Source: an optimization exercise on an open RTL-to-GDS flow (aim: small area, a short achievable clock period and few clock cycles). Production flows keep margins and buffers that such runs may drop. Where RTL was checked, it was by simulation tests only, not by an equivalence proof against the original. The series may have gaps, and a smaller design here may also do less where the tests do not look. Function not checked in run 3: the RTL went through the layout flow alone.

--- design.v ---
module JAM (CLK, RST, W, J, Cost, MatchCount, MinCost, Valid);
input CLK;
input RST;
input [6:0] Cost;
output reg [2:0] W;
output reg [2:0] J;
output reg [3:0] MatchCount;
output reg [9:0] MinCost;
output reg Valid;
localparam S_WAIT = 4'd0, S_A = 4'd1, S_B = 4'd2, S_C = 4'd3, S_FIX = 4'd4, S_WALK = 4'd5,
           S_T0 = 4'd6, S_T = 4'd7, S_PEEL = 4'd8, S_DFS = 4'd9, S_DONE = 4'd10;
integer k;
genvar g, h;
reg ld_done;
always @(posedge CLK or posedge RST) begin
    if (RST) begin
        W <= 3'd0; J <= 3'd0; ld_done <= 1'b0;
    end else if (!ld_done) begin
        {W, J} <= {W, J} + 6'd1;
        if ({W, J} == 6'd63) ld_done <= 1'b1;
    end
end
reg [6:0] cst [0:63];
always @(posedge CLK) begin
    if (!ld_done) cst[{W, J}] <= Cost;
end
reg [3:0] st;
reg [2:0] ph;           
reg [2:0] i0;           
reg [6:0] u0;           
reg [6:0] D;            
reg [2:0] j0;           
reg       j0root;       
reg [7:0] used;         
reg [7:0] pv;           
reg [6:0] w  [0:7];
reg [6:0] uc [0:7];
reg [7:0] mv [0:7];
reg [2:0] wy [0:7];
reg [7:0] wyr;
reg [2:0] pr [0:7];
reg [7:0] Dn;
reg [2:0] j1;
reg [2:0] tc;
reg [7:0] tgt [0:7];
reg [7:0] alive;
reg [2:0] lvl;
reg [3:0] lb;
reg [2:0] stk [0:6];
reg [7:0] usedc;
wire [6:0] rowc [0:7];
wire [8:0] s    [0:7];
wire [7:0] sat  [0:7];
wire [7:0] upd;
wire [7:0] tb;
generate for (g = 0; g < 8; g = g + 1) begin : scan
    assign rowc[g] = cst[{i0, g[2:0]}];
    assign s[g]    = {2'b00, rowc[g]} + {2'b00, w[g]} + {2'b00, D} - {2'b00, u0};
    assign sat[g]  = (s[g][8:7] != 2'b00) ? 8'd128 : {1'b0, s[g][6:0]};
    assign upd[g]  = !used[g] && (sat[g] < mv[g]);
    assign tb[g]   = (s[g] == 9'd0);
end endgenerate
wire [7:0] mval [0:7];
generate for (g = 0; g < 8; g = g + 1) begin : mk
    assign mval[g] = used[g] ? 8'hFF : mv[g];
end endgenerate
wire       c01 = mval[1] < mval[0];
wire       c23 = mval[3] < mval[2];
wire       c45 = mval[5] < mval[4];
wire       c67 = mval[7] < mval[6];
wire [7:0] m01 = c01 ? mval[1] : mval[0];
wire [7:0] m23 = c23 ? mval[3] : mval[2];
wire [7:0] m45 = c45 ? mval[5] : mval[4];
wire [7:0] m67 = c67 ? mval[7] : mval[6];
wire [1:0] i01 = {1'b0, c01};
wire [1:0] i23 = {1'b1, c23};
wire [1:0] i45 = {1'b0, c45};
wire [1:0] i67 = {1'b1, c67};
wire       c03 = m23 < m01;
wire       c47 = m67 < m45;
wire [7:0] m03 = c03 ? m23 : m01;
wire [7:0] m47 = c47 ? m67 : m45;
wire [2:0] i03 = {1'b0, c03 ? i23 : i01};
wire [2:0] i47 = {1'b1, c47 ? i67 : i45};
wire       c07 = m47 < m03;
wire [7:0] m07 = c07 ? m47 : m03;
wire [2:0] i07 = c07 ? i47 : i03;
wire [7:0] out_ok, in_ok;
generate for (g = 0; g < 8; g = g + 1) begin : pl
    wire [7:0] colg;
    for (h = 0; h < 8; h = h + 1) begin : cb
        assign colg[h] = tgt[h][g];
    end
    assign out_ok[g] = |(tgt[g] & alive & ~(8'd1 << g));
    assign in_ok[g]  = |(colg   & alive & ~(8'd1 << g));
end endgenerate
wire [7:0] keep = alive & out_ok & in_ok;
wire [7:0] teff = alive[lvl] ? (tgt[lvl] & alive) : (8'd1 << lvl);
wire [7:0] lbm  = lb[3] ? 8'd0 : (8'hFF << lb[2:0]);
wire [7:0] cm   = teff & ~usedc & lbm;
reg  [2:0] cj;
always @(*) begin
    cj = 3'd0;
    for (k = 7; k >= 0; k = k - 1)
        if (cm[k]) cj = k[2:0];
end
wire [2:0] sback = stk[lvl - 3'd1];
wire row_ready = ld_done || (W > ph);
always @(posedge CLK) begin
    case (st)
    S_A: begin
        for (k = 0; k < 8; k = k + 1)
            if (upd[k]) begin
                wy[k] <= j0; wyr[k] <= j0root;
            end
    end
    S_FIX: begin
        for (k = 0; k < 8; k = k + 1)
            if (used[k]) uc[k] <= uc[k] + (D - mv[k][6:0]);
    end
    S_WALK: begin
        if (wyr[j0]) begin
            pr[j0] <= ph; uc[j0] <= D;
        end else begin
            pr[j0] <= pr[wy[j0]]; uc[j0] <= uc[wy[j0]];
        end
    end
    S_T: tgt[tc] <= tb;
    S_DFS: if (lvl != 3'd7 && cm != 8'd0) stk[lvl] <= cj;
    default: ;
    endcase
end
always @(posedge CLK or posedge RST) begin
    if (RST) begin
        st <= S_WAIT; ph <= 3'd0; i0 <= 3'd0; u0 <= 7'd0; D <= 7'd0; j0 <= 3'd0; j0root <= 1'b1;
        used <= 8'd0; pv <= 8'd0; MinCost <= 10'd0; MatchCount <= 4'd0; Valid <= 1'b0;
        Dn <= 8'd0; j1 <= 3'd0; tc <= 3'd0; alive <= 8'hFF; lvl <= 3'd0; lb <= 4'd0;
        usedc <= 8'd0;
        for (k = 0; k < 8; k = k + 1) begin
            w[k] <= 7'd0; mv[k] <= 8'd128;
        end
    end else begin
        case (st)
        S_WAIT: if (row_ready) st <= S_A;
        S_A: begin
            for (k = 0; k < 8; k = k + 1)
                if (upd[k]) begin
                    mv[k] <= sat[k];
                end
            st <= S_B;
        end
        S_B: begin
            Dn <= m07; j1 <= i07; st <= S_C;
        end
        S_C: begin
            used[j1] <= 1'b1;
            D <= Dn[6:0];
            j0 <= j1; j0root <= 1'b0;
            if (pv[j1]) begin
                i0 <= pr[j1]; u0 <= uc[j1]; st <= S_A;
            end else
                st <= S_FIX;
        end
        S_FIX: begin
            for (k = 0; k < 8; k = k + 1)
                if (used[k]) begin
                    w[k]  <= w[k]  + (D - mv[k][6:0]);
                end
            MinCost <= MinCost + {3'd0, D};
            st <= S_WALK;
        end
        S_WALK: begin
            pv[j0] <= 1'b1;
            if (wyr[j0]) begin
                ph <= ph + 3'd1; i0 <= ph + 3'd1; u0 <= 7'd0; D <= 7'd0; j0root <= 1'b1;
                used <= 8'd0;
                for (k = 0; k < 8; k = k + 1) mv[k] <= 8'd128;
                st <= (ph == 3'd7) ? S_T0 : S_WAIT;
            end else begin
                j0 <= wy[j0];
            end
        end
        S_T0: begin
            i0 <= pr[0]; u0 <= uc[0]; tc <= 3'd0; st <= S_T;
        end
        S_T: begin
            i0 <= pr[tc + 3'd1]; u0 <= uc[tc + 3'd1];
            tc <= tc + 3'd1;
            if (tc == 3'd7) st <= S_PEEL;
        end
        S_PEEL: begin
            alive <= keep;
            if (keep == 8'd0) begin
                MatchCount <= 4'd1; st <= S_DONE;
            end else if (keep == alive) begin
                lvl <= 3'd0; lb <= 4'd0; usedc <= 8'd0; MatchCount <= 4'd0; st <= S_DFS;
            end
        end
        S_DFS: begin
            if (lvl == 3'd7) begin
                if (cm != 8'd0) MatchCount <= MatchCount + 4'd1;
                lvl <= 3'd6; usedc[stk[6]] <= 1'b0; lb <= {1'b0, stk[6]} + 4'd1;
            end else if (cm != 8'd0) begin
                usedc[cj] <= 1'b1; lvl <= lvl + 3'd1; lb <= 4'd0;
            end else if (lvl == 3'd0) begin
                st <= S_DONE;
            end else begin
                lvl <= lvl - 3'd1; usedc[sback] <= 1'b0; lb <= {1'b0, sback} + 4'd1;
            end
        end
        S_DONE: Valid <= 1'b1;
        default: st <= S_WAIT;
        endcase
    end
end
endmodule
--- run.sh ---
#!/bin/bash
# synth_recipe.tcl (not shown) runs the flow's synth.tcl, then flattens the netlist and writes it again
# the make line also repeats each setting of config.mk as NAME=value (left out here)
make -C /OpenROAD-flow-scripts/flow DESIGN_CONFIG=/design/flow/config.mk WORK_HOME=/design/flow/orfs CLKGATE_MAP_FILE= SYNTH_SCRIPT=/design/flow/synth_recipe.tcl finish
--- config.mk ---
export PLATFORM = sky130hd
export DESIGN_NAME = JAM
export DESIGN_NICKNAME = JAM
export VERILOG_FILES = /design/flow/design.v
export SDC_FILE = /design/flow/constraint.sdc
export NUM_CORES = 4
export LEC_CHECK = 0
export CAP_MARGIN = 20
export CORE_MARGIN = 2
export CORE_UTILIZATION = 40
export SLEW_MARGIN = 20
--- constraint.sdc ---
create_clock -name core_clock -period 5.0 [get_ports {CLK}]
set_input_delay 1.0000 -clock core_clock [delete_from_list [all_inputs] [get_ports {CLK}]]
set_output_delay 1.0000 -clock core_clock [all_outputs]
set_load 0.01 [all_outputs]
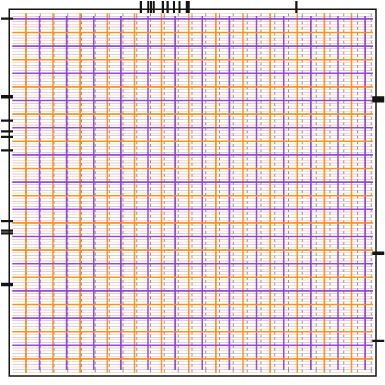
(run_1/power_grid.png)
Scale: 1 px per µm. Pins as bars on the die edge. Tap cells in gray.
legend:
  orange:
    net: VSS
  purple:
    net: VDD
rows: 132
signal pins: 30
tap cells: 1742
met1 rails: 133
Die Y: 365 µm

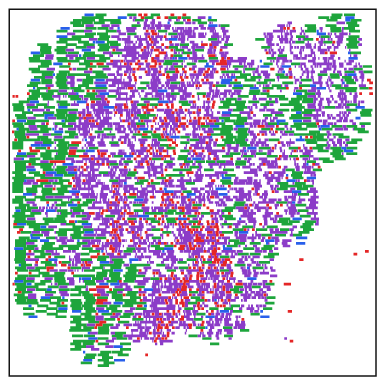
(run_1/placement_by_type.png)
Scale: 1 px per µm.
legend:
  purple:
    class: combinational and other logic
    cells: 3310
    share_of_their_area: 46%
  green:
    class: flops
    cells: 867
    share_of_their_area: 40%
  red:
    class: other buffers and delay cells
    cells: 685
    share_of_their_area: 9.2%
  blue:
    class: clock drivers and dummy loads
    cells: 182
    share_of_their_area: 5.2%
Layout Utilization: 50.3%
sequential cell area share: 38.4%

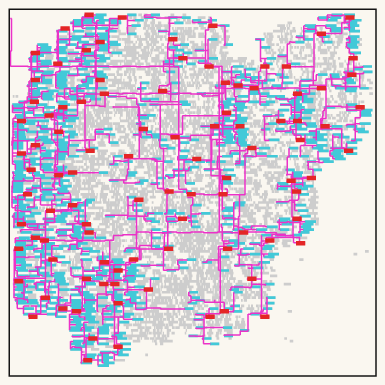
(run_1/clk_routes.png)
Scale: 1 px per µm.
legend:
  magenta:
    item: clock wires
    length: 12000 µm
  cyan:
    item: flip-flops
    count: 867
  red:
    item: clock drivers
    count: 97
routed clock nets: 98
clock latency (worst-skew pair): 0.75 ns

==> impl_metrics.json, run 1 <==
{
  "outcome": "complete, but fails checks",
  "so.violations": "negative setup slack",
  "wl_met3_um": 9250,
  "largest_register_ffs": 448,
  "finalMaxSlewViolations": 0,
  "synthCells": 4346,
  "cpMaxStageDelayCell": "dfrtp_4",
  "grt-ovfl-total": 0,
  "reg2reg_to": "mv[1][1]",
  "clock-sinks": 867,
  "synth.yosys.seq_area_share_pct": 47.8,
  "stdcell_area_um2": 65100,
  "cts_resized": 297,
  "highest_layer": "met5",
  "hold_buffers": 0,
  "gp_congestion": 0.952,
  "fin_setup_tns_ns": -113.75,
  "design.seq.count": 867,
  "synth_top_area_share_pct": 37.1,
  "crit_top_cell": "buf_4",
  "grt_start_max_net_pins": 106,
  "muxShareOfSynthArea_pct": 11.2,
  "start_kind": "flip-flop",
  "cts_max_level": 3,
  "critPathLaunch": "i0[0]",
  "crit_arrival_ns": 6.90,
  "critPathBufInv": 9,
  "holdPathEnd": "cst[48][6]",
  "io_pins": 30,
  "ant_nets": 0,
  "regMostFlops": "cst",
  "fin_crit_ns": 6.28,
  "post-cts-setup-buffers": 71,
  "core_um2": 129000,
  "synthMostInstantiatedCell": "edfxtp_1",
  "synth_simple_gate_area_share_pct": 7.88,
  "nonClkBufAreaFrac_pct": 8.87,
  "yosys_register_bits": 867,
  "critPathMaxStageDelay_ns": 0.55,
  "dieArea_um2": 133000,
  "numPortBuffers": 29,
  "area_growth_pct": 24.7,
  "clkbuf_count": 118,
  "top_regs": "cst x448, mv x64, tgt x64",
  "clk_share_pct": 5.07,
  "grt_first_pass_wirelength_um": 235000,
  "pre_cts_slack_ns": -1.72,
  "tapCellCount": 1742,
  "path_max_fanout": 8,
  "multi_input_area_um2": 27200,
  "ff2ff_path_depth": 27,
  "synth_compound_area_share_pct": 11.7,
  "die_x_um": 365,
  "multi_input_cells": 2880,
  "synthAdderAreaFrac_pct": 13.7,
  "syn_nets": 4839,
  "clock.fmax_mhz": 159,
  "critPathTopFamily": "adder cells",
  "hold_violations": 0,
  "final.setup_skew_ns": 0.0706,
  "nonClockInverterCount": 430,
  "timing.hold.ws_ns": 0.460,
  "cts_tree": "done",
  "crit_end": "mv[1][1]",
  "synth_area_leaders": "edfxtp_1 (37%), dfrtp_1 (9.8%), ha_1 (8.3%)",
  "grt_pass1_vias": 37100,
  "root_buffer": "clkbuf_16",
  "wire_per_inst_um": 23.1,
  "slew-limit-headroom_pct": 15.0,
  "worstReg2RegStart": "i0[0]",
  "path_clk_slew_ns": 0.06,
  "n_all_buffers": 685,
  "synth_ff_type": "edfxtp_1",
  "yosysUniqueCellTypes": 93,
  "wl_um": 157000,
  "drive_gt1_share_pct": 29.9,
  "rrSetupSlack_ns": -1.28,
  "wl_met1_um": 68100,
  "first_pass_iters": 9,
  "setup-violations-final": 127,
  "drc": 0,
  "hold_depth": 1,
  "numCtsBuffers": 97,
  "ff_latch_area_um2": 25000,
  "place_area_um2": 58600,
  "diodes": 0,
  "worstPathRequired_ns": 5.62,
  "rsz0062_at_grt": "yes",
  "final_nets": 5454,
  "largest_cell_class": "multi-input gates",
  "dr.first_iter.drc_count": 3421,
  "synthArstFlopShare_pct": 25.6,
  "synthesis.area_um2": 52200,
  "critPathKind": "flip-flop to flip-flop",
  "path_depth": 27,
  "fin_crit_sh_pct": 126,
  "row_count": 132,
  "antenna_found_initial": 3,
  "fillCellCount": 11300,
  "min_path_type": "primary input to flip-flop",
  "yosysTopAreaCell": "edfxtp_1",
  "avgSynthCellArea_um2": 12.0,
  "worstHoldStart": "Cost[6]",
  "num_vias": 37600,
  "grtUsageTotal_pct": 23.5,
  "cts_max_path_buffers": 3,
  "synth_xor_area_share_pct": 3.27,
  "synth_common_cells": "edfxtp_1 (645), inv_1 (426), ha_1 (347)",
  "synth_top_family_by_area": "adder cells",
  "ys_warn_count": 4,
  "start_util_pct": 40.3,
  "dp_hpwl_um": 114000,
  "tightest_slew_ns": 1.27,
  "vias_per_cell": 5.53,
  "synth_edf_count": 645,
  "maxCapViolCount": 0,
  "fin_ws_ns": -1.28,
  "critPathCaptureType": "flip-flop",
  "met2WireLength_um": 73200,
  "multi_input_area_share_pct": 41.8
}
Testbench counts for the RTL of run 1, summed over its fixed seeds: cycles 2,718.
[run 1: cells in the final DEF (no fill, tap or decap), types with 48 or more instances in the layout]
cell type and count:
clkbuf_16 97, inv_1 400, a21o_1 92, ha_1 306, mux2_2 82, mux2i_1 85, mux4_2 165, a21oi_1 207
xor2_1 48, o21ai_0 98, buf_6 51, nor2b_1 49, fa_1 128, dfrtp_1 190, edfxtp_1 645, nor2_1 303
buf_4 579, o21bai_1 53, xnor2_1 145, nand2_1 239, nand3_1 73
[run 1: through the flow]
step | utilization (%) | cells
CTS | 49.3 | 6750
floorplan | - | 4346
finish | 50.3 | 6786
global placement | 45.3 | 6493
global route | 50.3 | 6786
detailed placement | 45.3 | 6493
[run 1: routing by layer]
metal / track usage, % / up-vias
met5: 0 / -
met4: 8.40 / 2
met3: 3.51 / 330
met2: 37.8 / 1238
met1: 32.3 / 18800
li1: - / 17200
==> run 2: a larger rewrite; changed files in full <==
==> design.v <==
module JAM (CLK, RST, W, J, Cost, MatchCount, MinCost, Valid);
input CLK;
input RST;
input [6:0] Cost;
output reg [2:0] W;
output reg [2:0] J;
output reg [3:0] MatchCount;
output reg [9:0] MinCost;
output reg Valid;
localparam S_WAIT = 4'd0, S_A1 = 4'd1, S_A2 = 4'd2, S_B1 = 4'd3, S_B2 = 4'd4, S_WALK = 4'd5,
           S_T = 4'd6, S_PEEL = 4'd7, S_DFS = 4'd8;
integer k;
genvar g, h;
reg ld_done;
always @(posedge CLK or posedge RST) begin
    if (RST) begin
        W <= 3'd0; J <= 3'd0; ld_done <= 1'b0;
    end else if (!ld_done) begin
        {W, J} <= {W, J} + 6'd1;
        if ({W, J} == 6'd63) ld_done <= 1'b1;
    end
end
reg [6:0] cst [0:63];
always @(posedge CLK) begin
    if (!ld_done) cst[{W, J}] <= Cost;
end
reg [3:0] st;
reg [2:0] ph;           
reg [2:0] i0;           
reg [7:0] K;            
reg [6:0] D;            
reg [2:0] j0;           
reg       j0root;       
reg       fx;           
reg [7:0] used;         
reg [7:0] pv;           
reg [6:0] w  [0:7];     
reg [6:0] uc [0:7];     
reg [7:0] mv [0:7];     
reg [2:0] wy [0:7];
reg [7:0] wyr;
reg [2:0] pr [0:7];     
reg [3:0] tc;
reg [7:0] treg [0:7];   
reg [7:0] m03r, m47r;
reg [2:0] i03r, i47r;
reg [7:0] alive;
reg [2:0] lvl;
reg [3:0] lb;
reg [2:0] stk [0:6];
reg [7:0] usedc;
wire [8:0] Kx = {K[7], K};
wire [8:0] s    [0:7];
wire [7:0] sat  [0:7];
wire [7:0] upd;
wire [7:0] tb;
generate for (g = 0; g < 8; g = g + 1) begin : scan
    wire [6:0] rowc = cst[{i0, g[2:0]}];
    always @(posedge CLK) treg[g] <= {1'b0, rowc} + {1'b0, w[g]};
    assign s[g]    = {1'b0, treg[g]} + Kx;
    assign sat[g]  = (s[g][8:7] != 2'b00) ? 8'd128 : {1'b0, s[g][6:0]};
    assign upd[g]  = !used[g] && (sat[g] < mv[g]);
    assign tb[g]   = (s[g] == 9'd0);
end endgenerate
wire [7:0] mval [0:7];
wire [7:0] e    [0:7];    
wire [6:0] dl   [0:7];    
generate for (g = 0; g < 8; g = g + 1) begin : mk
    assign mval[g] = used[g] ? 8'hFF : mv[g];
    assign e[g]    = mv[g] - {1'b0, uc[g]};
    assign dl[g]   = used[g] ? (D - mv[g][6:0]) : 7'd0;
end endgenerate
wire       c01 = mval[1] < mval[0];
wire       c23 = mval[3] < mval[2];
wire       c45 = mval[5] < mval[4];
wire       c67 = mval[7] < mval[6];
wire [7:0] m01 = c01 ? mval[1] : mval[0];
wire [7:0] m23 = c23 ? mval[3] : mval[2];
wire [7:0] m45 = c45 ? mval[5] : mval[4];
wire [7:0] m67 = c67 ? mval[7] : mval[6];
wire [1:0] i01 = {1'b0, c01};
wire [1:0] i23 = {1'b1, c23};
wire [1:0] i45 = {1'b0, c45};
wire [1:0] i67 = {1'b1, c67};
wire       c03 = m23 < m01;
wire       c47 = m67 < m45;
wire [7:0] m03 = c03 ? m23 : m01;
wire [7:0] m47 = c47 ? m67 : m45;
wire [2:0] i03 = {1'b0, c03 ? i23 : i01};
wire [2:0] i47 = {1'b1, c47 ? i67 : i45};
wire       c07 = m47r < m03r;
wire [7:0] m07 = c07 ? m47r : m03r;
wire [2:0] j1  = c07 ? i47r : i03r;
wire [2:0] jw   = wy[j0];
wire       jrt  = wyr[j0];
wire [6:0] ucw  = fx ? (uc[jw] + dl[jw]) : uc[jw];
wire [7:0] out_ok, in_ok;
generate for (g = 0; g < 8; g = g + 1) begin : pl
    wire [7:0] colg;
    for (h = 0; h < 8; h = h + 1) begin : cb
        assign colg[h] = mv[h][g];
    end
    assign out_ok[g] = |(mv[g] & alive & ~(8'd1 << g));
    assign in_ok[g]  = |(colg  & alive & ~(8'd1 << g));
end endgenerate
wire [7:0] keep = alive & out_ok & in_ok;
wire [7:0] teff = alive[lvl] ? (mv[lvl] & alive) : (8'd1 << lvl);
wire [7:0] lbm  = lb[3] ? 8'd0 : (8'hFF << lb[2:0]);
wire [7:0] cm   = teff & ~usedc & lbm;
reg  [2:0] cj;
always @(*) begin
    cj = 3'd0;
    for (k = 7; k >= 0; k = k - 1)
        if (cm[k]) cj = k[2:0];
end
wire [2:0] lvlm1 = lvl - 3'd1;
wire [2:0] sback = stk[lvlm1];
wire [2:0] phn = ph + 3'd1;
wire [2:0] tcm1 = tc[2:0] - 3'd1;
wire [2:0] tcm2 = tc[2:0] - 3'd2;
wire row_ready  = ld_done || (W > ph);
wire next_ready = ld_done || (W > phn);
always @(posedge CLK) begin
    case (st)
    S_A2: begin
        for (k = 0; k < 8; k = k + 1)
            if (upd[k]) begin
                wy[k] <= j0; wyr[k] <= j0root;
            end
    end
    S_WALK: begin
        if (fx)
            for (k = 0; k < 8; k = k + 1) uc[k] <= uc[k] + dl[k];
        if (jrt) begin
            pr[j0] <= ph; uc[j0] <= D;
        end else begin
            pr[j0] <= pr[jw]; uc[j0] <= ucw;
        end
    end
    S_DFS: if (lvl != 3'd7 && cm != 8'd0) stk[lvl] <= cj;
    default: ;
    endcase
end
always @(posedge CLK or posedge RST) begin
    if (RST) begin
        st <= S_WAIT; ph <= 3'd0; i0 <= 3'd0; K <= 8'd0; D <= 7'd0; j0 <= 3'd0; j0root <= 1'b1;
        fx <= 1'b0; used <= 8'd0; pv <= 8'd0; MinCost <= 10'd0; MatchCount <= 4'd0;
        Valid <= 1'b0; tc <= 4'd0; alive <= 8'hFF; lvl <= 3'd0; lb <= 4'd0; usedc <= 8'd0;
        for (k = 0; k < 8; k = k + 1) begin
            w[k] <= 7'd0; mv[k] <= 8'd128;
        end
    end else begin
        case (st)
        S_WAIT: if (row_ready) st <= S_A1;
        S_A1: st <= S_A2;
        S_A2: begin
            for (k = 0; k < 8; k = k + 1)
                if (upd[k]) mv[k] <= sat[k];
            st <= S_B1;
        end
        S_B1: begin
            m03r <= m03; m47r <= m47; i03r <= i03; i47r <= i47; st <= S_B2;
        end
        S_B2: begin
            used[j1] <= 1'b1;
            D <= m07[6:0];
            j0 <= j1; j0root <= 1'b0;
            i0 <= pr[j1]; K <= e[j1];
            fx <= 1'b1;
            st <= pv[j1] ? S_A1 : S_WALK;
        end
        S_WALK: begin
            fx <= 1'b0;
            if (fx) begin
                for (k = 0; k < 8; k = k + 1) w[k] <= w[k] + dl[k];
                MinCost <= MinCost + {3'd0, D};
            end
            pv[j0] <= 1'b1;
            if (jrt) begin
                ph <= phn; i0 <= phn; K <= 8'd0; D <= 7'd0; j0root <= 1'b1;
                used <= 8'd0;
                for (k = 0; k < 8; k = k + 1) mv[k] <= 8'd128;
                tc <= 4'd0;
                st <= (ph == 3'd7) ? S_T : (next_ready ? S_A1 : S_WAIT);
            end else begin
                j0 <= jw;
            end
        end
        S_T: begin
            i0 <= pr[tc[2:0]];
            K  <= -{1'b0, uc[tcm1]};
            if (tc >= 4'd2) mv[tcm2] <= tb;
            tc <= tc + 4'd1;
            if (tc == 4'd9) st <= S_PEEL;
        end
        S_PEEL: if (!Valid) begin
            alive <= keep;
            if (keep == 8'd0) begin
                MatchCount <= 4'd1; Valid <= 1'b1;
            end else if (keep == alive) begin
                lvl <= 3'd0; lb <= 4'd0; usedc <= 8'd0; MatchCount <= 4'd0; st <= S_DFS;
            end
        end
        S_DFS: if (!Valid) begin
            if (lvl == 3'd7) begin
                if (cm != 8'd0) MatchCount <= MatchCount + 4'd1;
                lvl <= 3'd6; usedc[stk[6]] <= 1'b0; lb <= {1'b0, stk[6]} + 4'd1;
            end else if (cm != 8'd0) begin
                usedc[cj] <= 1'b1; lvl <= lvl + 3'd1; lb <= 4'd0;
            end else if (lvl == 3'd0) begin
                Valid <= 1'b1;
            end else begin
                lvl <= lvl - 3'd1; usedc[sback] <= 1'b0; lb <= {1'b0, sback} + 4'd1;
            end
        end
        default: st <= S_WAIT;
        endcase
    end
end
endmodule
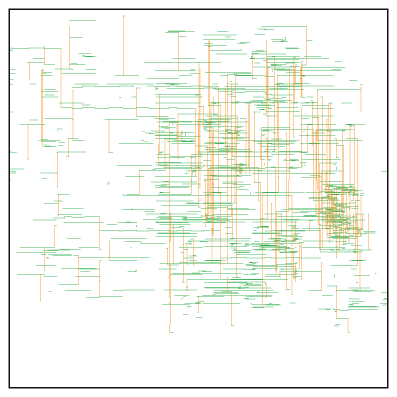
(run_2/wires.png)
Scale: 1 px per µm. Only two layers are drawn.
legend:
  orange:
    layer: metal 4
    wire_length: 8190 µm
  green:
    layer: metal 3
    wire_length: 14700 µm
Detailed Route WL: 188000 µm
detailed-route via count: 41.3k
Wirelength per Cell: 26.9 µm
global-route usage over all layers: 26.3%

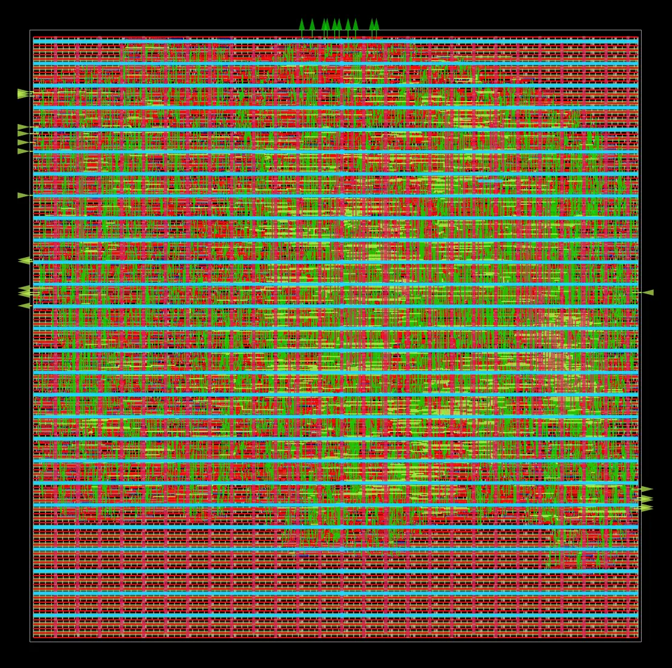
(run_2/layout.png)
Die Y: 377 µm
IO Pins: 30
row cnt: 136
finished layout cell area: 62500 µm²

==> impl_metrics.json, run 2 <==
{
  "wl_met3_um": 14700,
  "synth_xor_area_share_pct": 4.52,
  "fin_crit_ns": 4.76,
  "dp_hpwl_um": 144000,
  "drive_gt1_share_pct": 14.9,
  "highest_layer": "met5",
  "largest_register_ffs": 448,
  "fin_setup_tns_ns": 0,
  "yosysUniqueCellTypes": 106,
  "tightest_slew_ns": 1.15,
  "synth_common_cells": "edfxtp_1 (601), ha_1 (480), inv_1 (406)",
  "clock-sinks": 880,
  "gp_congestion": 1.03,
  "hold_depth": 1,
  "final.setup_skew_ns": 0.0503,
  "timing.hold.ws_ns": 0.458,
  "first_pass_iters": 13,
  "maxCapViolCount": 0,
  "synthMostInstantiatedCell": "edfxtp_1",
  "place_area_um2": 59000,
  "final_nets": 5641,
  "synth_ff_type": "edfxtp_1",
  "drc": 0,
  "ys_warn_count": 5,
  "critPathBufInv": 2,
  "dieArea_um2": 142000,
  "wl_met1_um": 83400,
  "critPathTopFamily": "compound AO/OA/AOI/OAI gates",
  "ff2ff_path_depth": 20,
  "cpMaxStageDelayCell": "dfrtp_1",
  "clk-insertion-delay-late_ns": 0.75,
  "syn_nets": 5491,
  "ff_latch_area_um2": 24700,
  "grt-ovfl-total": 0,
  "synthesis.area_um2": 55600,
  "antenna_found_initial": 3,
  "synth_area_leaders": "edfxtp_1 (32%), ha_1 (11%), dfrtp_1 (8.9%)",
  "critPathKind": "flip-flop to flip-flop",
  "start_kind": "flip-flop",
  "crit_arrival_ns": 5.32,
  "regMostFlops": "cst",
  "vias_per_cell": 5.92,
  "avgSynthCellArea_um2": 11.2,
  "synth_compound_area_share_pct": 14.0,
  "synth_top_family_by_area": "compound AO/OA/AOI/OAI gates",
  "yosys_register_bits": 880,
  "grt_first_pass_wirelength_um": 274000,
  "grt_start_max_net_pins": 112,
  "numCtsBuffers": 97,
  "slew-limit-headroom_pct": 23.5,
  "die_x_um": 377,
  "outcome": "no timing/DRC/antenna violations",
  "synth_edf_count": 601,
  "fin_crit_sh_pct": 95.1,
  "critPathCaptureType": "flip-flop",
  "clock.fmax_mhz": 210,
  "hold_violations": 0,
  "numPortBuffers": 29,
  "grt_pass1_vias": 39800,
  "worstReg2RegStart": "j0[0]",
  "dp_cells": 6795,
  "rrSetupSlack_ns": 0.24,
  "cts_max_path_buffers": 3,
  "finalMaxSlewViolations": 0,
  "area_growth_pct": 12.4,
  "rsz0062_at_grt": "no",
  "worstHoldStart": "pv[4]",
  "synth_top_area_share_pct": 32.4,
  "cts_tree": "done",
  "worstPathRequired_ns": 5.56,
  "multi_input_area_um2": 28600,
  "ant_nets": 0
}
Testbench counts for the RTL of run 2, summed over its fixed seeds: cycles 2,889.
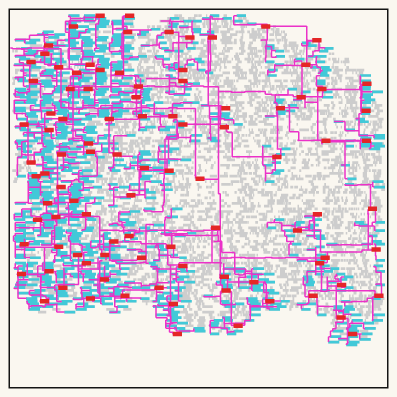
(run_2/clk_routes.png)
Scale: 1 px per µm.
legend:
  cyan:
    item: flip-flops
    count: 880
  magenta:
    item: clock wires
    length: 12000 µm
  red:
    item: clock drivers
    count: 97
routed clock nets: 98

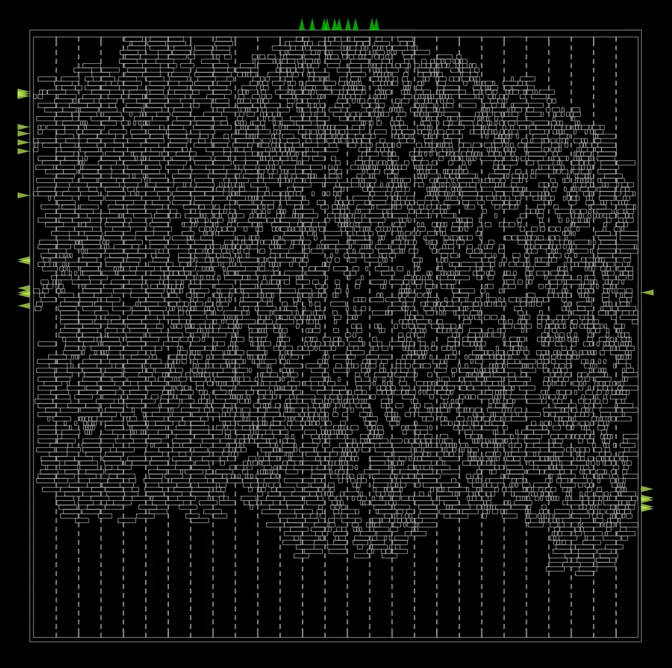
(run_2/placement.png)
core area: 138000 µm²
# Taps: 1794
Non-Filler Instances: 6979
fillers: 12.6k
Layout Utilization: 45.4%

## run 2: what timing repair did
item                                    in CTS  in global routing
resized for setup                            0                 16
endpoints found under the setup margin       0                 59
buffers inserted                             0                  2
hold endpoints to repair                     0                  0
## run 2: layer usage
metal,vias up,GRT usage (%)
li1,18600,-
met1,20500,37.8
met2,1806,39.9
met3,407,4.43
met4,2,9.65
met5,-,0
## run 2: worst max path at each step
stage               startpoint        to  slack, ns  cells past startpoint
detailed placement        K[3]  mv[3][5]       0.05                     17
CTS                       K[3]  mv[3][4]       0.03                     17
finish                   j0[0]  uc[6][6]       0.24                     20
global route             j0[0]  uc[5][6]       0.01                     20
floorplan                j0[1]  uc[7][6]       0.22                     26
global placement          K[3]  mv[3][5]       0.21                     17
## run 2: cell type report
| class | count | share of cell area [%] |
|---|---|---|
| repair buffers | 247 | 3.18 |
| inverters | 410 | 2.47 |
| flip-flops and latches | 880 | 39.6 |
| multi-input cells | 3466 | 45.7 |
| diodes | 1 | 0.00400 |
| well taps | 1794 | 3.59 |
| clock buffers | 135 | 4.45 |
| clock inverters | 46 | 1.01 |
==> run 3: a larger rewrite; changed files in full <==
==> design.v <==
module JAM (CLK, RST, W, J, Cost, MatchCount, MinCost, Valid);
input CLK;
input RST;
input [6:0] Cost;
output reg [2:0] W;
output reg [2:0] J;
output reg [3:0] MatchCount;
output reg [9:0] MinCost;
output reg Valid;
localparam S_WAIT = 4'd0, S_A1 = 4'd1, S_A2 = 4'd2, S_B = 4'd3, S_FIX = 4'd4, S_WALK = 4'd5,
           S_T = 4'd6, S_PEEL = 4'd7, S_DFS = 4'd8;
integer k;
genvar g, h;
reg ld_done;
always @(posedge CLK or posedge RST) begin
    if (RST) begin
        W <= 3'd0; J <= 3'd0; ld_done <= 1'b0;
    end else if (!ld_done) begin
        {W, J} <= {W, J} + 6'd1;
        if ({W, J} == 6'd63) ld_done <= 1'b1;
    end
end
reg [6:0] cst [0:63];
always @(posedge CLK) begin
    if (!ld_done) cst[{W, J}] <= Cost;
end
reg [3:0] st;
reg [2:0] ph;           
reg [8:0] win;          
reg       tmode;        
reg [7:0] K;            
reg [6:0] D;            
reg [2:0] j0;           
reg       j0root;       
reg [7:0] used;         
reg [7:0] pv;           
reg [6:0] w  [0:7];     
reg [6:0] uc [0:7];     
reg [7:0] mv [0:7];     
reg [2:0] wy [0:7];
reg [7:0] wyr;
reg [2:0] pr [0:7];     
reg [7:0] treg [0:7];   
reg [3:0] tc;
reg [7:0] alive;
reg [2:0] lvl;
reg [3:0] lb;
reg [2:0] stk [0:6];
reg [7:0] usedc;
reg       dph;
reg [7:0] cmr;
wire [7:0] e [0:7];     
generate for (g = 0; g < 8; g = g + 1) begin : ek
    wire co_unused;
    jam_add #(8) u_e (.a(tmode ? 8'd0 : mv[g]), .b(~{1'b0, uc[g]}), .ci(1'b1), .s(e[g]), .co(co_unused));
end endgenerate
reg [2:0] i0;
reg [7:0] kn;
reg [2:0] jn;
reg       more;
always @(*) begin
    i0 = win[8] ? ph : 3'd0;
    kn = 8'd0;
    jn = 3'd0;
    more = 1'b0;
    for (k = 0; k < 8; k = k + 1)
        if (win[k]) begin
            i0 = i0 | pr[k];
            kn = kn | e[k];
            jn = jn | k[2:0];
            more = more | pv[k];
        end
end
generate for (g = 0; g < 8; g = g + 1) begin : a1
    wire [6:0] rowc = cst[{i0, g[2:0]}];
    wire [6:0] ts;
    wire       tco;
    jam_add #(7) u_t (.a(rowc), .b(w[g]), .ci(1'b0), .s(ts), .co(tco));
    always @(posedge CLK) treg[g] <= {tco, ts};
end endgenerate
wire [8:0] s   [0:7];
wire [7:0] upd;
wire [7:0] tb;
generate for (g = 0; g < 8; g = g + 1) begin : a2
    wire sco, ge;
    wire [8:0] lt_unused;
    jam_add #(9) u_s (.a({1'b0, treg[g]}), .b({K[7], K}), .ci(1'b0), .s(s[g]), .co(sco));
    jam_add #(9) u_c (.a(s[g]), .b(~{1'b0, mv[g]}), .ci(1'b1), .s(lt_unused), .co(ge));
    assign upd[g] = !used[g] && !ge;
    assign tb[g]  = (s[g] == 9'd0);
end endgenerate
wire [7:0] mval [0:7];
generate for (g = 0; g < 8; g = g + 1) begin : bm
    assign mval[g] = used[g] ? 8'hFF : mv[g];
end endgenerate
wire [7:0] bwin;
generate for (g = 0; g < 8; g = g + 1) begin : bw
    wire [7:0] ok;
    for (h = 0; h < 8; h = h + 1) begin : bo
        if (h != g) begin : c
            wire [7:0] su;
            wire       co;
            jam_add #(8) u_b (.a(mval[h]), .b(~mval[g]), .ci(h > g), .s(su), .co(co));
            assign ok[h] = co;
        end else begin : c
            assign ok[h] = 1'b1;
        end
    end
    assign bwin[g] = &ok;
end endgenerate
reg [6:0] bmin;
always @(*) begin
    bmin = 7'd0;
    for (k = 0; k < 8; k = k + 1)
        if (bwin[k]) bmin = bmin | mv[k][6:0];
end
wire [6:0] dl [0:7];
wire [6:0] wfix [0:7];
wire [6:0] ufix [0:7];
wire [9:0] mcs;
wire       mco;
jam_add #(10) u_mc (.a(MinCost), .b({3'd0, D}), .ci(1'b0), .s(mcs), .co(mco));
generate for (g = 0; g < 8; g = g + 1) begin : fx
    wire [6:0] dd;
    wire       dco;
    jam_add #(7) u_d (.a(D), .b(~mv[g][6:0]), .ci(1'b1), .s(dd), .co(dco));
    assign dl[g] = used[g] ? dd : 7'd0;
    wire [6:0] wf, uf;
    wire       wco, uco;
    jam_add #(7) u_w (.a(w[g]),  .b(dl[g]), .ci(1'b0), .s(wf), .co(wco));
    jam_add #(7) u_u (.a(uc[g]), .b(dl[g]), .ci(1'b0), .s(uf), .co(uco));
    assign wfix[g] = wf;
    assign ufix[g] = uf;
end endgenerate
wire [2:0] jw  = wy[j0];
wire       jrt = wyr[j0];
wire [7:0] out_ok, in_ok;
generate for (g = 0; g < 8; g = g + 1) begin : pl
    wire [7:0] colg;
    for (h = 0; h < 8; h = h + 1) begin : cb
        assign colg[h] = mv[h][g];
    end
    assign out_ok[g] = |(mv[g] & alive & ~(8'd1 << g));
    assign in_ok[g]  = |(colg  & alive & ~(8'd1 << g));
end endgenerate
wire [7:0] keep = alive & out_ok & in_ok;
wire [7:0] teff = alive[lvl] ? (mv[lvl] & alive) : (8'd1 << lvl);
wire [7:0] lbm  = lb[3] ? 8'd0 : (8'hFF << lb[2:0]);
wire [7:0] cm   = teff & ~usedc & lbm;
reg  [2:0] cj;
always @(*) begin
    cj = 3'd0;
    for (k = 7; k >= 0; k = k - 1)
        if (cmr[k]) cj = k[2:0];
end
wire [2:0] lvlm1 = lvl - 3'd1;
wire [2:0] sback = stk[lvlm1];
wire [2:0] phn = ph + 3'd1;
wire row_ready  = ld_done || (W > ph);
wire next_ready = ld_done || (W > phn);
wire [2:0] tcm2 = tc[2:0] - 3'd2;
always @(posedge CLK) begin
    case (st)
    S_A2: begin
        for (k = 0; k < 8; k = k + 1)
            if (upd[k]) begin
                wy[k] <= j0; wyr[k] <= j0root;
            end
    end
    S_FIX: begin
        for (k = 0; k < 8; k = k + 1) uc[k] <= ufix[k];
    end
    S_WALK: begin
        if (jrt) begin
            pr[j0] <= ph; uc[j0] <= D;
        end else begin
            pr[j0] <= pr[jw]; uc[j0] <= uc[jw];
        end
    end
    S_DFS: if (dph && lvl != 3'd7 && cmr != 8'd0) stk[lvl] <= cj;
    default: ;
    endcase
end
always @(posedge CLK or posedge RST) begin
    if (RST) begin
        st <= S_WAIT; ph <= 3'd0; win <= 9'h100; tmode <= 1'b0; K <= 8'd0; D <= 7'd0;
        j0 <= 3'd0; j0root <= 1'b1; used <= 8'd0; pv <= 8'd0; MinCost <= 10'd0;
        MatchCount <= 4'd0; Valid <= 1'b0; tc <= 4'd0; alive <= 8'hFF; lvl <= 3'd0;
        lb <= 4'd0; usedc <= 8'd0; dph <= 1'b0; cmr <= 8'd0;
        for (k = 0; k < 8; k = k + 1) begin
            w[k] <= 7'd0; mv[k] <= 8'd128;
        end
    end else begin
        case (st)
        S_WAIT: if (row_ready) st <= S_A1;
        S_A1: begin
            K <= kn;
            j0 <= jn; j0root <= win[8];
            used <= used | win[7:0];
            st <= (win[8] || more) ? S_A2 : S_FIX;
        end
        S_A2: begin
            for (k = 0; k < 8; k = k + 1)
                if (upd[k]) mv[k] <= {1'b0, s[k][6:0]};
            st <= S_B;
        end
        S_B: begin
            win <= {1'b0, bwin};
            D <= bmin;
            st <= S_A1;
        end
        S_FIX: begin
            for (k = 0; k < 8; k = k + 1) w[k] <= wfix[k];
            MinCost <= mcs;
            st <= S_WALK;
        end
        S_WALK: begin
            pv[j0] <= 1'b1;
            if (jrt) begin
                ph <= phn; win <= 9'h100; D <= 7'd0;
                used <= 8'd0;
                for (k = 0; k < 8; k = k + 1) mv[k] <= 8'd128;
                tc <= 4'd0;
                if (ph == 3'd7) begin
                    tmode <= 1'b1; st <= S_T;
                end else
                    st <= next_ready ? S_A1 : S_WAIT;
            end else begin
                j0 <= jw;
            end
        end
        S_T: begin
            win <= {1'b0, 8'd1 << tc[2:0]};
            K <= kn;
            if (tc >= 4'd2) mv[tcm2] <= tb;
            tc <= tc + 4'd1;
            if (tc == 4'd9) st <= S_PEEL;
        end
        S_PEEL: if (!Valid) begin
            alive <= keep;
            if (keep == 8'd0) begin
                MatchCount <= 4'd1; Valid <= 1'b1;
            end else if (keep == alive) begin
                lvl <= 3'd0; lb <= 4'd0; usedc <= 8'd0; MatchCount <= 4'd0; dph <= 1'b0;
                st <= S_DFS;
            end
        end
        S_DFS: if (!Valid) begin
            dph <= !dph;
            if (!dph) begin
                cmr <= cm;
            end else if (lvl == 3'd7) begin
                if (cmr != 8'd0) MatchCount <= MatchCount + 4'd1;
                lvl <= 3'd6; usedc[stk[6]] <= 1'b0; lb <= {1'b0, stk[6]} + 4'd1;
            end else if (cmr != 8'd0) begin
                usedc[cj] <= 1'b1; lvl <= lvl + 3'd1; lb <= 4'd0;
            end else if (lvl == 3'd0) begin
                Valid <= 1'b1;
            end else begin
                lvl <= lvlm1; usedc[sback] <= 1'b0; lb <= {1'b0, sback} + 4'd1;
            end
        end
        default: st <= S_WAIT;
        endcase
    end
end
endmodule
module jam_add #(parameter N = 8) (a, b, ci, s, co);
input  [N-1:0] a;
input  [N-1:0] b;
input          ci;
output [N-1:0] s;
output         co;
wire [N-1:0] p  = a ^ b;
wire [N-1:0] g0 = a & b;
reg  [N-1:0] G, P;
integer i, d;
always @(*) begin
    G = g0;
    G[0] = g0[0] | (p[0] & ci);
    P = p;
    for (d = 1; d < N; d = d * 2)
        for (i = N - 1; i >= d; i = i - 1) begin
            G[i] = G[i] | (P[i] & G[i - d]);
            P[i] = P[i] & P[i - d];
        end
end
assign s  = p ^ {G[N-2:0], ci};
assign co = G[N-1];
endmodule
==> config.mk <==
export PLATFORM = sky130hd
export DESIGN_NAME = JAM
export DESIGN_NICKNAME = JAM
export VERILOG_FILES = /design/flow/design.v
export SDC_FILE = /design/flow/constraint.sdc
export NUM_CORES = 4
export LEC_CHECK = 0
export CAP_MARGIN = 20
export CORE_MARGIN = 2
export CORE_UTILIZATION = 40
export SETUP_SLACK_MARGIN = 1.5
export SLEW_MARGIN = 20
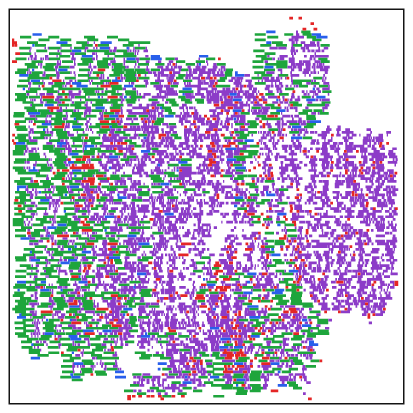
(run_3/placement_by_type.png)
Scale: 1 px per µm.
legend:
  green:
    class: flops
    cells: 875
    share_of_their_area: 34%
  red:
    class: other buffers and delay cells
    cells: 540
    share_of_their_area: 7.5%
  blue:
    class: clock drivers and dummy loads
    cells: 182
    share_of_their_area: 4.6%
  purple:
    class: combinational and other logic
    cells: 5161
    share_of_their_area: 53%
sequential cell area share: 33.3%
Layout Utilization: 49.2%
row cnt: 142

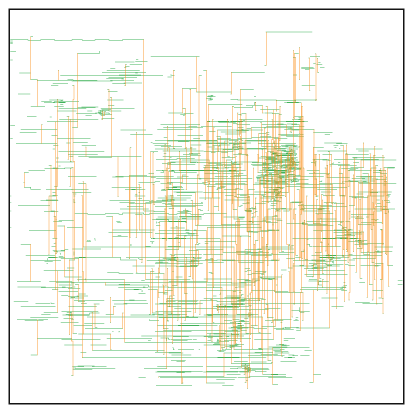
(run_3/wires.png)
Scale: 1 px per µm. Only two layers are drawn.
legend:
  orange:
    layer: metal 4
    wire_length: 19800 µm
  green:
    layer: metal 3
    wire_length: 18900 µm
global-route usage over all layers: 29.9%
detailed-route via count: 52.4k

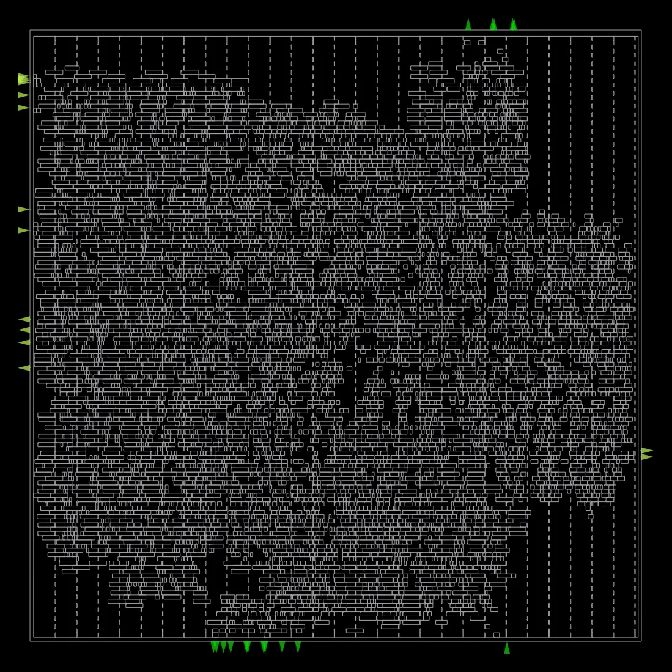
(run_3/placement.png)
FFs & Latches: 875
# Taps: 2016

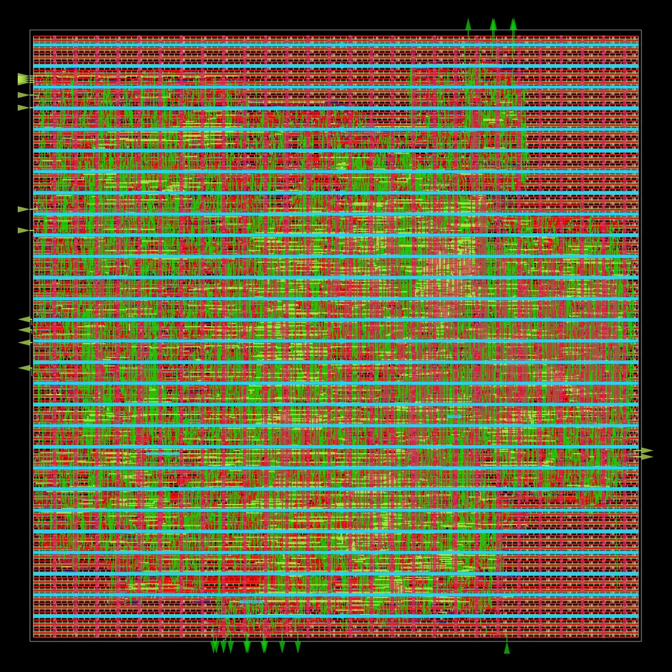
(run_3/layout.png)
die width: 393 µm
die area: 154000 µm²
finished layout cell area: 73800 µm²
Detailed Route WL: 238000 µm
Die Y: 393 µm

==> impl_metrics.json, run 3 <==
{
  "cts_max_path_buffers": 3,
  "final_nets": 7534,
  "hold_depth": 1,
  "synth_top_family_by_area": "adder cells",
  "finalMaxSlewViolations": 0,
  "setup-violations-final": 0,
  "cts_max_level": 3,
  "ff_latch_area_um2": 24600,
  "root_buffer": "clkbuf_16",
  "top_regs": "cst x448, mv x64, treg x64",
  "yosysTopAreaCell": "edfxtp_1",
  "gp_congestion": 1.04,
  "synth.yosys.seq_area_share_pct": 40.5,
  "first_pass_iters": 12,
  "avgSynthCellArea_um2": 9.64,
  "outcome": "no timing/DRC/antenna violations",
  "synth_simple_gate_area_share_pct": 14.9,
  "largest_cell_class": "multi-input gates",
  "mostFrequentLayoutCells": "nand2_1 (774), ha_1 (754), edfxtp_1 (581)",
  "grt_pass1_vias": 50500,
  "yosys_register_bits": 875,
  "muxShareOfSynthArea_pct": 1.18,
  "worstHoldStart": "pv[4]",
  "min_path_type": "flip-flop to flip-flop",
  "fin_setup_tns_ns": 0,
  "clock.fmax_mhz": 259,
  "synth_common_cells": "nand2_1 (830), ha_1 (802), edfxtp_1 (581)",
  "fillCellCount": 13800,
  "fin_ws_ns": 1.13,
  "largest_register_ffs": 448,
  "synth_area_leaders": "edfxtp_1 (29%), ha_1 (17%), dfrtp_1 (8.8%)",
  "grt_first_pass_wirelength_um": 341000,
  "final.setup_skew_ns": 0.0436,
  "wl_met3_um": 18900,
  "critPathTopFamily": "compound AO/OA/AOI/OAI gates",
  "maxCapViolCount": 0,
  "rrSetupSlack_ns": 1.13,
  "core_um2": 150000,
  "fin_crit_ns": 3.87,
  "critPathKind": "flip-flop to flip-flop",
  "grt-ovfl-total": 0,
  "wire_per_inst_um": 27.1,
  "highest_layer": "met5",
  "synth_edf_count": 581,
  "clk_share_pct": 4.47,
  "hold_violations": 0,
  "worstPathRequired_ns": 5.57,
  "synth_ff_type": "edfxtp_1",
  "critPathLaunch": "K[0]",
  "dp_cells": 8263,
  "vias_per_cell": 5.97,
  "synthArstFlopShare_pct": 26.3,
  "area_growth_pct": 22.0,
  "layout_commonest_cell": "nand2_1",
  "final_cells": 8776,
  "ys_warn_count": 13,
  "regMostFlops": "cst",
  "antenna_found_initial": 6,
  "synthesis.area_um2": 60500,
  "slew-limit-headroom_pct": 14.1,
  "multi_input_area_um2": 36500,
  "synthCells": 6278,
  "clk-insertion-delay-late_ns": 0.74,
  "multi_input_area_share_pct": 49.4,
  "holdPathEnd": "pv[4]",
  "dr.first_iter.drc_count": 5186,
  "path_clk_slew_ns": 0.07,
  "worstReg2RegStart": "K[0]",
  "met2WireLength_um": 106000,
  "path_depth": 18,
  "multi_input_cells": 4769,
  "pre_cts_slack_ns": 0.306,
  "nonClockInverterCount": 392,
  "numCtsBuffers": 96,
  "start_kind": "flip-flop",
  "crit_arrival_ns": 4.44,
  "timing.hold.ws_ns": 0.456,
  "synth_top_area_share_pct": 28.8,
  "rsz0062_at_grt": "yes",
  "n_all_buffers": 540,
  "path_max_fanout": 6
}
-- run 3: cell count changes in the layout (fill, tap and decap cells not counted), sizes merged, moves of 33 or more --
| cell | delta |
|---|---|
| a21oi | +236 |
| inv | -51 |
| clkinvlp | +42 |
| nand2b | +38 |
| xnor2 | +33 |
| or2 | +44 |
| ha | +322 |
| a21o | +38 |
| buf | +282 |
| nand2 | +509 |
| mux2 | -110 |
| nand3 | +252 |
| mux4 | -156 |
| mux2i | -64 |
-- run 3: repair_timing --
item / 4_1_cts / 5_1_grt
buffers inserted: 180 / 121
hold buffers: 0 / 0
gates cloned: 20 / 8
setup endpoints to repair: 259 / 239
resized for setup: 487 / 377
pin swaps: 166 / 192
-- run 3: routing by layer --
layer	vias to the layer above	GRT usage (%)
met5	-	0
li1	23500	-
met1	25500	37.8
met3	850	4.77
met4	6	20.5
met2	2588	47.0
--- run 4 (changed files replaced; the others as in run 3) ---
==> design.v <==
module JAM (CLK, RST, W, J, Cost, MatchCount, MinCost, Valid);
input CLK;
input RST;
input [6:0] Cost;
output reg [2:0] W;
output reg [2:0] J;
output reg [3:0] MatchCount;
output reg [9:0] MinCost;
output reg Valid;
localparam S_WAIT = 3'd0, S_A1 = 3'd1, S_A2 = 3'd2, S_B = 3'd3,
           S_T = 3'd4, S_PEEL = 3'd5, S_DFS = 3'd6;
integer k;
genvar g, h;
reg ld_done;
always @(posedge CLK or posedge RST) begin
    if (RST) begin
        W <= 3'd0; J <= 3'd0; ld_done <= 1'b0;
    end else if (!ld_done) begin
        {W, J} <= {W, J} + 6'd1;
        if ({W, J} == 6'd63) ld_done <= 1'b1;
    end
end
reg [6:0] cst [0:63];
always @(posedge CLK) begin
    if (!ld_done) cst[{W, J}] <= Cost;
end
reg [2:0] st;
reg [2:0] ph;           
reg [8:0] win;          
reg       tmode;        
reg [6:0] D;            
reg [2:0] j0;           
reg       j0root;       
reg [7:0] used;         
reg [7:0] pv;           
reg [6:0] w  [0:7];     
reg [6:0] uc [0:7];     
reg [7:0] mv [0:7];     
reg [2:0] wy [0:7];
reg [7:0] wyr0, wyr1;   
reg       wk;           
reg [2:0] wj;           
reg [2:0] wjw;          
reg       wjr;          
reg [6:0] wD;           
reg [2:0] pr [0:7];     
reg [6:0] rowr [0:7];   
reg [8:0] wkr  [0:7];   
reg [3:0] tc;
reg [7:0] alive;
reg [2:0] lvl;
reg [3:0] lb;
reg [2:0] stk [0:6];
reg [7:0] usedc;
reg       dph;
reg [7:0] cmr;
reg [2:0] i0;
reg [6:0] un;
reg [2:0] jn;
reg       more;
always @(*) begin
    i0 = win[8] ? ph : 3'd0;
    un = 7'd0;
    jn = 3'd0;
    more = 1'b0;
    for (k = 0; k < 8; k = k + 1)
        if (win[k]) begin
            i0 = i0 | pr[k];
            un = un | uc[k];
            jn = jn | k[2:0];
            more = more | pv[k];
        end
end
generate for (g = 0; g < 8; g = g + 1) begin : a1
    always @(posedge CLK) rowr[g] <= cst[{i0, g[2:0]}];
    wire [8:0] y1 = {2'b00, w[g]};
    wire [8:0] y2 = {2'b00, D};
    wire [8:0] y3 = ~{2'b00, un};
    wire [8:0] ks = y1 ^ y2 ^ y3;
    wire [8:0] kc = {(y1[7:0] & y2[7:0]) | (y1[7:0] & y3[7:0]) | (y2[7:0] & y3[7:0]), 1'b0};
    wire [8:0] wks;
    wire       wkco;
    jam_add #(9) u_wk (.a(ks), .b(kc), .ci(1'b1), .s(wks), .co(wkco));
    always @(posedge CLK) wkr[g] <= wks;
end endgenerate
wire [8:0] s   [0:7];
wire [7:0] upd;
wire [7:0] tb;
generate for (g = 0; g < 8; g = g + 1) begin : a2
    wire [9:0] x1 = {3'b000, rowr[g]};
    wire [9:0] x3 = {wkr[g][8], wkr[g]};
    wire [9:0] x4 = ~{2'b00, mv[g]};
    wire [9:0] s2 = x1 ^ x3 ^ x4;
    wire [9:0] c2 = {(x1[8:0] & x3[8:0]) | (x1[8:0] & x4[8:0]) | (x3[8:0] & x4[8:0]), 1'b0};
    wire [6:0] sf;
    wire [9:0] df;
    wire       sco, dco;
    jam_add #(7)  u_s (.a(rowr[g]), .b(wkr[g][6:0]), .ci(1'b0), .s(sf), .co(sco));
    jam_add #(10) u_c (.a(s2), .b(c2), .ci(1'b1), .s(df), .co(dco));
    assign s[g]   = {2'b00, sf};
    assign upd[g] = !used[g] && df[9];
    wire [9:0] zp = x1 ^ x3;
    wire [9:0] zo = {x1[8:0] | x3[8:0], 1'b0};
    assign tb[g]  = (zp == zo);
end endgenerate
wire [7:0] mval [0:7];
generate for (g = 0; g < 8; g = g + 1) begin : bm
    assign mval[g] = mv[g];
end endgenerate
wire [7:0] nb [0:7];
generate for (g = 0; g < 8; g = g + 1) begin : bc
    for (h = 0; h < 8; h = h + 1) begin : bo
        if (h > g) begin : c
            wire [7:0] su;
            wire       co;
            jam_add #(8) u_b (.a(mval[h]), .b(~mval[g]), .ci(1'b1), .s(su), .co(co));
            assign nb[g][h] = !co;
        end else begin : c
            assign nb[g][h] = 1'b0;
        end
    end
end endgenerate
wire [7:0] bwin;
generate for (g = 0; g < 8; g = g + 1) begin : bw
    wire [7:0] ok;
    for (h = 0; h < 8; h = h + 1) begin : bo
        if (h < g)      assign ok[h] = used[h] | nb[h][g];
        else if (h > g) assign ok[h] = used[h] | !nb[g][h];
        else            assign ok[h] = !used[g];
    end
    assign bwin[g] = &ok;
end endgenerate
reg [6:0] bmin;
always @(*) begin
    bmin = 7'd0;
    for (k = 0; k < 8; k = k + 1)
        if (bwin[k]) bmin = bmin | mv[k][6:0];
end
wire [6:0] wfix [0:7];
wire [6:0] ufix [0:7];
wire [9:0] mcs;
wire       mco;
jam_add #(10) u_mc (.a(MinCost), .b({3'd0, D}), .ci(1'b0), .s(mcs), .co(mco));
generate for (g = 0; g < 8; g = g + 1) begin : fx
    wire [6:0] nm = ~mv[g][6:0];
    wire [6:0] ws1 = w[g] ^ D ^ nm;
    wire [6:0] wc1 = {(w[g][5:0] & D[5:0]) | (w[g][5:0] & nm[5:0]) | (D[5:0] & nm[5:0]), 1'b0};
    wire [6:0] us1 = uc[g] ^ D ^ nm;
    wire [6:0] uc1 = {(uc[g][5:0] & D[5:0]) | (uc[g][5:0] & nm[5:0]) | (D[5:0] & nm[5:0]), 1'b0};
    wire [6:0] wf, uf;
    wire       wco, uco;
    jam_add #(7) u_w (.a(ws1), .b(wc1), .ci(1'b1), .s(wf), .co(wco));
    jam_add #(7) u_u (.a(us1), .b(uc1), .ci(1'b1), .s(uf), .co(uco));
    assign wfix[g] = used[g] ? wf : w[g];
    assign ufix[g] = used[g] ? uf : uc[g];
end endgenerate
wire [2:0] jw  = wjw;
wire       jrt = wjr;
wire [2:0] jwn = wy[wjw];                                 
wire       jrn = ph[0] ? wyr0[wjw] : wyr1[wjw];
wire [2:0] jwe = wy[jn];                                  
wire       jre = ph[0] ? wyr1[jn] : wyr0[jn];
wire [2:0] phm = ph - 3'd1;
wire [7:0] out_ok, in_ok;
generate for (g = 0; g < 8; g = g + 1) begin : pl
    wire [7:0] colg;
    for (h = 0; h < 8; h = h + 1) begin : cb
        assign colg[h] = mv[h][g];
    end
    assign out_ok[g] = |(mv[g] & alive & ~(8'd1 << g));
    assign in_ok[g]  = |(colg  & alive & ~(8'd1 << g));
end endgenerate
wire [7:0] keep = alive & out_ok & in_ok;
wire [7:0] teff = alive[lvl] ? (mv[lvl] & alive) : (8'd1 << lvl);
wire [7:0] lbm  = lb[3] ? 8'd0 : (8'hFF << lb[2:0]);
wire [7:0] cm   = teff & ~usedc & lbm;
reg  [2:0] cj;
always @(*) begin
    cj = 3'd0;
    for (k = 7; k >= 0; k = k - 1)
        if (cmr[k]) cj = k[2:0];
end
wire [2:0] lvlm1 = lvl - 3'd1;
wire [2:0] sback = stk[lvlm1];
wire [2:0] phn = ph + 3'd1;
wire row_ready  = ld_done || (W > ph);
wire next_ready = ld_done || (W > phn);
wire [2:0] tcm2 = tc[2:0] - 3'd2;
always @(posedge CLK) begin
    case (st)
    S_A2: begin
        for (k = 0; k < 8; k = k + 1)
            if (upd[k]) begin
                if (!j0root) wy[k] <= j0;
                if (ph[0]) wyr1[k] <= j0root; else wyr0[k] <= j0root;
            end
    end
    S_A1: begin
        if (!win[8] && !more && !wk)
            for (k = 0; k < 8; k = k + 1) uc[k] <= ufix[k];
    end
    S_DFS: if (dph && lvl != 3'd7 && cmr != 8'd0) stk[lvl] <= cj;
    default: ;
    endcase
    if (wk) begin
        if (jrt) begin
            pr[wj] <= phm; uc[wj] <= wD;
        end else begin
            pr[wj] <= pr[jw]; uc[wj] <= uc[jw];
        end
    end
end
always @(posedge CLK or posedge RST) begin
    if (RST) begin
        st <= S_WAIT; ph <= 3'd0; win <= 9'h100; tmode <= 1'b0; D <= 7'd0;
        j0 <= 3'd0; j0root <= 1'b1; wk <= 1'b0; wj <= 3'd0; wjw <= 3'd0; wjr <= 1'b0; wD <= 7'd0; used <= 8'd0; pv <= 8'd0; MinCost <= 10'd0;
        MatchCount <= 4'd0; Valid <= 1'b0; tc <= 4'd0; alive <= 8'hFF; lvl <= 3'd0;
        lb <= 4'd0; usedc <= 8'd0; dph <= 1'b0; cmr <= 8'd0;
        for (k = 0; k < 8; k = k + 1) begin
            w[k] <= 7'd0; mv[k] <= 8'd128;
        end
    end else begin
        case (st)
        S_WAIT: if (row_ready) st <= S_A1;
        S_A1: if (win[8] || !wk) begin
            j0 <= jn; j0root <= win[8];
            used <= used | win[7:0];
            if (win[8] || more)
                st <= S_A2;
            else begin
                for (k = 0; k < 8; k = k + 1) w[k] <= wfix[k];
                MinCost <= mcs;
                wk <= 1'b1; wj <= jn; wjw <= jwe; wjr <= jre; wD <= D;
                ph <= phn; win <= 9'h100; D <= 7'd0;
                used <= 8'd0;
                for (k = 0; k < 8; k = k + 1) mv[k] <= 8'd128;
                tc <= 4'd0;
                if (ph == 3'd7) begin
                    tmode <= 1'b1; st <= S_T;
                end else
                    st <= next_ready ? S_A1 : S_WAIT;
            end
        end
        S_A2: begin
            for (k = 0; k < 8; k = k + 1)
                if (upd[k]) mv[k] <= {1'b0, s[k][6:0]};
            st <= S_B;
        end
        S_B: begin
            win <= {1'b0, bwin};
            D <= bmin;
            st <= S_A1;
        end
        S_T: if (!wk || tc != 4'd0) begin
            win <= {1'b0, 8'd1 << tc[2:0]};
            if (tc >= 4'd2) mv[tcm2] <= tb;
            tc <= tc + 4'd1;
            if (tc == 4'd9) st <= S_PEEL;
        end
        S_PEEL: if (!Valid) begin
            alive <= keep;
            if (keep == 8'd0) begin
                MatchCount <= 4'd1; Valid <= 1'b1;
            end else if (keep == alive) begin
                lvl <= 3'd0; lb <= 4'd0; usedc <= 8'd0; MatchCount <= 4'd0; dph <= 1'b0;
                st <= S_DFS;
            end
        end
        S_DFS: if (!Valid) begin
            dph <= !dph;
            if (!dph) begin
                cmr <= cm;
            end else if (lvl == 3'd7) begin
                if (cmr != 8'd0) MatchCount <= MatchCount + 4'd1;
                lvl <= 3'd6; usedc[stk[6]] <= 1'b0; lb <= {1'b0, stk[6]} + 4'd1;
            end else if (cmr != 8'd0) begin
                usedc[cj] <= 1'b1; lvl <= lvl + 3'd1; lb <= 4'd0;
            end else if (lvl == 3'd0) begin
                Valid <= 1'b1;
            end else begin
                lvl <= lvlm1; usedc[sback] <= 1'b0; lb <= {1'b0, sback} + 4'd1;
            end
        end
        default: st <= S_WAIT;
        endcase
        if (wk) begin
            pv[wj] <= 1'b1;
            if (jrt) wk <= 1'b0; else begin wj <= jw; wjw <= jwn; wjr <= jrn; end
        end
    end
end
endmodule
module jam_add #(parameter N = 8) (a, b, ci, s, co);
input  [N-1:0] a;
input  [N-1:0] b;
input          ci;
output [N-1:0] s;
output         co;
wire [N-1:0] p  = a ^ b;
wire [N-1:0] g0 = a & b;
reg  [N-1:0] G, P;
integer i, d;
always @(*) begin
    G = g0;
    G[0] = g0[0] | (p[0] & ci);
    P = p;
    for (d = 1; d < N; d = d * 2)
        for (i = N - 1; i >= d; i = i - 1) begin
            G[i] = G[i] | (P[i] & G[i - d]);
            P[i] = P[i] & P[i - d];
        end
end
assign s  = p ^ {G[N-2:0], ci};
assign co = G[N-1];
endmodule
==> config.mk <==
export PLATFORM = sky130hd
export DESIGN_NAME = JAM
export DESIGN_NICKNAME = JAM
export VERILOG_FILES = /design/flow/design.v
export SDC_FILE = /design/flow/constraint.sdc
export NUM_CORES = 4
export LEC_CHECK = 0
export CAP_MARGIN = 20
export CORE_MARGIN = 2
export CORE_UTILIZATION = 40
export SETUP_SLACK_MARGIN = 2.0
export SLEW_MARGIN = 20
==> impl_metrics.json, run 4 <==
{
  "crit_arrival_ns": 3.87,
  "fin_crit_sh_pct": 64.5,
  "synthesis.area_um2": 61200,
  "fin_crit_ns": 3.22,
  "yosysTopAreaCell": "edfxtp_1",
  "cts_max_level": 3,
  "path_cells": "a22oi_2, nand4_1, buf_12, fa_1, inv_1, ha_1, nor2b_1, o21ai_1, a21boi_2, o21a_1, nor2_2, o21bai_1, a21oi_2, xnor2_1",
  "top_regs": "cst x448, wkr x72, mv x64",
  "cts_max_path_buffers": 3,
  "maxCapViolCount": 0,
  "hold_depth": 1,
  "critPathTopFamily": "compound AO/OA/AOI/OAI gates",
  "highest_layer": "met5",
  "row_count": 143,
  "critPathKind": "flip-flop to flip-flop",
  "outcome": "no timing/DRC/antenna violations",
  "hold_buffers": 0,
  "root_buffer": "clkbuf_16",
  "busiest_layer": "met2",
  "setup-violations-final": 0,
  "regMostFlops": "cst",
  "synthCells": 6046,
  "yosysUniqueCellTypes": 86,
  "dp_hpwl_um": 140000,
  "synth_common_cells": "nand2_1 (809), inv_1 (789), edfxtp_1 (589)",
  "fin_ws_ns": 1.78,
  "grt_first_pass_wirelength_um": 300000,
  "reg2reg_to": "wkr[1][7]",
  "gp_congestion": 1.00,
  "vias_per_cell": 5.62,
  "ys_warn_count": 15,
  "critPathCaptureType": "flip-flop",
  "clock.fmax_mhz": 310,
  "mostFrequentLayoutCells": "nand2_1 (783), inv_1 (744), edfxtp_1 (589)",
  "place_area_um2": 64800,
  "layout_commonest_cell": "nand2_1",
  "num_vias": 47500,
  "syn_nets": 6850,
  "synth_ff_type": "edfxtp_1",
  "critPathBufInv": 2,
  "crit_end": "wkr[1][7]",
  "synthMostInstantiatedCell": "nand2_1",
  "timing.hold.ws_ns": 0.472,
  "use_met3_pct": 5.72,
  "start_util_pct": 40.3,
  "critPathMaxStageDelay_ns": 0.55,
  "rrSetupSlack_ns": 1.78,
  "synthArstFlopShare_pct": 24.7,
  "grt-ovfl-total": 0,
  "wire_per_inst_um": 24.5,
  "synth_top_area_share_pct": 28.9,
  "path_clk_slew_ns": 0.06,
  "area_growth_pct": 18.0,
  "drc": 0,
  "cpMaxStageDelayCell": "fa_1",
  "wl_met3_um": 19800,
  "fin_setup_tns_ns": 0,
  "grtUsageMet2_pct": 38.5,
  "yosys_register_bits": 952,
  "hold_violations": 0,
  "grt_start_max_net_pins": 113,
  "grt_pass1_vias": 45600,
  "first_pass_iters": 14,
  "clock-sinks": 952,
  "ant_nets": 0,
  "worstPathRequired_ns": 5.65,
  "synth_area_leaders": "edfxtp_1 (29%), ha_1 (11%), dfrtp_1 (8.9%)",
  "min_path_type": "flip-flop to flip-flop",
  "met1_usage_pct": 35.1,
  "slew-limit-headroom_pct": 25.1,
  "ff2ff_path_depth": 14,
  "critPathLaunch": "uc[1][1]",
  "drive_gt1_share_pct": 16.8,
  "die_x_um": 395,
  "avgSynthCellArea_um2": 10.1,
  "wl_met1_um": 86300,
  "numCtsBuffers": 104,
  "dr.first_iter.drc_count": 5218,
  "rsz0062_at_grt": "yes",
  "worstHoldStart": "pv[1]",
  "antenna_found_initial": 13,
  "met2WireLength_um": 88400,
  "tightest_slew_ns": 1.11,
  "worstReg2RegStart": "uc[1][1]",
  "synth_edf_count": 589,
  "final_nets": 7133,
  "path_depth": 14,
  "synth.yosys.seq_area_share_pct": 42.8,
  "holdPathEnd": "pv[1]",
  "largest_register_ffs": 448,
  "pre_cts_slack_ns": 1.10,
  "start_kind": "flip-flop",
  "path_max_fanout": 8
}
Testbench counts for the RTL of run 4, summed over its fixed seeds: cycles 2,634.
==> run 4: cells by family (layout without fill, tap and decap cells) <==
group	after synthesis	after routing	synth area share (%)
AND/OR/NAND/NOR	1725	1725	12.5
AO/OA/AOI/OAI	1155	1160	12.2
buffers and inverters	1016	1384	6.35
flip-flops	952	952	42.8
adder cells (fa/ha/maj)	795	795	19.2
XOR/XNOR	275	275	3.94
multiplexers	128	128	3.00
other	0	2	0
==> run 4: layout make-up <==
cell class | count | area (µm²)
repair buffers | 398 | 3810
inverters | 790 | 3030
fillers | 13900 | 79800
clock inverters | 52 | 682
clock buffers | 144 | 2920
flip-flops and latches | 952 | 26300
multi-input cells | 4083 | 32800
diodes | 2 | 5.00
well taps | 2030 | 2540
==> run 4: timing repair <==
action,in CTS,in global routing
cloned,2,7
buffers inserted,119,107
gates resized for setup,224,259
hold endpoints to repair,0,0
endpoints found under the setup margin,478,261
pin swaps,50,115
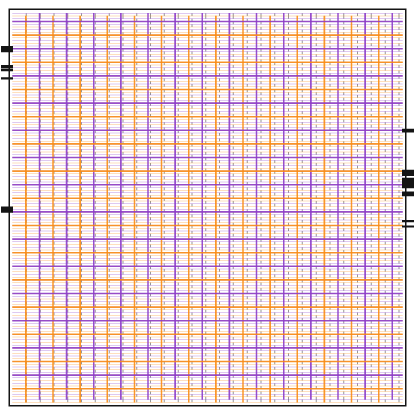
(run_4/power_grid.png)
Scale: 1 px per µm. Pins as bars on the die edge. Tap cells in gray.
legend:
  purple:
    net: VDD
  orange:
    net: VSS
signal pins: 30
met1 rails: 144
Die Y: 395 µm
core area: 152000 µm²

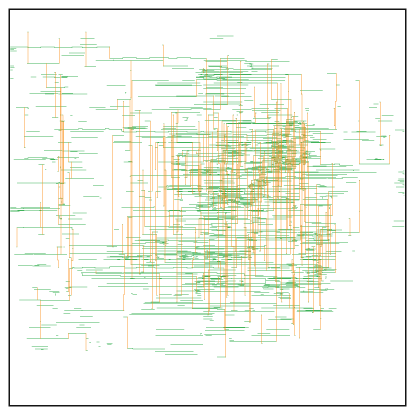
(run_4/wires.png)
Scale: 1 px per µm. Only two layers are drawn.
legend:
  orange:
    layer: metal 4
    wire_length: 12300 µm
  green:
    layer: metal 3
    wire_length: 19800 µm
global-route usage over all layers: 25.7%
Detailed Route WL: 207000 µm

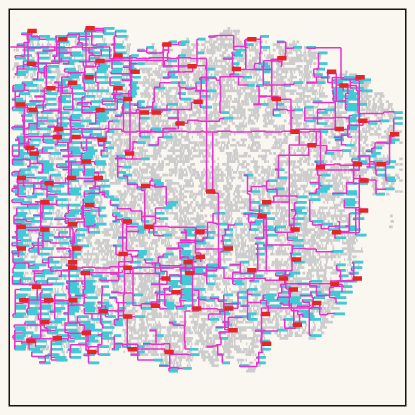
(run_4/clk_routes.png)
Scale: 1 px per µm.
legend:
  cyan:
    item: flip-flops
    count: 952
  magenta:
    item: clock wires
    length: 13400 µm
  red:
    item: clock drivers
    count: 104
flops lie: widely spread
routed clock nets: 105
clock latency (worst-skew pair): 0.77 ns
Setup Skew: 0.0771 ns

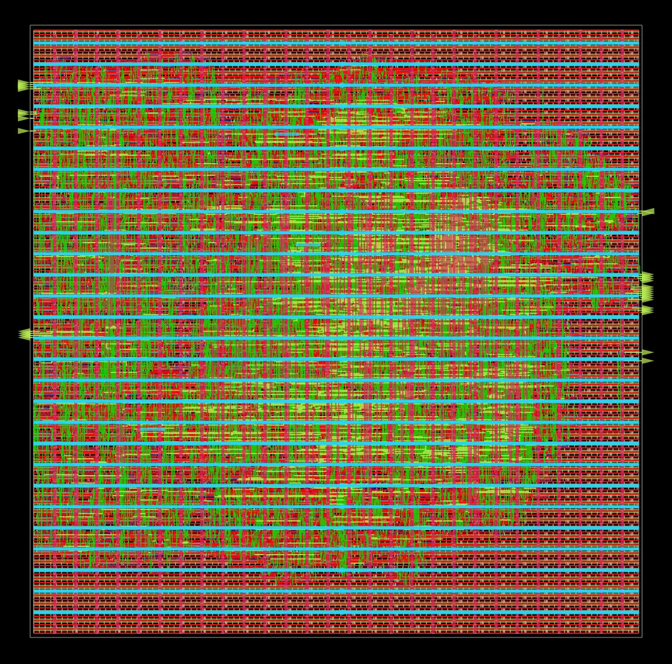
(run_4/layout.png)
finished layout cell area: 72100 µm²
die area: 156000 µm²
Non-Filler Instances: 8451
Layout Utilization: 47.5%

==> run_4/placement.png <==
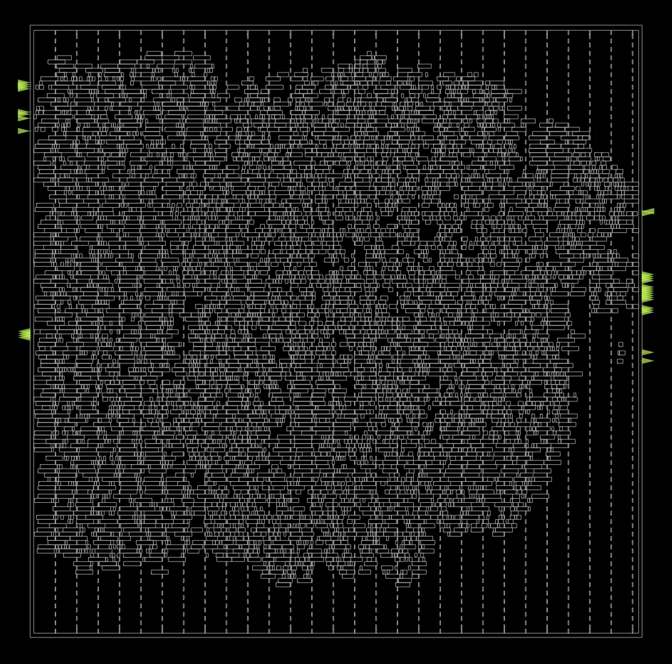

## Run 5: what changed since run 4
--- a/design.v
+++ b/design.v
@@ -27,7 +27,6 @@
 reg [2:0] st;
 reg [2:0] ph;           
 reg [8:0] win;          
-reg       tmode;        
 reg [6:0] D;            
 reg [2:0] j0;           
 reg       j0root;       
@@ -55,18 +54,16 @@
 reg       dph;
 reg [7:0] cmr;
 reg [2:0] i0;
-reg [6:0] un;
+reg [6:0] unr;          
 reg [2:0] jn;
 reg       more;
 always @(*) begin
     i0 = win[8] ? ph : 3'd0;
-    un = 7'd0;
     jn = 3'd0;
     more = 1'b0;
     for (k = 0; k < 8; k = k + 1)
         if (win[k]) begin
             i0 = i0 | pr[k];
-            un = un | uc[k];
             jn = jn | k[2:0];
             more = more | pv[k];
         end
@@ -75,7 +72,7 @@
     always @(posedge CLK) rowr[g] <= cst[{i0, g[2:0]}];
     wire [8:0] y1 = {2'b00, w[g]};
     wire [8:0] y2 = {2'b00, D};
-    wire [8:0] y3 = ~{2'b00, un};
+    wire [8:0] y3 = ~{2'b00, unr};
     wire [8:0] ks = y1 ^ y2 ^ y3;
     wire [8:0] kc = {(y1[7:0] & y2[7:0]) | (y1[7:0] & y3[7:0]) | (y2[7:0] & y3[7:0]), 1'b0};
     wire [8:0] wks;
@@ -131,10 +128,15 @@
     assign bwin[g] = &ok;
 end endgenerate
 reg [6:0] bmin;
+reg [6:0] bun;
 always @(*) begin
     bmin = 7'd0;
+    bun = 7'd0;
     for (k = 0; k < 8; k = k + 1)
-        if (bwin[k]) bmin = bmin | mv[k][6:0];
+        if (bwin[k]) begin
+            bmin = bmin | mv[k][6:0];
+            bun = bun | uc[k];
+        end
 end
 wire [6:0] wfix [0:7];
 wire [6:0] ufix [0:7];
@@ -212,7 +214,7 @@
 end
 always @(posedge CLK or posedge RST) begin
     if (RST) begin
-        st <= S_WAIT; ph <= 3'd0; win <= 9'h100; tmode <= 1'b0; D <= 7'd0;
+        st <= S_WAIT; ph <= 3'd0; win <= 9'h100; unr <= 7'd0; D <= 7'd0;
         j0 <= 3'd0; j0root <= 1'b1; wk <= 1'b0; wj <= 3'd0; wjw <= 3'd0; wjr <= 1'b0; wD <= 7'd0; used <= 8'd0; pv <= 8'd0; MinCost <= 10'd0;
         MatchCount <= 4'd0; Valid <= 1'b0; tc <= 4'd0; alive <= 8'hFF; lvl <= 3'd0;
         lb <= 4'd0; usedc <= 8'd0; dph <= 1'b0; cmr <= 8'd0;
@@ -231,12 +233,12 @@
                 for (k = 0; k < 8; k = k + 1) w[k] <= wfix[k];
                 MinCost <= mcs;
                 wk <= 1'b1; wj <= jn; wjw <= jwe; wjr <= jre; wD <= D;
-                ph <= phn; win <= 9'h100; D <= 7'd0;
+                ph <= phn; win <= 9'h100; unr <= 7'd0; D <= 7'd0;
                 used <= 8'd0;
                 for (k = 0; k < 8; k = k + 1) mv[k] <= 8'd128;
                 tc <= 4'd0;
                 if (ph == 3'd7) begin
-                    tmode <= 1'b1; st <= S_T;
+                    st <= S_T;
                 end else
                     st <= next_ready ? S_A1 : S_WAIT;
             end
@@ -246,13 +248,15 @@
                 if (upd[k]) mv[k] <= {1'b0, s[k][6:0]};
             st <= S_B;
         end
-        S_B: begin
+        S_B: if (!wk) begin
             win <= {1'b0, bwin};
+            unr <= bun;
             D <= bmin;
             st <= S_A1;
         end
         S_T: if (!wk || tc != 4'd0) begin
             win <= {1'b0, 8'd1 << tc[2:0]};
+            unr <= uc[tc[2:0]];
             if (tc >= 4'd2) mv[tcm2] <= tb;
             tc <= tc + 4'd1;
             if (tc == 4'd9) st <= S_PEEL;
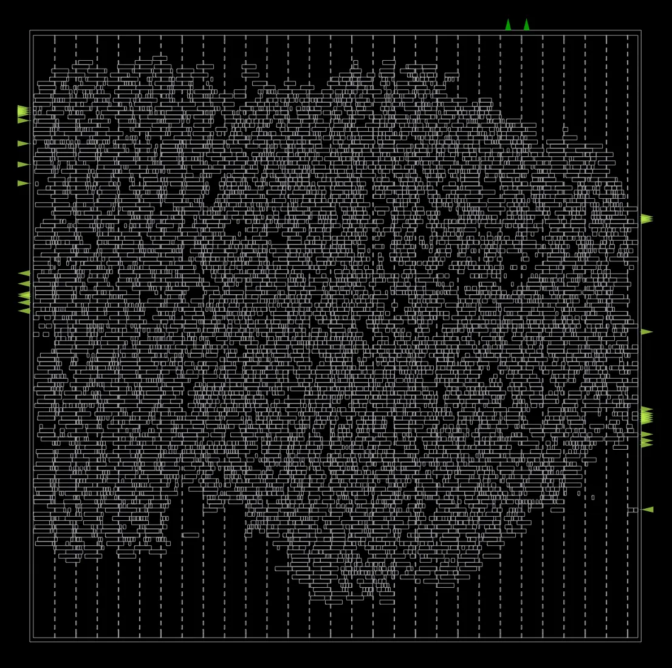
(run_5/placement.png)
Non-Filler Instances: 8522
FFs & Latches: 959
# Taps: 2044
sequential cell area share: 36.2%

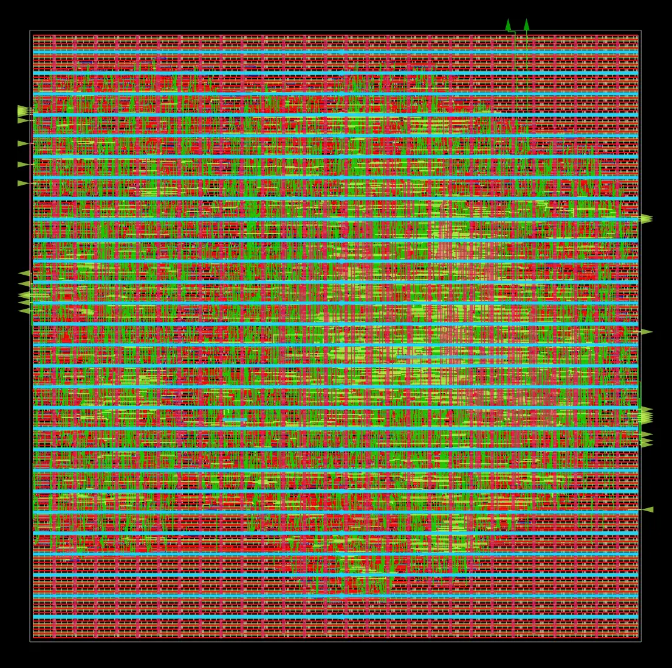
(run_5/layout.png)
Die Y: 398 µm
die width: 398 µm

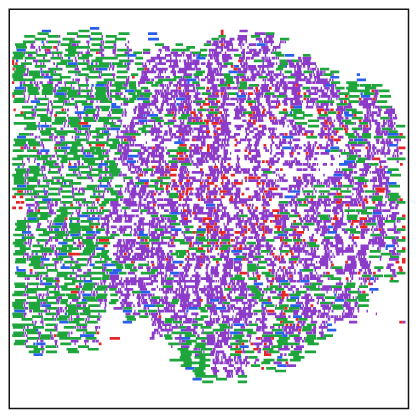
(run_5/placement_by_type.png)
Scale: 1 px per µm.
legend:
  blue:
    class: clock drivers and dummy loads
    cells: 199
    share_of_their_area: 5.2%
  red:
    class: other buffers and delay cells
    cells: 403
    share_of_their_area: 5.4%
  purple:
    class: combinational and other logic
    cells: 4913
    share_of_their_area: 52%
  green:
    class: flops
    cells: 959
    share_of_their_area: 38%
Layout Utilization: 47.5%
core area: 154000 µm²
finished layout cell area: 73200 µm²
row cnt: 144

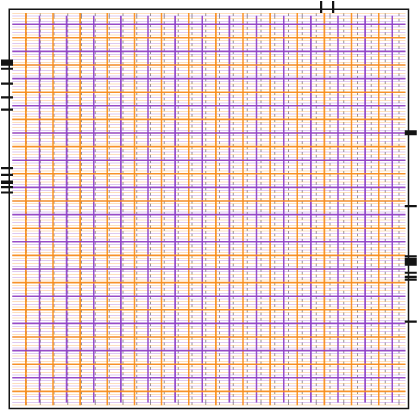
(run_5/power_grid.png)
Scale: 1 px per µm. Pins as bars on the die edge. Tap cells in gray.
legend:
  purple:
    net: VDD
  orange:
    net: VSS
met4 straps: 28
met5 straps: 28
signal pins: 30
tap cells: 2044
met1 rails: 145

==> impl_metrics.json, run 5 <==
{
  "clk-insertion-delay-late_ns": 0.78,
  "yosysTopAreaCell": "edfxtp_1",
  "critPathBufInv": 3,
  "crit_arrival_ns": 3.79,
  "hold_depth": 2,
  "outcome": "no timing/DRC/antenna violations",
  "grt_pass1_vias": 46500,
  "fin_crit_sh_pct": 63.0,
  "synthCells": 6109,
  "yosysUniqueCellTypes": 87,
  "finalMaxSlewViolations": 0,
  "synth_area_leaders": "edfxtp_1 (29%), ha_1 (11%), dfrtp_1 (9.0%)",
  "cts_tree": "done",
  "yosys_register_bits": 959,
  "holdPathEnd": "w[5][0]",
  "fin_ws_ns": 1.85,
  "root_buffer": "clkbuf_16",
  "path_cells": "clkinvlp_4, buf_6, ha_4, a21oi_2, o21ai_1, a21oi_2, o21ai_1, or4_4, nor3_4, buf_12, a222oi_1, a41oi_1",
  "rsz0062_at_grt": "yes",
  "reg2reg_to": "D[5]",
  "wl_met3_um": 18900,
  "synth_edf_count": 589,
  "synth_xor_area_share_pct": 3.83,
  "synthAdderAreaFrac_pct": 19.0,
  "path_clk_slew_ns": 0.07,
  "pre_cts_slack_ns": 1.23,
  "cts_max_level": 3,
  "synth_top_area_share_pct": 28.5,
  "wire_per_inst_um": 25.0,
  "setup-violations-final": 0,
  "grt_start_max_net_pins": 113,
  "synth_simple_gate_area_share_pct": 12.4,
  "grt-ovfl-total": 0,
  "numCtsBuffers": 105,
  "syn_nets": 6914,
  "final.setup_skew_ns": 0.0670,
  "cts_max_path_buffers": 3,
  "synthMostInstantiatedCell": "nand2_1",
  "avgSynthCellArea_um2": 10.2,
  "dr.first_iter.drc_count": 5416,
  "tightest_slew_ns": 1.19,
  "use_met3_pct": 5.01,
  "critPathKind": "flip-flop to flip-flop",
  "critPathTopFamily": "simple AND/OR/NAND/NOR gates",
  "critPathCaptureType": "flip-flop",
  "synth_compound_area_share_pct": 12.2,
  "ys_warn_count": 15,
  "drive_gt1_share_pct": 17.7,
  "dp_cells": 8100,
  "gp_congestion": 1.04,
  "dieArea_um2": 158000,
  "num_vias": 47900,
  "met1_usage_pct": 36.0,
  "synth_ff_type": "edfxtp_1",
  "start_kind": "flip-flop",
  "synth.yosys.seq_area_share_pct": 42.5,
  "fin_setup_tns_ns": 0,
  "cpMaxStageDelayCell": "or4_4",
  "top_regs": "cst x448, wkr x72, mv x64",
  "muxShareOfSynthArea_pct": 3.66,
  "area_growth_pct": 18.1,
  "antenna_found_initial": 10,
  "drc": 0,
  "ff2ff_path_depth": 12,
  "io_pins": 30,
  "numPortBuffers": 29,
  "slew-limit-headroom_pct": 19.7,
  "worstReg2RegStart": "mv[2][7]",
  "clock-sinks": 959,
  "critPathMaxStageDelay_ns": 0.60,
  "synthesis.area_um2": 62000,
  "synthArstFlopShare_pct": 25.2,
  "worstHoldStart": "w[5][0]",
  "start_util_pct": 40.3,
  "grtUsageMet2_pct": 40.0,
  "largest_register_ffs": 448,
  "vias_per_cell": 5.62,
  "met2WireLength_um": 93000,
  "hold_violations": 0,
  "synth_top_family_by_area": "adder cells",
  "highest_layer": "met5",
  "path_max_fanout": 9,
  "wl_um": 213000,
  "clock.fmax_mhz": 317,
  "min_path_type": "flip-flop to flip-flop"
}
Testbench counts for the RTL of run 5, summed over its fixed seeds: cycles 2,648.
==> run 5: what timing repair did <==
action,CTS,global route
cloned,4,8
pin swaps,52,100
hold buffers,0,0
gates resized for setup,236,287
endpoints found under the setup margin,395,242
buffers inserted,57,150
==> run 5: logic make-up (layout without fill, tap and decap cells) <==
logic type               count (synthesis)  count (layout)
multiplexers                           156             156
other                                    0               4
XOR/XNOR                               271             271
flip-flops                             959             959
buffers and inverters                 1042            1404
AO/OA/AOI/OAI                         1159            1159
adder cells (fa/ha/maj)                796             796
AND/OR/NAND/NOR                       1726            1729
==> run 5: layout make-up <==
class,instances,area (µm²)
Antenna cell,4,10.0
Clock buffer,153,3050
Clock inverter,46,602
Fill cell,14100,80800
Inverter,802,3080
Multi-Input combinational cell,4111,33600
Sequential cell,959,26500
Tap cell,2044,2560
Timing Repair Buffer,403,3790
==> run 5: worst max path at each step <==
stage / start / to / slack (ns) / cells after the start
floorplan: RST / D[0] / 0.84 / 1
global placement: lvl[2] / cmr[3] / 1.28 / 9
detailed placement: mv[6][5] / D[5] / 1.23 / 10
CTS: mv[2][1] / D[5] / 1.85 / 11
global route: mv[2][1] / D[3] / 1.78 / 11
finish: mv[2][7] / D[5] / 1.85 / 12
## Run 6: what changed since run 5
--- a/design.v
+++ b/design.v
@@ -69,7 +69,12 @@
         end
 end
 generate for (g = 0; g < 8; g = g + 1) begin : a1
-    always @(posedge CLK) rowr[g] <= cst[{i0, g[2:0]}];
+    if (g == 7) begin : byp
+        always @(posedge CLK) rowr[g] <= (st == S_WAIT && W == ph && J == 3'd7 && !ld_done) ? Cost
+                                                                                 : cst[{i0, g[2:0]}];
+    end else begin : nob
+        always @(posedge CLK) rowr[g] <= cst[{i0, g[2:0]}];
+    end
     wire [8:0] y1 = {2'b00, w[g]};
     wire [8:0] y2 = {2'b00, D};
     wire [8:0] y3 = ~{2'b00, unr};
@@ -185,7 +190,7 @@
 wire [2:0] lvlm1 = lvl - 3'd1;
 wire [2:0] sback = stk[lvlm1];
 wire [2:0] phn = ph + 3'd1;
-wire row_ready  = ld_done || (W > ph);
+wire row_ready  = ld_done || (W > ph) || (W == ph && J == 3'd7);
 wire next_ready = ld_done || (W > phn);
 wire [2:0] tcm2 = tc[2:0] - 3'd2;
 always @(posedge CLK) begin
@@ -223,7 +228,9 @@
         end
     end else begin
         case (st)
-        S_WAIT: if (row_ready) st <= S_A1;
+        S_WAIT: if (row_ready) begin
+            j0root <= 1'b1; st <= S_A2;
+        end
         S_A1: if (win[8] || !wk) begin
             j0 <= jn; j0root <= win[8];
             used <= used | win[7:0];
==> impl_metrics.json, run 6 <==
{
  "io_pins": 30,
  "antenna_found_initial": 6,
  "start_kind": "flip-flop",
  "pre_cts_slack_ns": 1.11,
  "grt_pass1_vias": 46900,
  "dp_cells": 8131,
  "largest_register_ffs": 448,
  "wire_per_inst_um": 25.0,
  "outcome": "no timing/DRC/antenna violations",
  "cts_max_level": 3,
  "top_regs": "cst x448, wkr x72, mv x64",
  "synth_area_leaders": "edfxtp_1 (28%), ha_1 (11%), dfrtp_1 (9.0%)",
  "path_max_fanout": 7,
  "fin_crit_ns": 3.16,
  "worstPathRequired_ns": 5.65,
  "clock.fmax_mhz": 316,
  "muxShareOfSynthArea_pct": 2.84,
  "synth_ff_type": "edfxtp_1",
  "synth_compound_area_share_pct": 13.1,
  "critPathCaptureType": "flip-flop",
  "layout_commonest_cell": "nand2_1",
  "fin_crit_sh_pct": 63.2,
  "yosysTopAreaCell": "edfxtp_1",
  "holdPathEnd": "cst[6][6]",
  "setup-violations-final": 0,
  "ys_warn_count": 15,
  "synth_simple_gate_area_share_pct": 12.5,
  "rrSetupSlack_ns": 1.84,
  "synthCells": 6176,
  "timing.hold.ws_ns": 0.468,
  "gp_congestion": 1.00,
  "start_util_pct": 40.3,
  "critPathKind": "flip-flop to flip-flop",
  "drive_gt1_share_pct": 15.8,
  "grtUsageMet2_pct": 40.1,
  "dp_hpwl_um": 145000,
  "final_nets": 7227,
  "synthesis.area_um2": 62200,
  "grt_start_max_net_pins": 75,
  "yosysUniqueCellTypes": 97,
  "vias_per_cell": 5.72,
  "crit_arrival_ns": 3.81,
  "clock-sinks": 959,
  "rsz0062_at_grt": "yes",
  "worstReg2RegStart": "mv[1][7]",
  "dr.first_iter.drc_count": 5654,
  "use_met3_pct": 5.10,
  "stdcell_area_um2": 72800,
  "tightest_slew_ns": 1.04,
  "numPortBuffers": 29,
  "first_pass_iters": 11,
  "synth.yosys.seq_area_share_pct": 42.3,
  "met1_usage_pct": 36.2,
  "row_count": 144,
  "maxCapViolCount": 0,
  "synthAdderAreaFrac_pct": 18.9,
  "synthArstFlopShare_pct": 25.2,
  "numCtsBuffers": 107,
  "critPathLaunch": "mv[1][7]",
  "synthMostInstantiatedCell": "nand2_1",
  "place_area_um2": 65500,
  "hold_buffers": 0,
  "reg2reg_to": "D[3]",
  "avgSynthCellArea_um2": 10.1,
  "crit_end": "D[3]",
  "finalMaxSlewViolations": 0,
  "synth_top_area_share_pct": 28.4,
  "min_path_type": "primary input to flip-flop",
  "yosys_register_bits": 959,
  "grt_first_pass_wirelength_um": 310000,
  "mostFrequentLayoutCells": "nand2_1 (810), inv_1 (762), edfxtp_1 (589)",
  "slew-limit-headroom_pct": 30.5,
  "grtUsageTotal_pct": 26.3,
  "area_growth_pct": 17.0,
  "synth_common_cells": "nand2_1 (831), inv_1 (806), edfxtp_1 (589)",
  "drc": 0,
  "synth_edf_count": 589,
  "fin_setup_tns_ns": 0,
  "busiest_layer": "met2",
  "synth_xor_area_share_pct": 3.81,
  "synth_top_family_by_area": "adder cells",
  "ff2ff_path_depth": 13,
  "grt-ovfl-total": 0,
  "regMostFlops": "cst",
  "syn_nets": 6982,
  "cts_max_path_buffers": 3,
  "fin_ws_ns": 1.84,
  "ant_nets": 0,
  "num_vias": 49000,
  "path_clk_slew_ns": 0.07,
  "hold_violations": 0,
  "root_buffer": "clkbuf_16",
  "hold_depth": 1,
  "worstHoldStart": "Cost[6]",
  "cts_tree": "done"
}
Testbench counts for the RTL of run 6, summed over its fixed seeds: cycles 2,600.
## run 6: metal layers
| metal | wire length, µm | vias to the layer above |
|---|---|---|
| met5 | 27 | - |
| met4 | 11000 | 4 |
| met3 | 20500 | 596 |
| met2 | 93800 | 2378 |
| met1 | 89100 | 24100 |
| li1 | - | 21900 |
## run 6: critical path, stage by stage, from the launching register on
cell,delay (ns)
dfstp_2,0.56
clkinvlp_4,0.16
buf_4,0.18
ha_1,0.32
and2_0,0.19
a221oi_2,0.25
o21ai_2,0.12
buf_4,0.16
a2111oi_4,0.44
buf_4,0.24
nand3_1,0.08
o311ai_0,0.12
a22oi_1,0.13
o31ai_1,0.11
## run 6: final cells by class
| type | instances | area (µm²) |
|---|---|---|
| clock inverters | 66 | 773 |
| flip-flops and latches | 959 | 26500 |
| multi-input cells | 4172 | 33400 |
| inverters | 809 | 3140 |
| clock buffers | 138 | 2920 |
| well taps | 2044 | 2560 |
| diodes | 4 | 10.0 |
| fillers | 14400 | 81400 |
| repair buffers | 372 | 3450 |
## run 6: timing repair
item / CTS / global route
pin swaps: 24 / 56
endpoints found under the setup margin: 423 / 258
gates cloned: 7 / 6
setup buffers: 118 / 94
gates resized for setup: 256 / 190
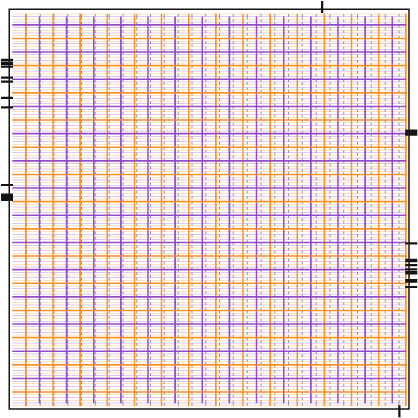
(run_6/power_grid.png)
Scale: 1 px per µm. Pins as bars on the die edge. Tap cells in gray.
legend:
  orange:
    net: VSS
  purple:
    net: VDD
met4 straps: 29
met5 straps: 28
tap cells: 2044
met1 rails: 145
core area: 154000 µm²
Die Y: 398 µm

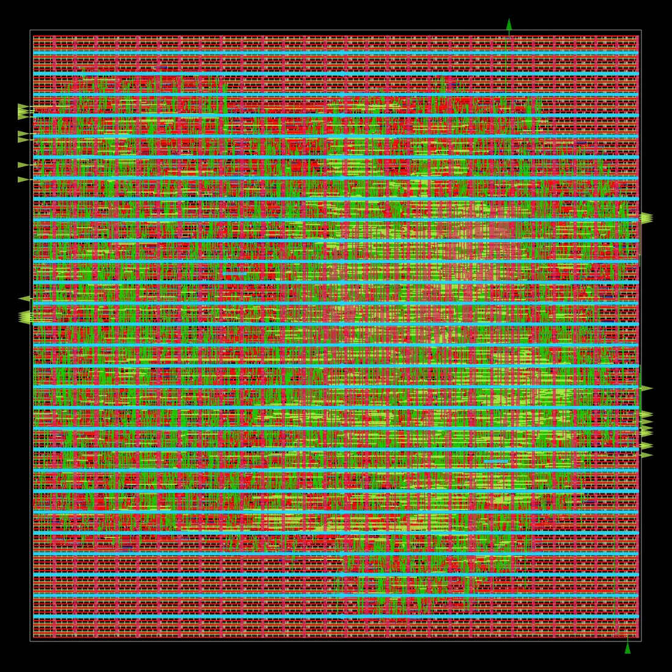
(run_6/layout.png)
die area: 159000 µm²
Detailed Route WL: 214000 µm
die width: 398 µm
Layout Utilization: 47.2%

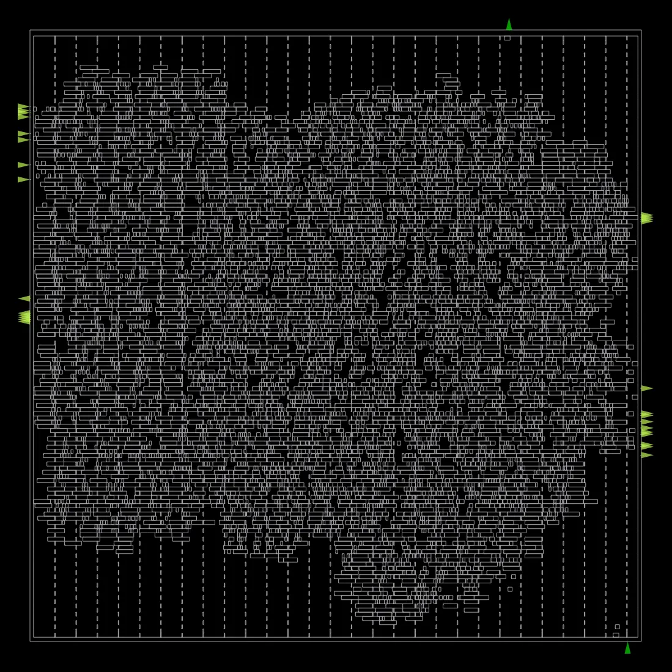
(run_6/placement.png)
Non-Filler Instances: 8564
sequential cell area share: 36.5%
fillers: 14.4k

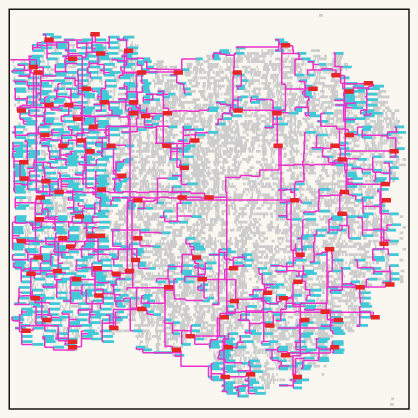
(run_6/clk_routes.png)
Scale: 1 px per µm.
legend:
  red:
    item: clock drivers
    count: 107
  cyan:
    item: flip-flops
    count: 959
  magenta:
    item: clock wires
    length: 13500 µm
routed clock nets: 108
Setup Skew: 0.0535 ns
clock latency (worst-skew pair): 0.78 ns

==> run_6/wires.png <==
Scale: 1 px per µm. Only two layers are drawn.
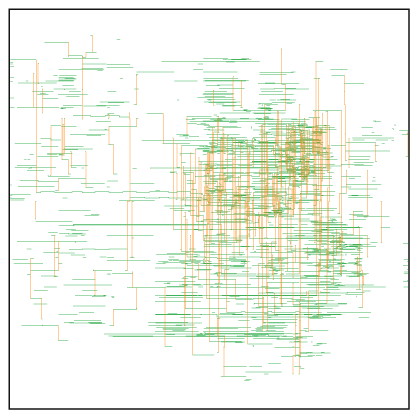

## Run 7: what changed since run 6
--- a/config.mk
+++ b/config.mk
@@ -7,6 +7,6 @@
 export LEC_CHECK = 0
 export CAP_MARGIN = 20
 export CORE_MARGIN = 2
-export CORE_UTILIZATION = 40
+export CORE_UTILIZATION = 50
 export SETUP_SLACK_MARGIN = 2.0
 export SLEW_MARGIN = 20
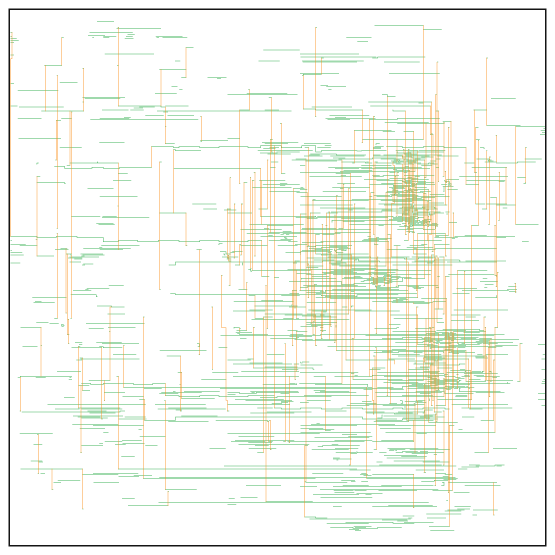
(run_7/wires.png)
Scale: 1.5 px per µm. Only two layers are drawn.
legend:
  orange:
    layer: metal 4
    wire_length: 11600 µm
  green:
    layer: metal 3
    wire_length: 19700 µm
Wirelength per Cell: 25.9 µm
global-route usage over all layers: 32.5%
Detailed Route WL: 210000 µm
detailed-route via count: 48.7k

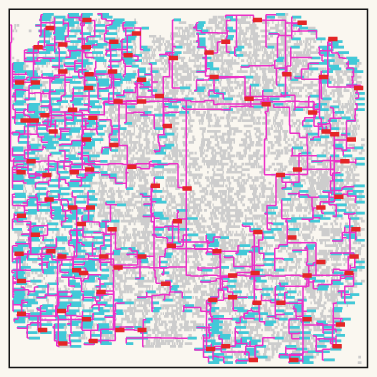
(run_7/clk_routes.png)
Scale: 1 px per µm.
legend:
  red:
    item: clock drivers
    count: 105
  magenta:
    item: clock wires
    length: 13500 µm
  cyan:
    item: flip-flops
    count: 959
routed clock nets: 106
flops lie: widely spread
Setup Skew: 0.0475 ns
clock latency (worst-skew pair): 0.76 ns

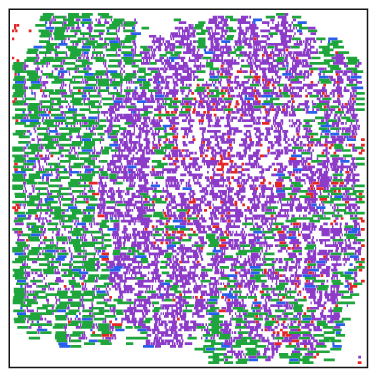
(run_7/placement_by_type.png)
Scale: 1 px per µm.
legend:
  blue:
    class: clock drivers and dummy loads
    cells: 198
    share_of_their_area: 5.1%
  red:
    class: other buffers and delay cells
    cells: 344
    share_of_their_area: 4.4%
  green:
    class: flops
    cells: 959
    share_of_their_area: 38%
  purple:
    class: combinational and other logic
    cells: 4980
    share_of_their_area: 52%
finished layout cell area: 71700 µm²
row cnt: 129
Layout Utilization: 58.0%
core area: 124000 µm²

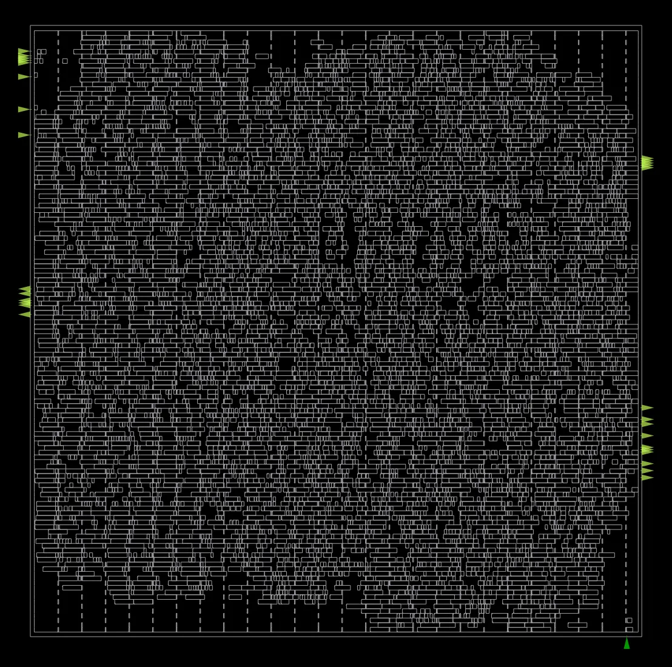
(run_7/placement.png)
sequential cell area share: 37.0%
Non-Filler Instances: 8122
fillers: 10.7k

==> impl_metrics.json, run 7 <==
{
  "pre_cts_slack_ns": 1.05,
  "multi_input_cells": 4171,
  "synth_top_family_by_area": "adder cells",
  "synth_ff_type": "edfxtp_1",
  "tightest_slew_ns": 0.934,
  "cts_max_level": 3,
  "largest_cell_class": "multi-input gates",
  "ant_nets": 0,
  "start_kind": "flip-flop",
  "setup-violations-final": 0,
  "drive_gt1_share_pct": 15.2,
  "drc": 0,
  "gp_congestion": 1.01,
  "area_growth_pct": 15.3,
  "critPathCaptureType": "flip-flop",
  "die_x_um": 357,
  "hold_violations": 0,
  "fin_setup_tns_ns": 0,
  "highest_layer": "met5",
  "top_regs": "cst x448, wkr x72, mv x64",
  "path_cells": "clkinvlp_4, ha_1, nand2_1, nor2_1, a31oi_4, a2111o_1, o311ai_0, a22oi_1, o31ai_1",
  "cts_max_path_buffers": 3,
  "clock-sinks": 959,
  "antenna_found_initial": 8,
  "synth_top_area_share_pct": 28.4,
  "met1_usage_pct": 44.4,
  "synthMostInstantiatedCell": "nand2_1",
  "synth_compound_area_share_pct": 13.1,
  "synth_xor_area_share_pct": 3.81,
  "wl_met1_um": 86800,
  "clkbuf_count": 139,
  "numCtsBuffers": 105,
  "slew-limit-headroom_pct": 37.5,
  "nonClkBufAreaFrac_pct": 4.26,
  "hold_buffers": 0,
  "first_pass_iters": 9,
  "path_clk_slew_ns": 0.07,
  "dp_hpwl_um": 144000,
  "synth.yosys.seq_area_share_pct": 42.3,
  "outcome": "no timing/DRC/antenna violations",
  "root_buffer": "clkbuf_16",
  "met2WireLength_um": 92200,
  "fin_crit_ns": 3.21,
  "muxShareOfSynthArea_pct": 2.84,
  "synth_simple_gate_area_share_pct": 12.5,
  "busiest_layer": "met2",
  "mostFrequentLayoutCells": "nand2_1 (813), inv_1 (768), edfxtp_1 (589)",
  "grt_pass1_vias": 46600,
  "final_nets": 7196,
  "dp_cells": 7730,
  "syn_nets": 6982,
  "vias_per_cell": 5.99,
  "grt-ovfl-total": 0,
  "yosys_register_bits": 959,
  "ff_latch_area_um2": 26500
}
-- run 7: cell counts after synthesis --
No cell type changed its count.
-- run 7: what timing repair did --
item | in CTS | in global routing
setup buffers | 95 | 84
pin swaps | 27 | 69
endpoints found under the setup margin | 397 | 228
gates cloned | 6 | 5
gates resized for setup | 253 | 203
-- run 7: final timing paths --
check	start	end	slack [ns]
min reg2reg	MinCost[9]	MinCost[9]	0.46
max	mv[3][7]	D[1]	1.79
min	MinCost[9]	MinCost[9]	0.46
max in group asynchronous	RST	mv[6][3]	3.13
max reg2reg	mv[3][7]	D[1]	1.79
min in group asynchronous	RST	w[7][0]	0.79
-- run 7: metrics by stage --
stage	hold WS (ns)	util, %
2_1_floorplan	0.440	-
4_1_cts	0.469	56.8
6_report	0.463	58.0
3_5_place_dp	0.456	52.6
3_3_place_gp	0.457	52.6
5_1_grt	0.500	58.0
-- run 7: critical path: cells and delay by family, from the launching register on --
kind / cells / cell delay (ns)
AOI/OAI and AO/OA: 5 / 1.51
adders and majority gates: 1 / 0.40
buffers and inverters: 1 / 0.24
DFF: 1 / 0.66
and+or+nand+nor: 2 / 0.28
==> run_7/layout.png <==
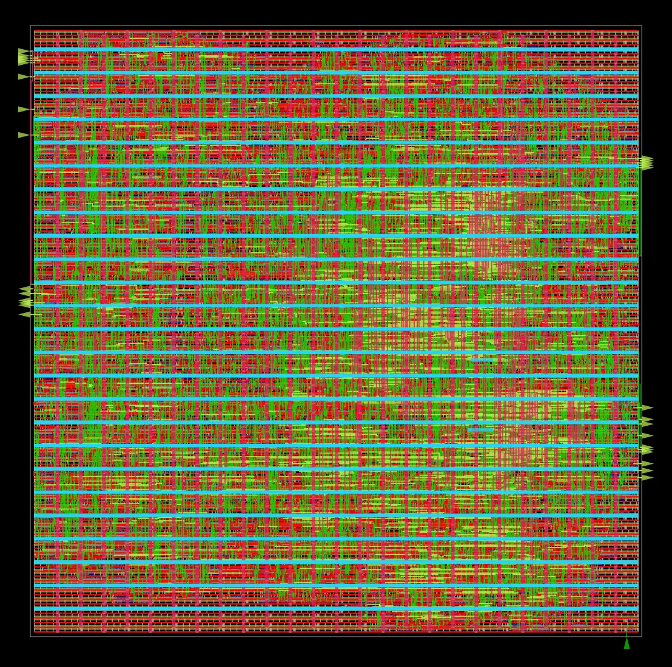

## Run 8: what changed since run 7
--- a/design.v
+++ b/design.v
@@ -57,12 +57,14 @@
 reg [6:0] unr;          
 reg [2:0] jn;
 reg       more;
+wire [7:0] asel = (st == S_T) ? (8'd1 << tc[2:0]) : win[7:0];
+wire [6:0] aun  = (st == S_T) ? uc[tc[2:0]] : unr;
 always @(*) begin
-    i0 = win[8] ? ph : 3'd0;
+    i0 = (win[8] && st != S_T) ? ph : 3'd0;
     jn = 3'd0;
     more = 1'b0;
     for (k = 0; k < 8; k = k + 1)
-        if (win[k]) begin
+        if (asel[k]) begin
             i0 = i0 | pr[k];
             jn = jn | k[2:0];
             more = more | pv[k];
@@ -77,7 +79,7 @@
     end
     wire [8:0] y1 = {2'b00, w[g]};
     wire [8:0] y2 = {2'b00, D};
-    wire [8:0] y3 = ~{2'b00, unr};
+    wire [8:0] y3 = ~{2'b00, aun};
     wire [8:0] ks = y1 ^ y2 ^ y3;
     wire [8:0] kc = {(y1[7:0] & y2[7:0]) | (y1[7:0] & y3[7:0]) | (y2[7:0] & y3[7:0]), 1'b0};
     wire [8:0] wks;
@@ -168,16 +170,19 @@
 wire [2:0] jwe = wy[jn];                                  
 wire       jre = ph[0] ? wyr1[jn] : wyr0[jn];
 wire [2:0] phm = ph - 3'd1;
-wire [7:0] out_ok, in_ok;
+wire [7:0] out_ok, in_ok, out_ok2, in_ok2;
+wire [7:0] keep1 = alive & out_ok & in_ok;
 generate for (g = 0; g < 8; g = g + 1) begin : pl
     wire [7:0] colg;
     for (h = 0; h < 8; h = h + 1) begin : cb
         assign colg[h] = mv[h][g];
     end
-    assign out_ok[g] = |(mv[g] & alive & ~(8'd1 << g));
-    assign in_ok[g]  = |(colg  & alive & ~(8'd1 << g));
+    assign out_ok[g]  = |(mv[g] & alive & ~(8'd1 << g));
+    assign in_ok[g]   = |(colg  & alive & ~(8'd1 << g));
+    assign out_ok2[g] = |(mv[g] & keep1 & ~(8'd1 << g));
+    assign in_ok2[g]  = |(colg  & keep1 & ~(8'd1 << g));
 end endgenerate
-wire [7:0] keep = alive & out_ok & in_ok;
+wire [7:0] keep = keep1 & out_ok2 & in_ok2;
 wire [7:0] teff = alive[lvl] ? (mv[lvl] & alive) : (8'd1 << lvl);
 wire [7:0] lbm  = lb[3] ? 8'd0 : (8'hFF << lb[2:0]);
 wire [7:0] cm   = teff & ~usedc & lbm;
@@ -192,7 +197,7 @@
 wire [2:0] phn = ph + 3'd1;
 wire row_ready  = ld_done || (W > ph) || (W == ph && J == 3'd7);
 wire next_ready = ld_done || (W > phn);
-wire [2:0] tcm2 = tc[2:0] - 3'd2;
+wire [2:0] tcm1 = tc[2:0] - 3'd1;
 always @(posedge CLK) begin
     case (st)
     S_A2: begin
@@ -262,11 +267,9 @@
             st <= S_A1;
         end
         S_T: if (!wk || tc != 4'd0) begin
-            win <= {1'b0, 8'd1 << tc[2:0]};
-            unr <= uc[tc[2:0]];
-            if (tc >= 4'd2) mv[tcm2] <= tb;
+            if (tc >= 4'd1) mv[tcm1] <= tb;
             tc <= tc + 4'd1;
-            if (tc == 4'd9) st <= S_PEEL;
+            if (tc == 4'd8) st <= S_PEEL;
         end
         S_PEEL: if (!Valid) begin
             alive <= keep;
--- a/config.mk
+++ b/config.mk
@@ -7,6 +7,6 @@
 export LEC_CHECK = 0
 export CAP_MARGIN = 20
 export CORE_MARGIN = 2
-export CORE_UTILIZATION = 50
+export CORE_UTILIZATION = 40
 export SETUP_SLACK_MARGIN = 2.0
 export SLEW_MARGIN = 20
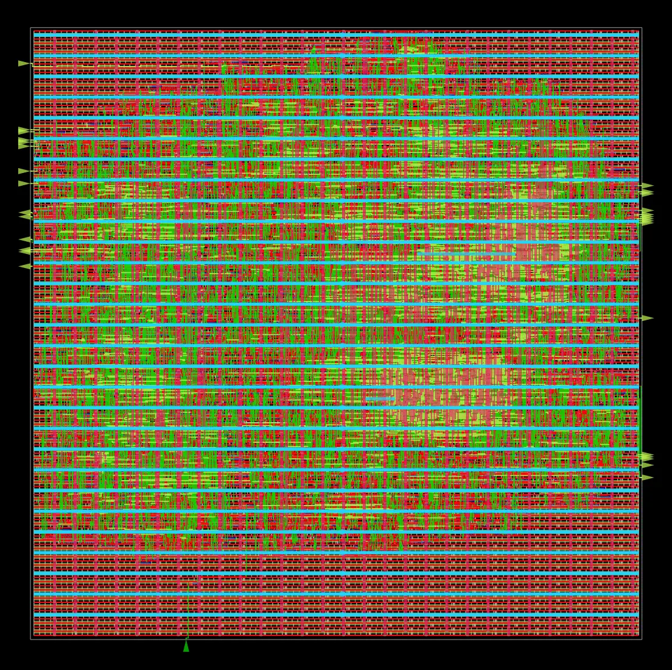
(run_8/layout.png)
Die Y: 402 µm
die width: 402 µm
Layout Utilization: 52.3%

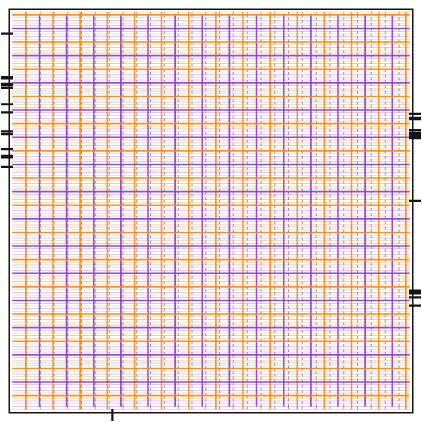
(run_8/power_grid.png)
Scale: 1 px per µm. Pins as bars on the die edge. Tap cells in gray.
legend:
  purple:
    net: VDD
  orange:
    net: VSS
rows: 146
met1 rails: 147
met4 straps: 29
signal pins: 30
core area: 158000 µm²

==> impl_metrics.json, run 8 <==
{
  "outcome": "no timing/DRC/antenna violations",
  "io_pins": 30,
  "layout_commonest_cell": "inv_1",
  "crit_arrival_ns": 4.23,
  "fin_setup_tns_ns": 0,
  "vias_per_cell": 5.91,
  "synth_edf_count": 589,
  "pre_cts_slack_ns": 0.782,
  "start_util_pct": 40.1,
  "dp_cells": 8293,
  "wl_met1_um": 93100,
  "area_growth_pct": 30.3,
  "ys_warn_count": 15,
  "synth_ff_type": "edfxtp_1",
  "synthesis.area_um2": 63300,
  "fin_crit_sh_pct": 72.2,
  "finalMaxSlewViolations": 0,
  "slew-limit-headroom_pct": 15.8,
  "worstHoldStart": "MinCost[9]",
  "path_clk_slew_ns": 0.07,
  "use_met3_pct": 7.36,
  "ff2ff_path_depth": 14,
  "path_cells": "buf_6, buf_6, a222oi_1, nand3_1, and3_4, a221o_1, o31ai_4, o22ai_2, nor4_4, buf_6, nor4b_4, buf_4, o21ai_4, o21ai_2",
  "fin_crit_ns": 3.61,
  "grt-ovfl-total": 0,
  "crit_top_cell": "buf_6",
  "setup-violations-final": 0,
  "tightest_slew_ns": 1.26,
  "holdPathEnd": "MinCost[9]",
  "min_path_type": "flip-flop to flip-flop",
  "maxCapViolCount": 0,
  "wl_met3_um": 25200,
  "cts_resized": 996,
  "path_max_fanout": 8,
  "yosysUniqueCellTypes": 82,
  "critPathBufInv": 4,
  "mostFrequentLayoutCells": "inv_1 (712), nand2_1 (623), edfxtp_1 (589)",
  "worstReg2RegStart": "alive[0]",
  "hold_violations": 0,
  "dr.first_iter.drc_count": 7135,
  "numCtsBuffers": 106,
  "drive_gt1_share_pct": 29.4,
  "synth_top_area_share_pct": 27.9,
  "drc": 0,
  "first_pass_iters": 13,
  "hold_buffers": 0,
  "clock-sinks": 959,
  "timing.hold.ws_ns": 0.470,
  "synthCells": 6302,
  "grt_pass1_vias": 52100,
  "cpMaxStageDelayCell": "dfstp_4",
  "post-cts-setup-buffers": 333,
  "dp_hpwl_um": 148000,
  "avgSynthCellArea_um2": 10.1,
  "antenna_found_initial": 4,
  "numPortBuffers": 29,
  "highest_layer": "met5",
  "grt_start_max_net_pins": 77,
  "busiest_layer": "met2",
  "synth.yosys.seq_area_share_pct": 41.6,
  "met1_usage_pct": 36.7,
  "critPathCaptureType": "flip-flop",
  "final.setup_skew_ns": 0.0904,
  "synth_area_leaders": "edfxtp_1 (28%), ha_1 (11%), dfrtp_1 (8.8%)",
  "largest_register_ffs": 448,
  "diodes": 0,
  "rrSetupSlack_ns": 1.39,
  "dieArea_um2": 162000,
  "synthMostInstantiatedCell": "nand2_1",
  "fin_ws_ns": 1.39,
  "cts_max_path_buffers": 3,
  "regMostFlops": "cst",
  "top_regs": "cst x448, wkr x72, mv x64",
  "met2WireLength_um": 106000,
  "cts_max_level": 3,
  "gp_congestion": 1.00,
  "start_kind": "flip-flop",
  "synth_common_cells": "nand2_1 (832), inv_1 (785), edfxtp_1 (589)",
  "critPathMaxStageDelay_ns": 0.48,
  "root_buffer": "clkbuf_16",
  "yosys_register_bits": 959,
  "multi_input_area_um2": 38000
}
Testbench counts for the RTL of run 8, summed over its fixed seeds: cycles 2,553.
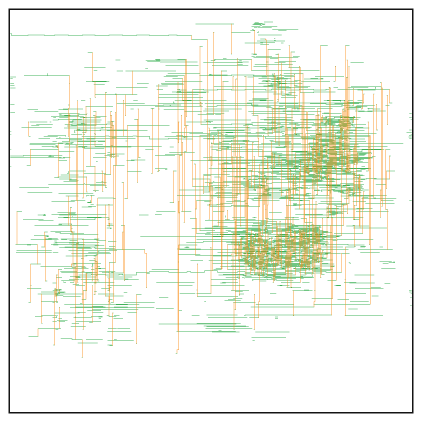
(run_8/wires.png)
Scale: 1 px per µm. Only two layers are drawn.
legend:
  orange:
    layer: metal 4
    wire_length: 15900 µm
  green:
    layer: metal 3
    wire_length: 25.2 mm
Detailed Route WL: 240000 µm
detailed-route via count: 53.4k
global-route usage over all layers: 28.1%
Wirelength per Cell: 26.5 µm

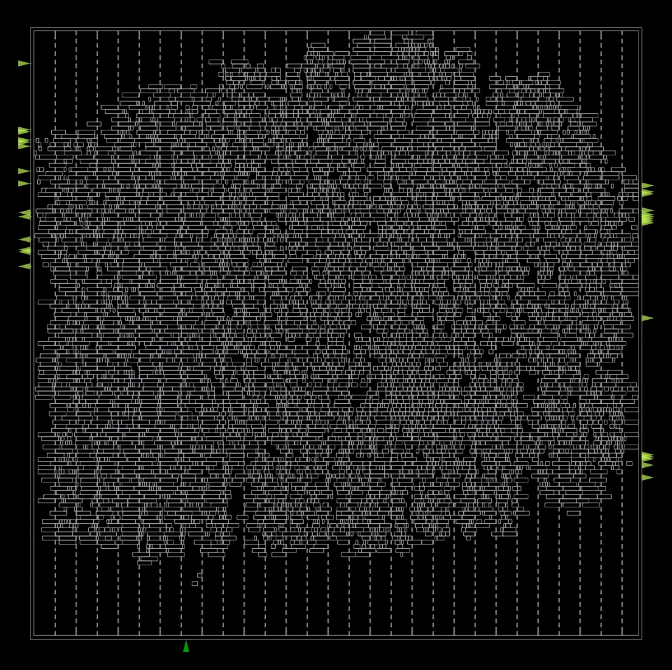
(run_8/placement.png)
# Taps: 2072
Non-Filler Instances: 9036
row cnt: 146
fillers: 13.6k

## run 8: cell count changes in the layout (fill, tap and decap cells not counted), moves of 84 or more
cell | before | now
buf_4 | 265 | 386
buf_6 | 17 | 132
nand2_1 | 813 | 623
nand2_2 | 14 | 98
nand2_4 | 3 | 98
nand3_1 | 343 | 147
nand3_2 | 5 | 150
o21ai_0 | 277 | 161
## run 8: cell families after synthesis
group,Yosys count,share of synthesized area (%)
flops,959,41.6
simple gates,1769,12.7
xor+xnor,282,3.90
compound gates,1246,12.9
buf+inv,1074,6.54
mux,171,3.74
fa+ha+maj,801,18.7
## run 8: layout make-up
class | count | share of cell area [%]
clock buffer | 146 | 3.60
multi-input combinational | 4281 | 46.1
timing repair buffer | 734 | 10.5
inverter | 788 | 3.73
clock inverter | 56 | 0.849
tap | 2072 | 3.14
sequential | 959 | 32.1
## run 8: worst max-delay path by stage
stage             start       end  slack (ns)  cells past startpoint
6_report       alive[0]     st[1]        1.39                     14
5_1_grt        alive[0]     st[1]        1.30                     14
4_1_cts        mv[5][1]  mv[5][2]        1.59                     14
3_5_place_dp      tc[1]  mv[4][6]        0.78                     12
3_3_place_gp      tc[1]  mv[4][3]        0.78                     12
2_1_floorplan       RST      D[0]        0.84                      1
==> run_8/clk_routes.png <==
Scale: 1 px per µm.
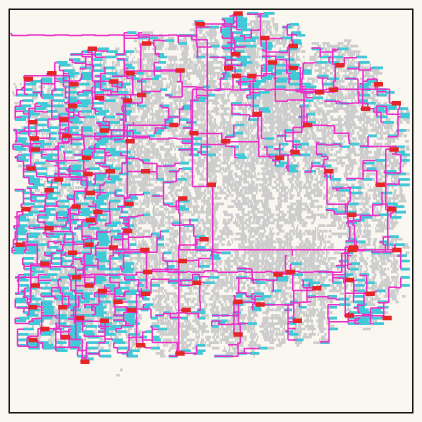

--- run 9: outline of the changes from run 8 ---
design.v: 329 -> 321 lines; modules unchanged: 1
  JAM: edited, 306 -> 298 lines
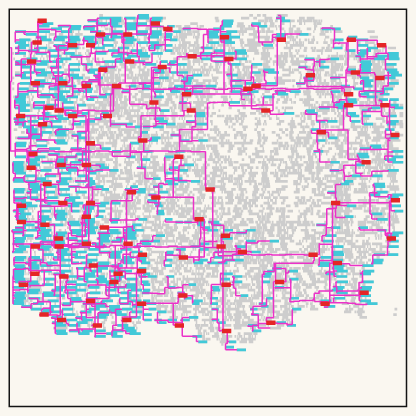
(run_9/clk_routes.png)
Scale: 1 px per µm.
legend:
  cyan:
    item: flip-flops
    count: 906
  magenta:
    item: clock wires
    length: 12700 µm
  red:
    item: clock drivers
    count: 98
flops lie: widely spread
routed clock nets: 99
Setup Skew: 0.0581 ns

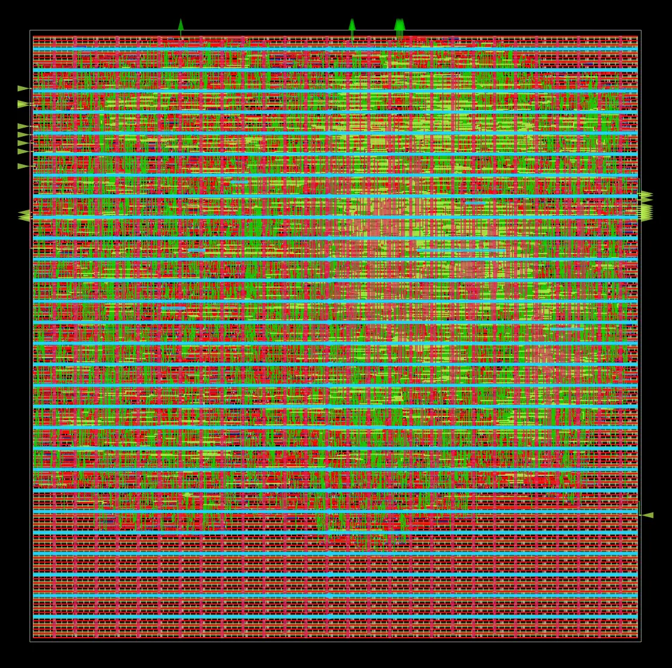
(run_9/layout.png)
Layout Utilization: 47.4%
die width: 396 µm
Detailed Route WL: 226000 µm
Die Y: 396 µm
Non-Filler Instances: 8607

==> impl_metrics.json, run 9 <==
{
  "outcome": "no timing/DRC/antenna violations",
  "yosysTopAreaCell": "edfxtp_1",
  "numCtsBuffers": 98,
  "clock-sinks": 906,
  "worstReg2RegStart": "mv[0][7]",
  "critPathCaptureType": "flip-flop",
  "multi_input_area_um2": 34300,
  "antenna_found_initial": 12,
  "cts_max_level": 3,
  "synth.yosys.seq_area_share_pct": 40.6,
  "timing.hold.ws_ns": 0.466,
  "yosys_register_bits": 906,
  "critPathKind": "flip-flop to flip-flop",
  "synth_ff_type": "edfxtp_1",
  "area_growth_pct": 17.4,
  "synth_area_leaders": "edfxtp_1 (28%), ha_1 (11%), dfrtp_1 (8.2%)",
  "vias_per_cell": 5.77,
  "path_depth": 12,
  "grt_start_max_net_pins": 98,
  "dp_cells": 8191,
  "cpMaxStageDelayCell": "dfstp_2",
  "fin_setup_tns_ns": 0,
  "busiest_layer": "met2",
  "largest_cell_class": "multi-input gates",
  "start_kind": "flip-flop",
  "reg2reg_to": "D[0]",
  "dr.first_iter.drc_count": 5678,
  "met2WireLength_um": 96000,
  "finalMaxSlewViolations": 0,
  "rrSetupSlack_ns": 1.81,
  "slew-limit-headroom_pct": 22.7,
  "synthCells": 6215,
  "fin_crit_ns": 3.19,
  "critPathTopFamily": "buffers and inverters",
  "grtUsageMet2_pct": 42.1,
  "crit_top_cell": "buf_4",
  "wl_met1_um": 92200,
  "nonClkBufAreaFrac_pct": 5.19,
  "numPortBuffers": 29,
  "synthesis.area_um2": 61400,
  "critPathBufInv": 5,
  "cts_tree": "done",
  "largest_register_ffs": 448,
  "multi_input_cells": 4266,
  "ff2ff_path_depth": 12,
  "start_util_pct": 40.4,
  "maxCapViolCount": 0,
  "synth_edf_count": 568,
  "ant_nets": 0,
  "diodes": 2,
  "crit_arrival_ns": 3.80,
  "min_path_type": "flip-flop to flip-flop",
  "top_regs": "cst x448, wkr x72, mv x64",
  "n_all_buffers": 417,
  "clkbuf_count": 120,
  "worstPathRequired_ns": 5.61,
  "fin_ws_ns": 1.81,
  "hold_buffers": 0,
  "path_max_fanout": 8,
  "path_cells": "clkinvlp_4, buf_6, buf_4, ha_1, a21oi_2, o21ai_2, o32ai_2, buf_4, buf_8, nor4_2, nor4_1, a31oi_1",
  "avgSynthCellArea_um2": 9.87,
  "hold_depth": 1,
  "multi_input_area_share_pct": 47.6,
  "synth_common_cells": "nand2_1 (901), inv_1 (800), edfxtp_1 (568)",
  "regMostFlops": "cst",
  "setup-violations-final": 0,
  "grt-ovfl-total": 0,
  "grt_first_pass_wirelength_um": 326000,
  "clk-insertion-delay-late_ns": 0.76,
  "layout_commonest_cell": "nand2_1",
  "highest_layer": "met5",
  "cts_max_path_buffers": 3,
  "io_pins": 30,
  "met1_usage_pct": 37.5,
  "root_buffer": "clkbuf_16",
  "syn_nets": 7027,
  "fillCellCount": 14100,
  "synthMostInstantiatedCell": "nand2_1",
  "hold_violations": 0,
  "rsz0062_at_grt": "yes",
  "dp_hpwl_um": 156000,
  "drive_gt1_share_pct": 17.3,
  "crit_end": "D[0]",
  "synthArstFlopShare_pct": 23.2,
  "dieArea_um2": 157000,
  "holdPathEnd": "MinCost[9]",
  "grt_pass1_vias": 47900,
  "critPathLaunch": "mv[0][7]",
  "tapCellCount": 2030,
  "yosysUniqueCellTypes": 101,
  "use_met3_pct": 7.87,
  "nonClockInverterCount": 803,
  "critPathMaxStageDelay_ns": 0.56,
  "path_clk_slew_ns": 0.07,
  "drc": 0,
  "clk_share_pct": 4.50,
  "final_nets": 7304,
  "worstHoldStart": "MinCost[9]",
  "gp_congestion": 1.05,
  "design.seq.count": 906,
  "fin_crit_sh_pct": 63.8,
  "ys_warn_count": 13,
  "tightest_slew_ns": 1.16,
  "first_pass_iters": 11,
  "pre_cts_slack_ns": 1.14,
  "mostFrequentLayoutCells": "nand2_1 (880), inv_1 (743), edfxtp_1 (568)",
  "synth_top_area_share_pct": 27.8,
  "ff_latch_area_um2": 25100,
  "clock.fmax_mhz": 314,
  "wl_met3_um": 23700
}
Testbench counts for the RTL of run 9, summed over its fixed seeds: cycles 2,600.
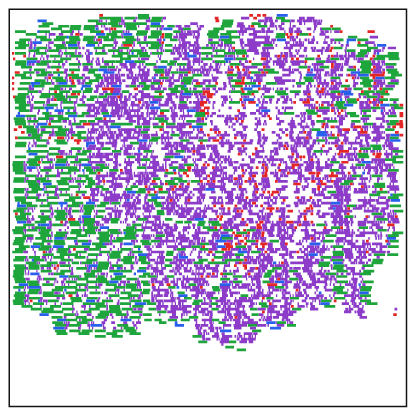
(run_9/placement_by_type.png)
Scale: 1 px per µm.
legend:
  red:
    class: other buffers and delay cells
    cells: 417
    share_of_their_area: 5.4%
  blue:
    class: clock drivers and dummy loads
    cells: 183
    share_of_their_area: 4.7%
  green:
    class: flops
    cells: 906
    share_of_their_area: 36%
  purple:
    class: combinational and other logic
    cells: 5069
    share_of_their_area: 54%
core area: 152000 µm²
row cnt: 143
sequential cell area share: 34.8%
finished layout cell area: 72000 µm²

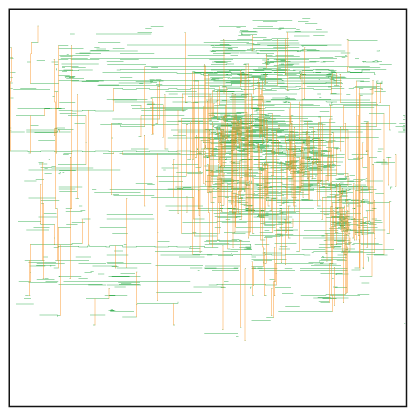
(run_9/wires.png)
Scale: 1 px per µm. Only two layers are drawn.
legend:
  orange:
    layer: metal 4
    wire_length: 14200 µm
  green:
    layer: metal 3
    wire_length: 23.7 mm
Wirelength per Cell: 26.3 µm
detailed-route via count: 49.7k
global-route usage over all layers: 28.2%

run 9: changes by cell type after synthesis, moves of 25 or more:
cell      delta
a21o_1      -49
a21oi_1     +57
buf_2       +48
clkbuf_1    -67
nand2_1     +69
nand2b_1    -44
nand4b_1    -31
nor2_1      +26
nor4_1      +42
xnor2_1     -25
run 9: timing repair:
action / 4_1_cts / 5_1_grt
cloned: 6 / 5
pin swaps: 41 / 90
resized for setup: 224 / 273
setup endpoints to repair: 431 / 313
setup buffers: 132 / 87
run 9: cells by family (layout without fill, tap and decap cells):
group / Yosys count / count (layout) / synth area share, %
AO/OA/AOI/OAI: 1230 / 1233 / 12.9
adder cells (fa/ha/maj): 803 / 803 / 19.3
AND/OR/NAND/NOR: 1816 / 1819 / 13.2
buffers and inverters: 1049 / 1403 / 6.65
flip-flops: 906 / 906 / 40.6
XOR/XNOR: 271 / 271 / 3.88
other: 0 / 2 / 0
multiplexers: 140 / 140 / 3.49
run 9: through the flow:
| stage | utilization (%) | instance area, µm² |
|---|---|---|
| after detailed placement | 42.7 | 64900 |
| after floorplan | - | 61800 |
| after CTS | 46.1 | 70100 |
| after global routing | 47.4 | 72000 |
| after global placement | 42.7 | 64900 |
| final | 47.4 | 72000 |

==> what the ideal ports hide <==
Ports are ideal in the flow. The routed layouts listed here were re-timed in OpenROAD. Step 1 (the two cells are an assumption about what drives the block):
set clk [get_ports {CLK}]
set_driving_cell -lib_cell sky130_fd_sc_hd__clkbuf_16 $clk
set_driving_cell -lib_cell sky130_fd_sc_hd__buf_2 [delete_from_list [all_inputs] $clk]
Step 2, shift: input delay + t, output delay - t, t = (earliest + latest rising clock arrival at the registers) / 2. This alone moves slack from input paths to output paths. Slacks: ideal ports / drivers / drivers and shift; pairs: ideal ports / drivers.
run	t, ns	slack for setup (ns)	worst hold slack (ns)	clock arrival spread, ns
run 1	0.795	-1.275 / -1.275 / -1.275	0.460 / 0.401 / 0.460	0.072 / 0.072
run 2	0.808	0.244 / 0.244 / 0.244	0.458 / 0.458 / 0.458	0.056 / 0.056
run 3	0.789	1.132 / 1.132 / 1.132	0.456 / 0.456 / 0.456	0.044 / 0.044
run 4	0.816	1.777 / 1.777 / 1.777	0.472 / 0.472 / 0.472	0.081 / 0.082
run 5	0.823	1.848 / 1.848 / 1.848	0.475 / 0.475 / 0.475	0.070 / 0.070
run 6	0.838	1.840 / 1.840 / 1.840	0.468 / 0.411 / 0.468	0.059 / 0.059
run 7	0.813	1.790 / 1.790 / 1.790	0.463 / 0.463 / 0.463	0.047 / 0.048
run 8	0.853	1.389 / 1.389 / 1.389	0.470 / 0.470 / 0.470	0.091 / 0.091
run 9	0.808	1.811 / 1.811 / 1.811	0.466 / 0.466 / 0.466	0.062 / 0.061
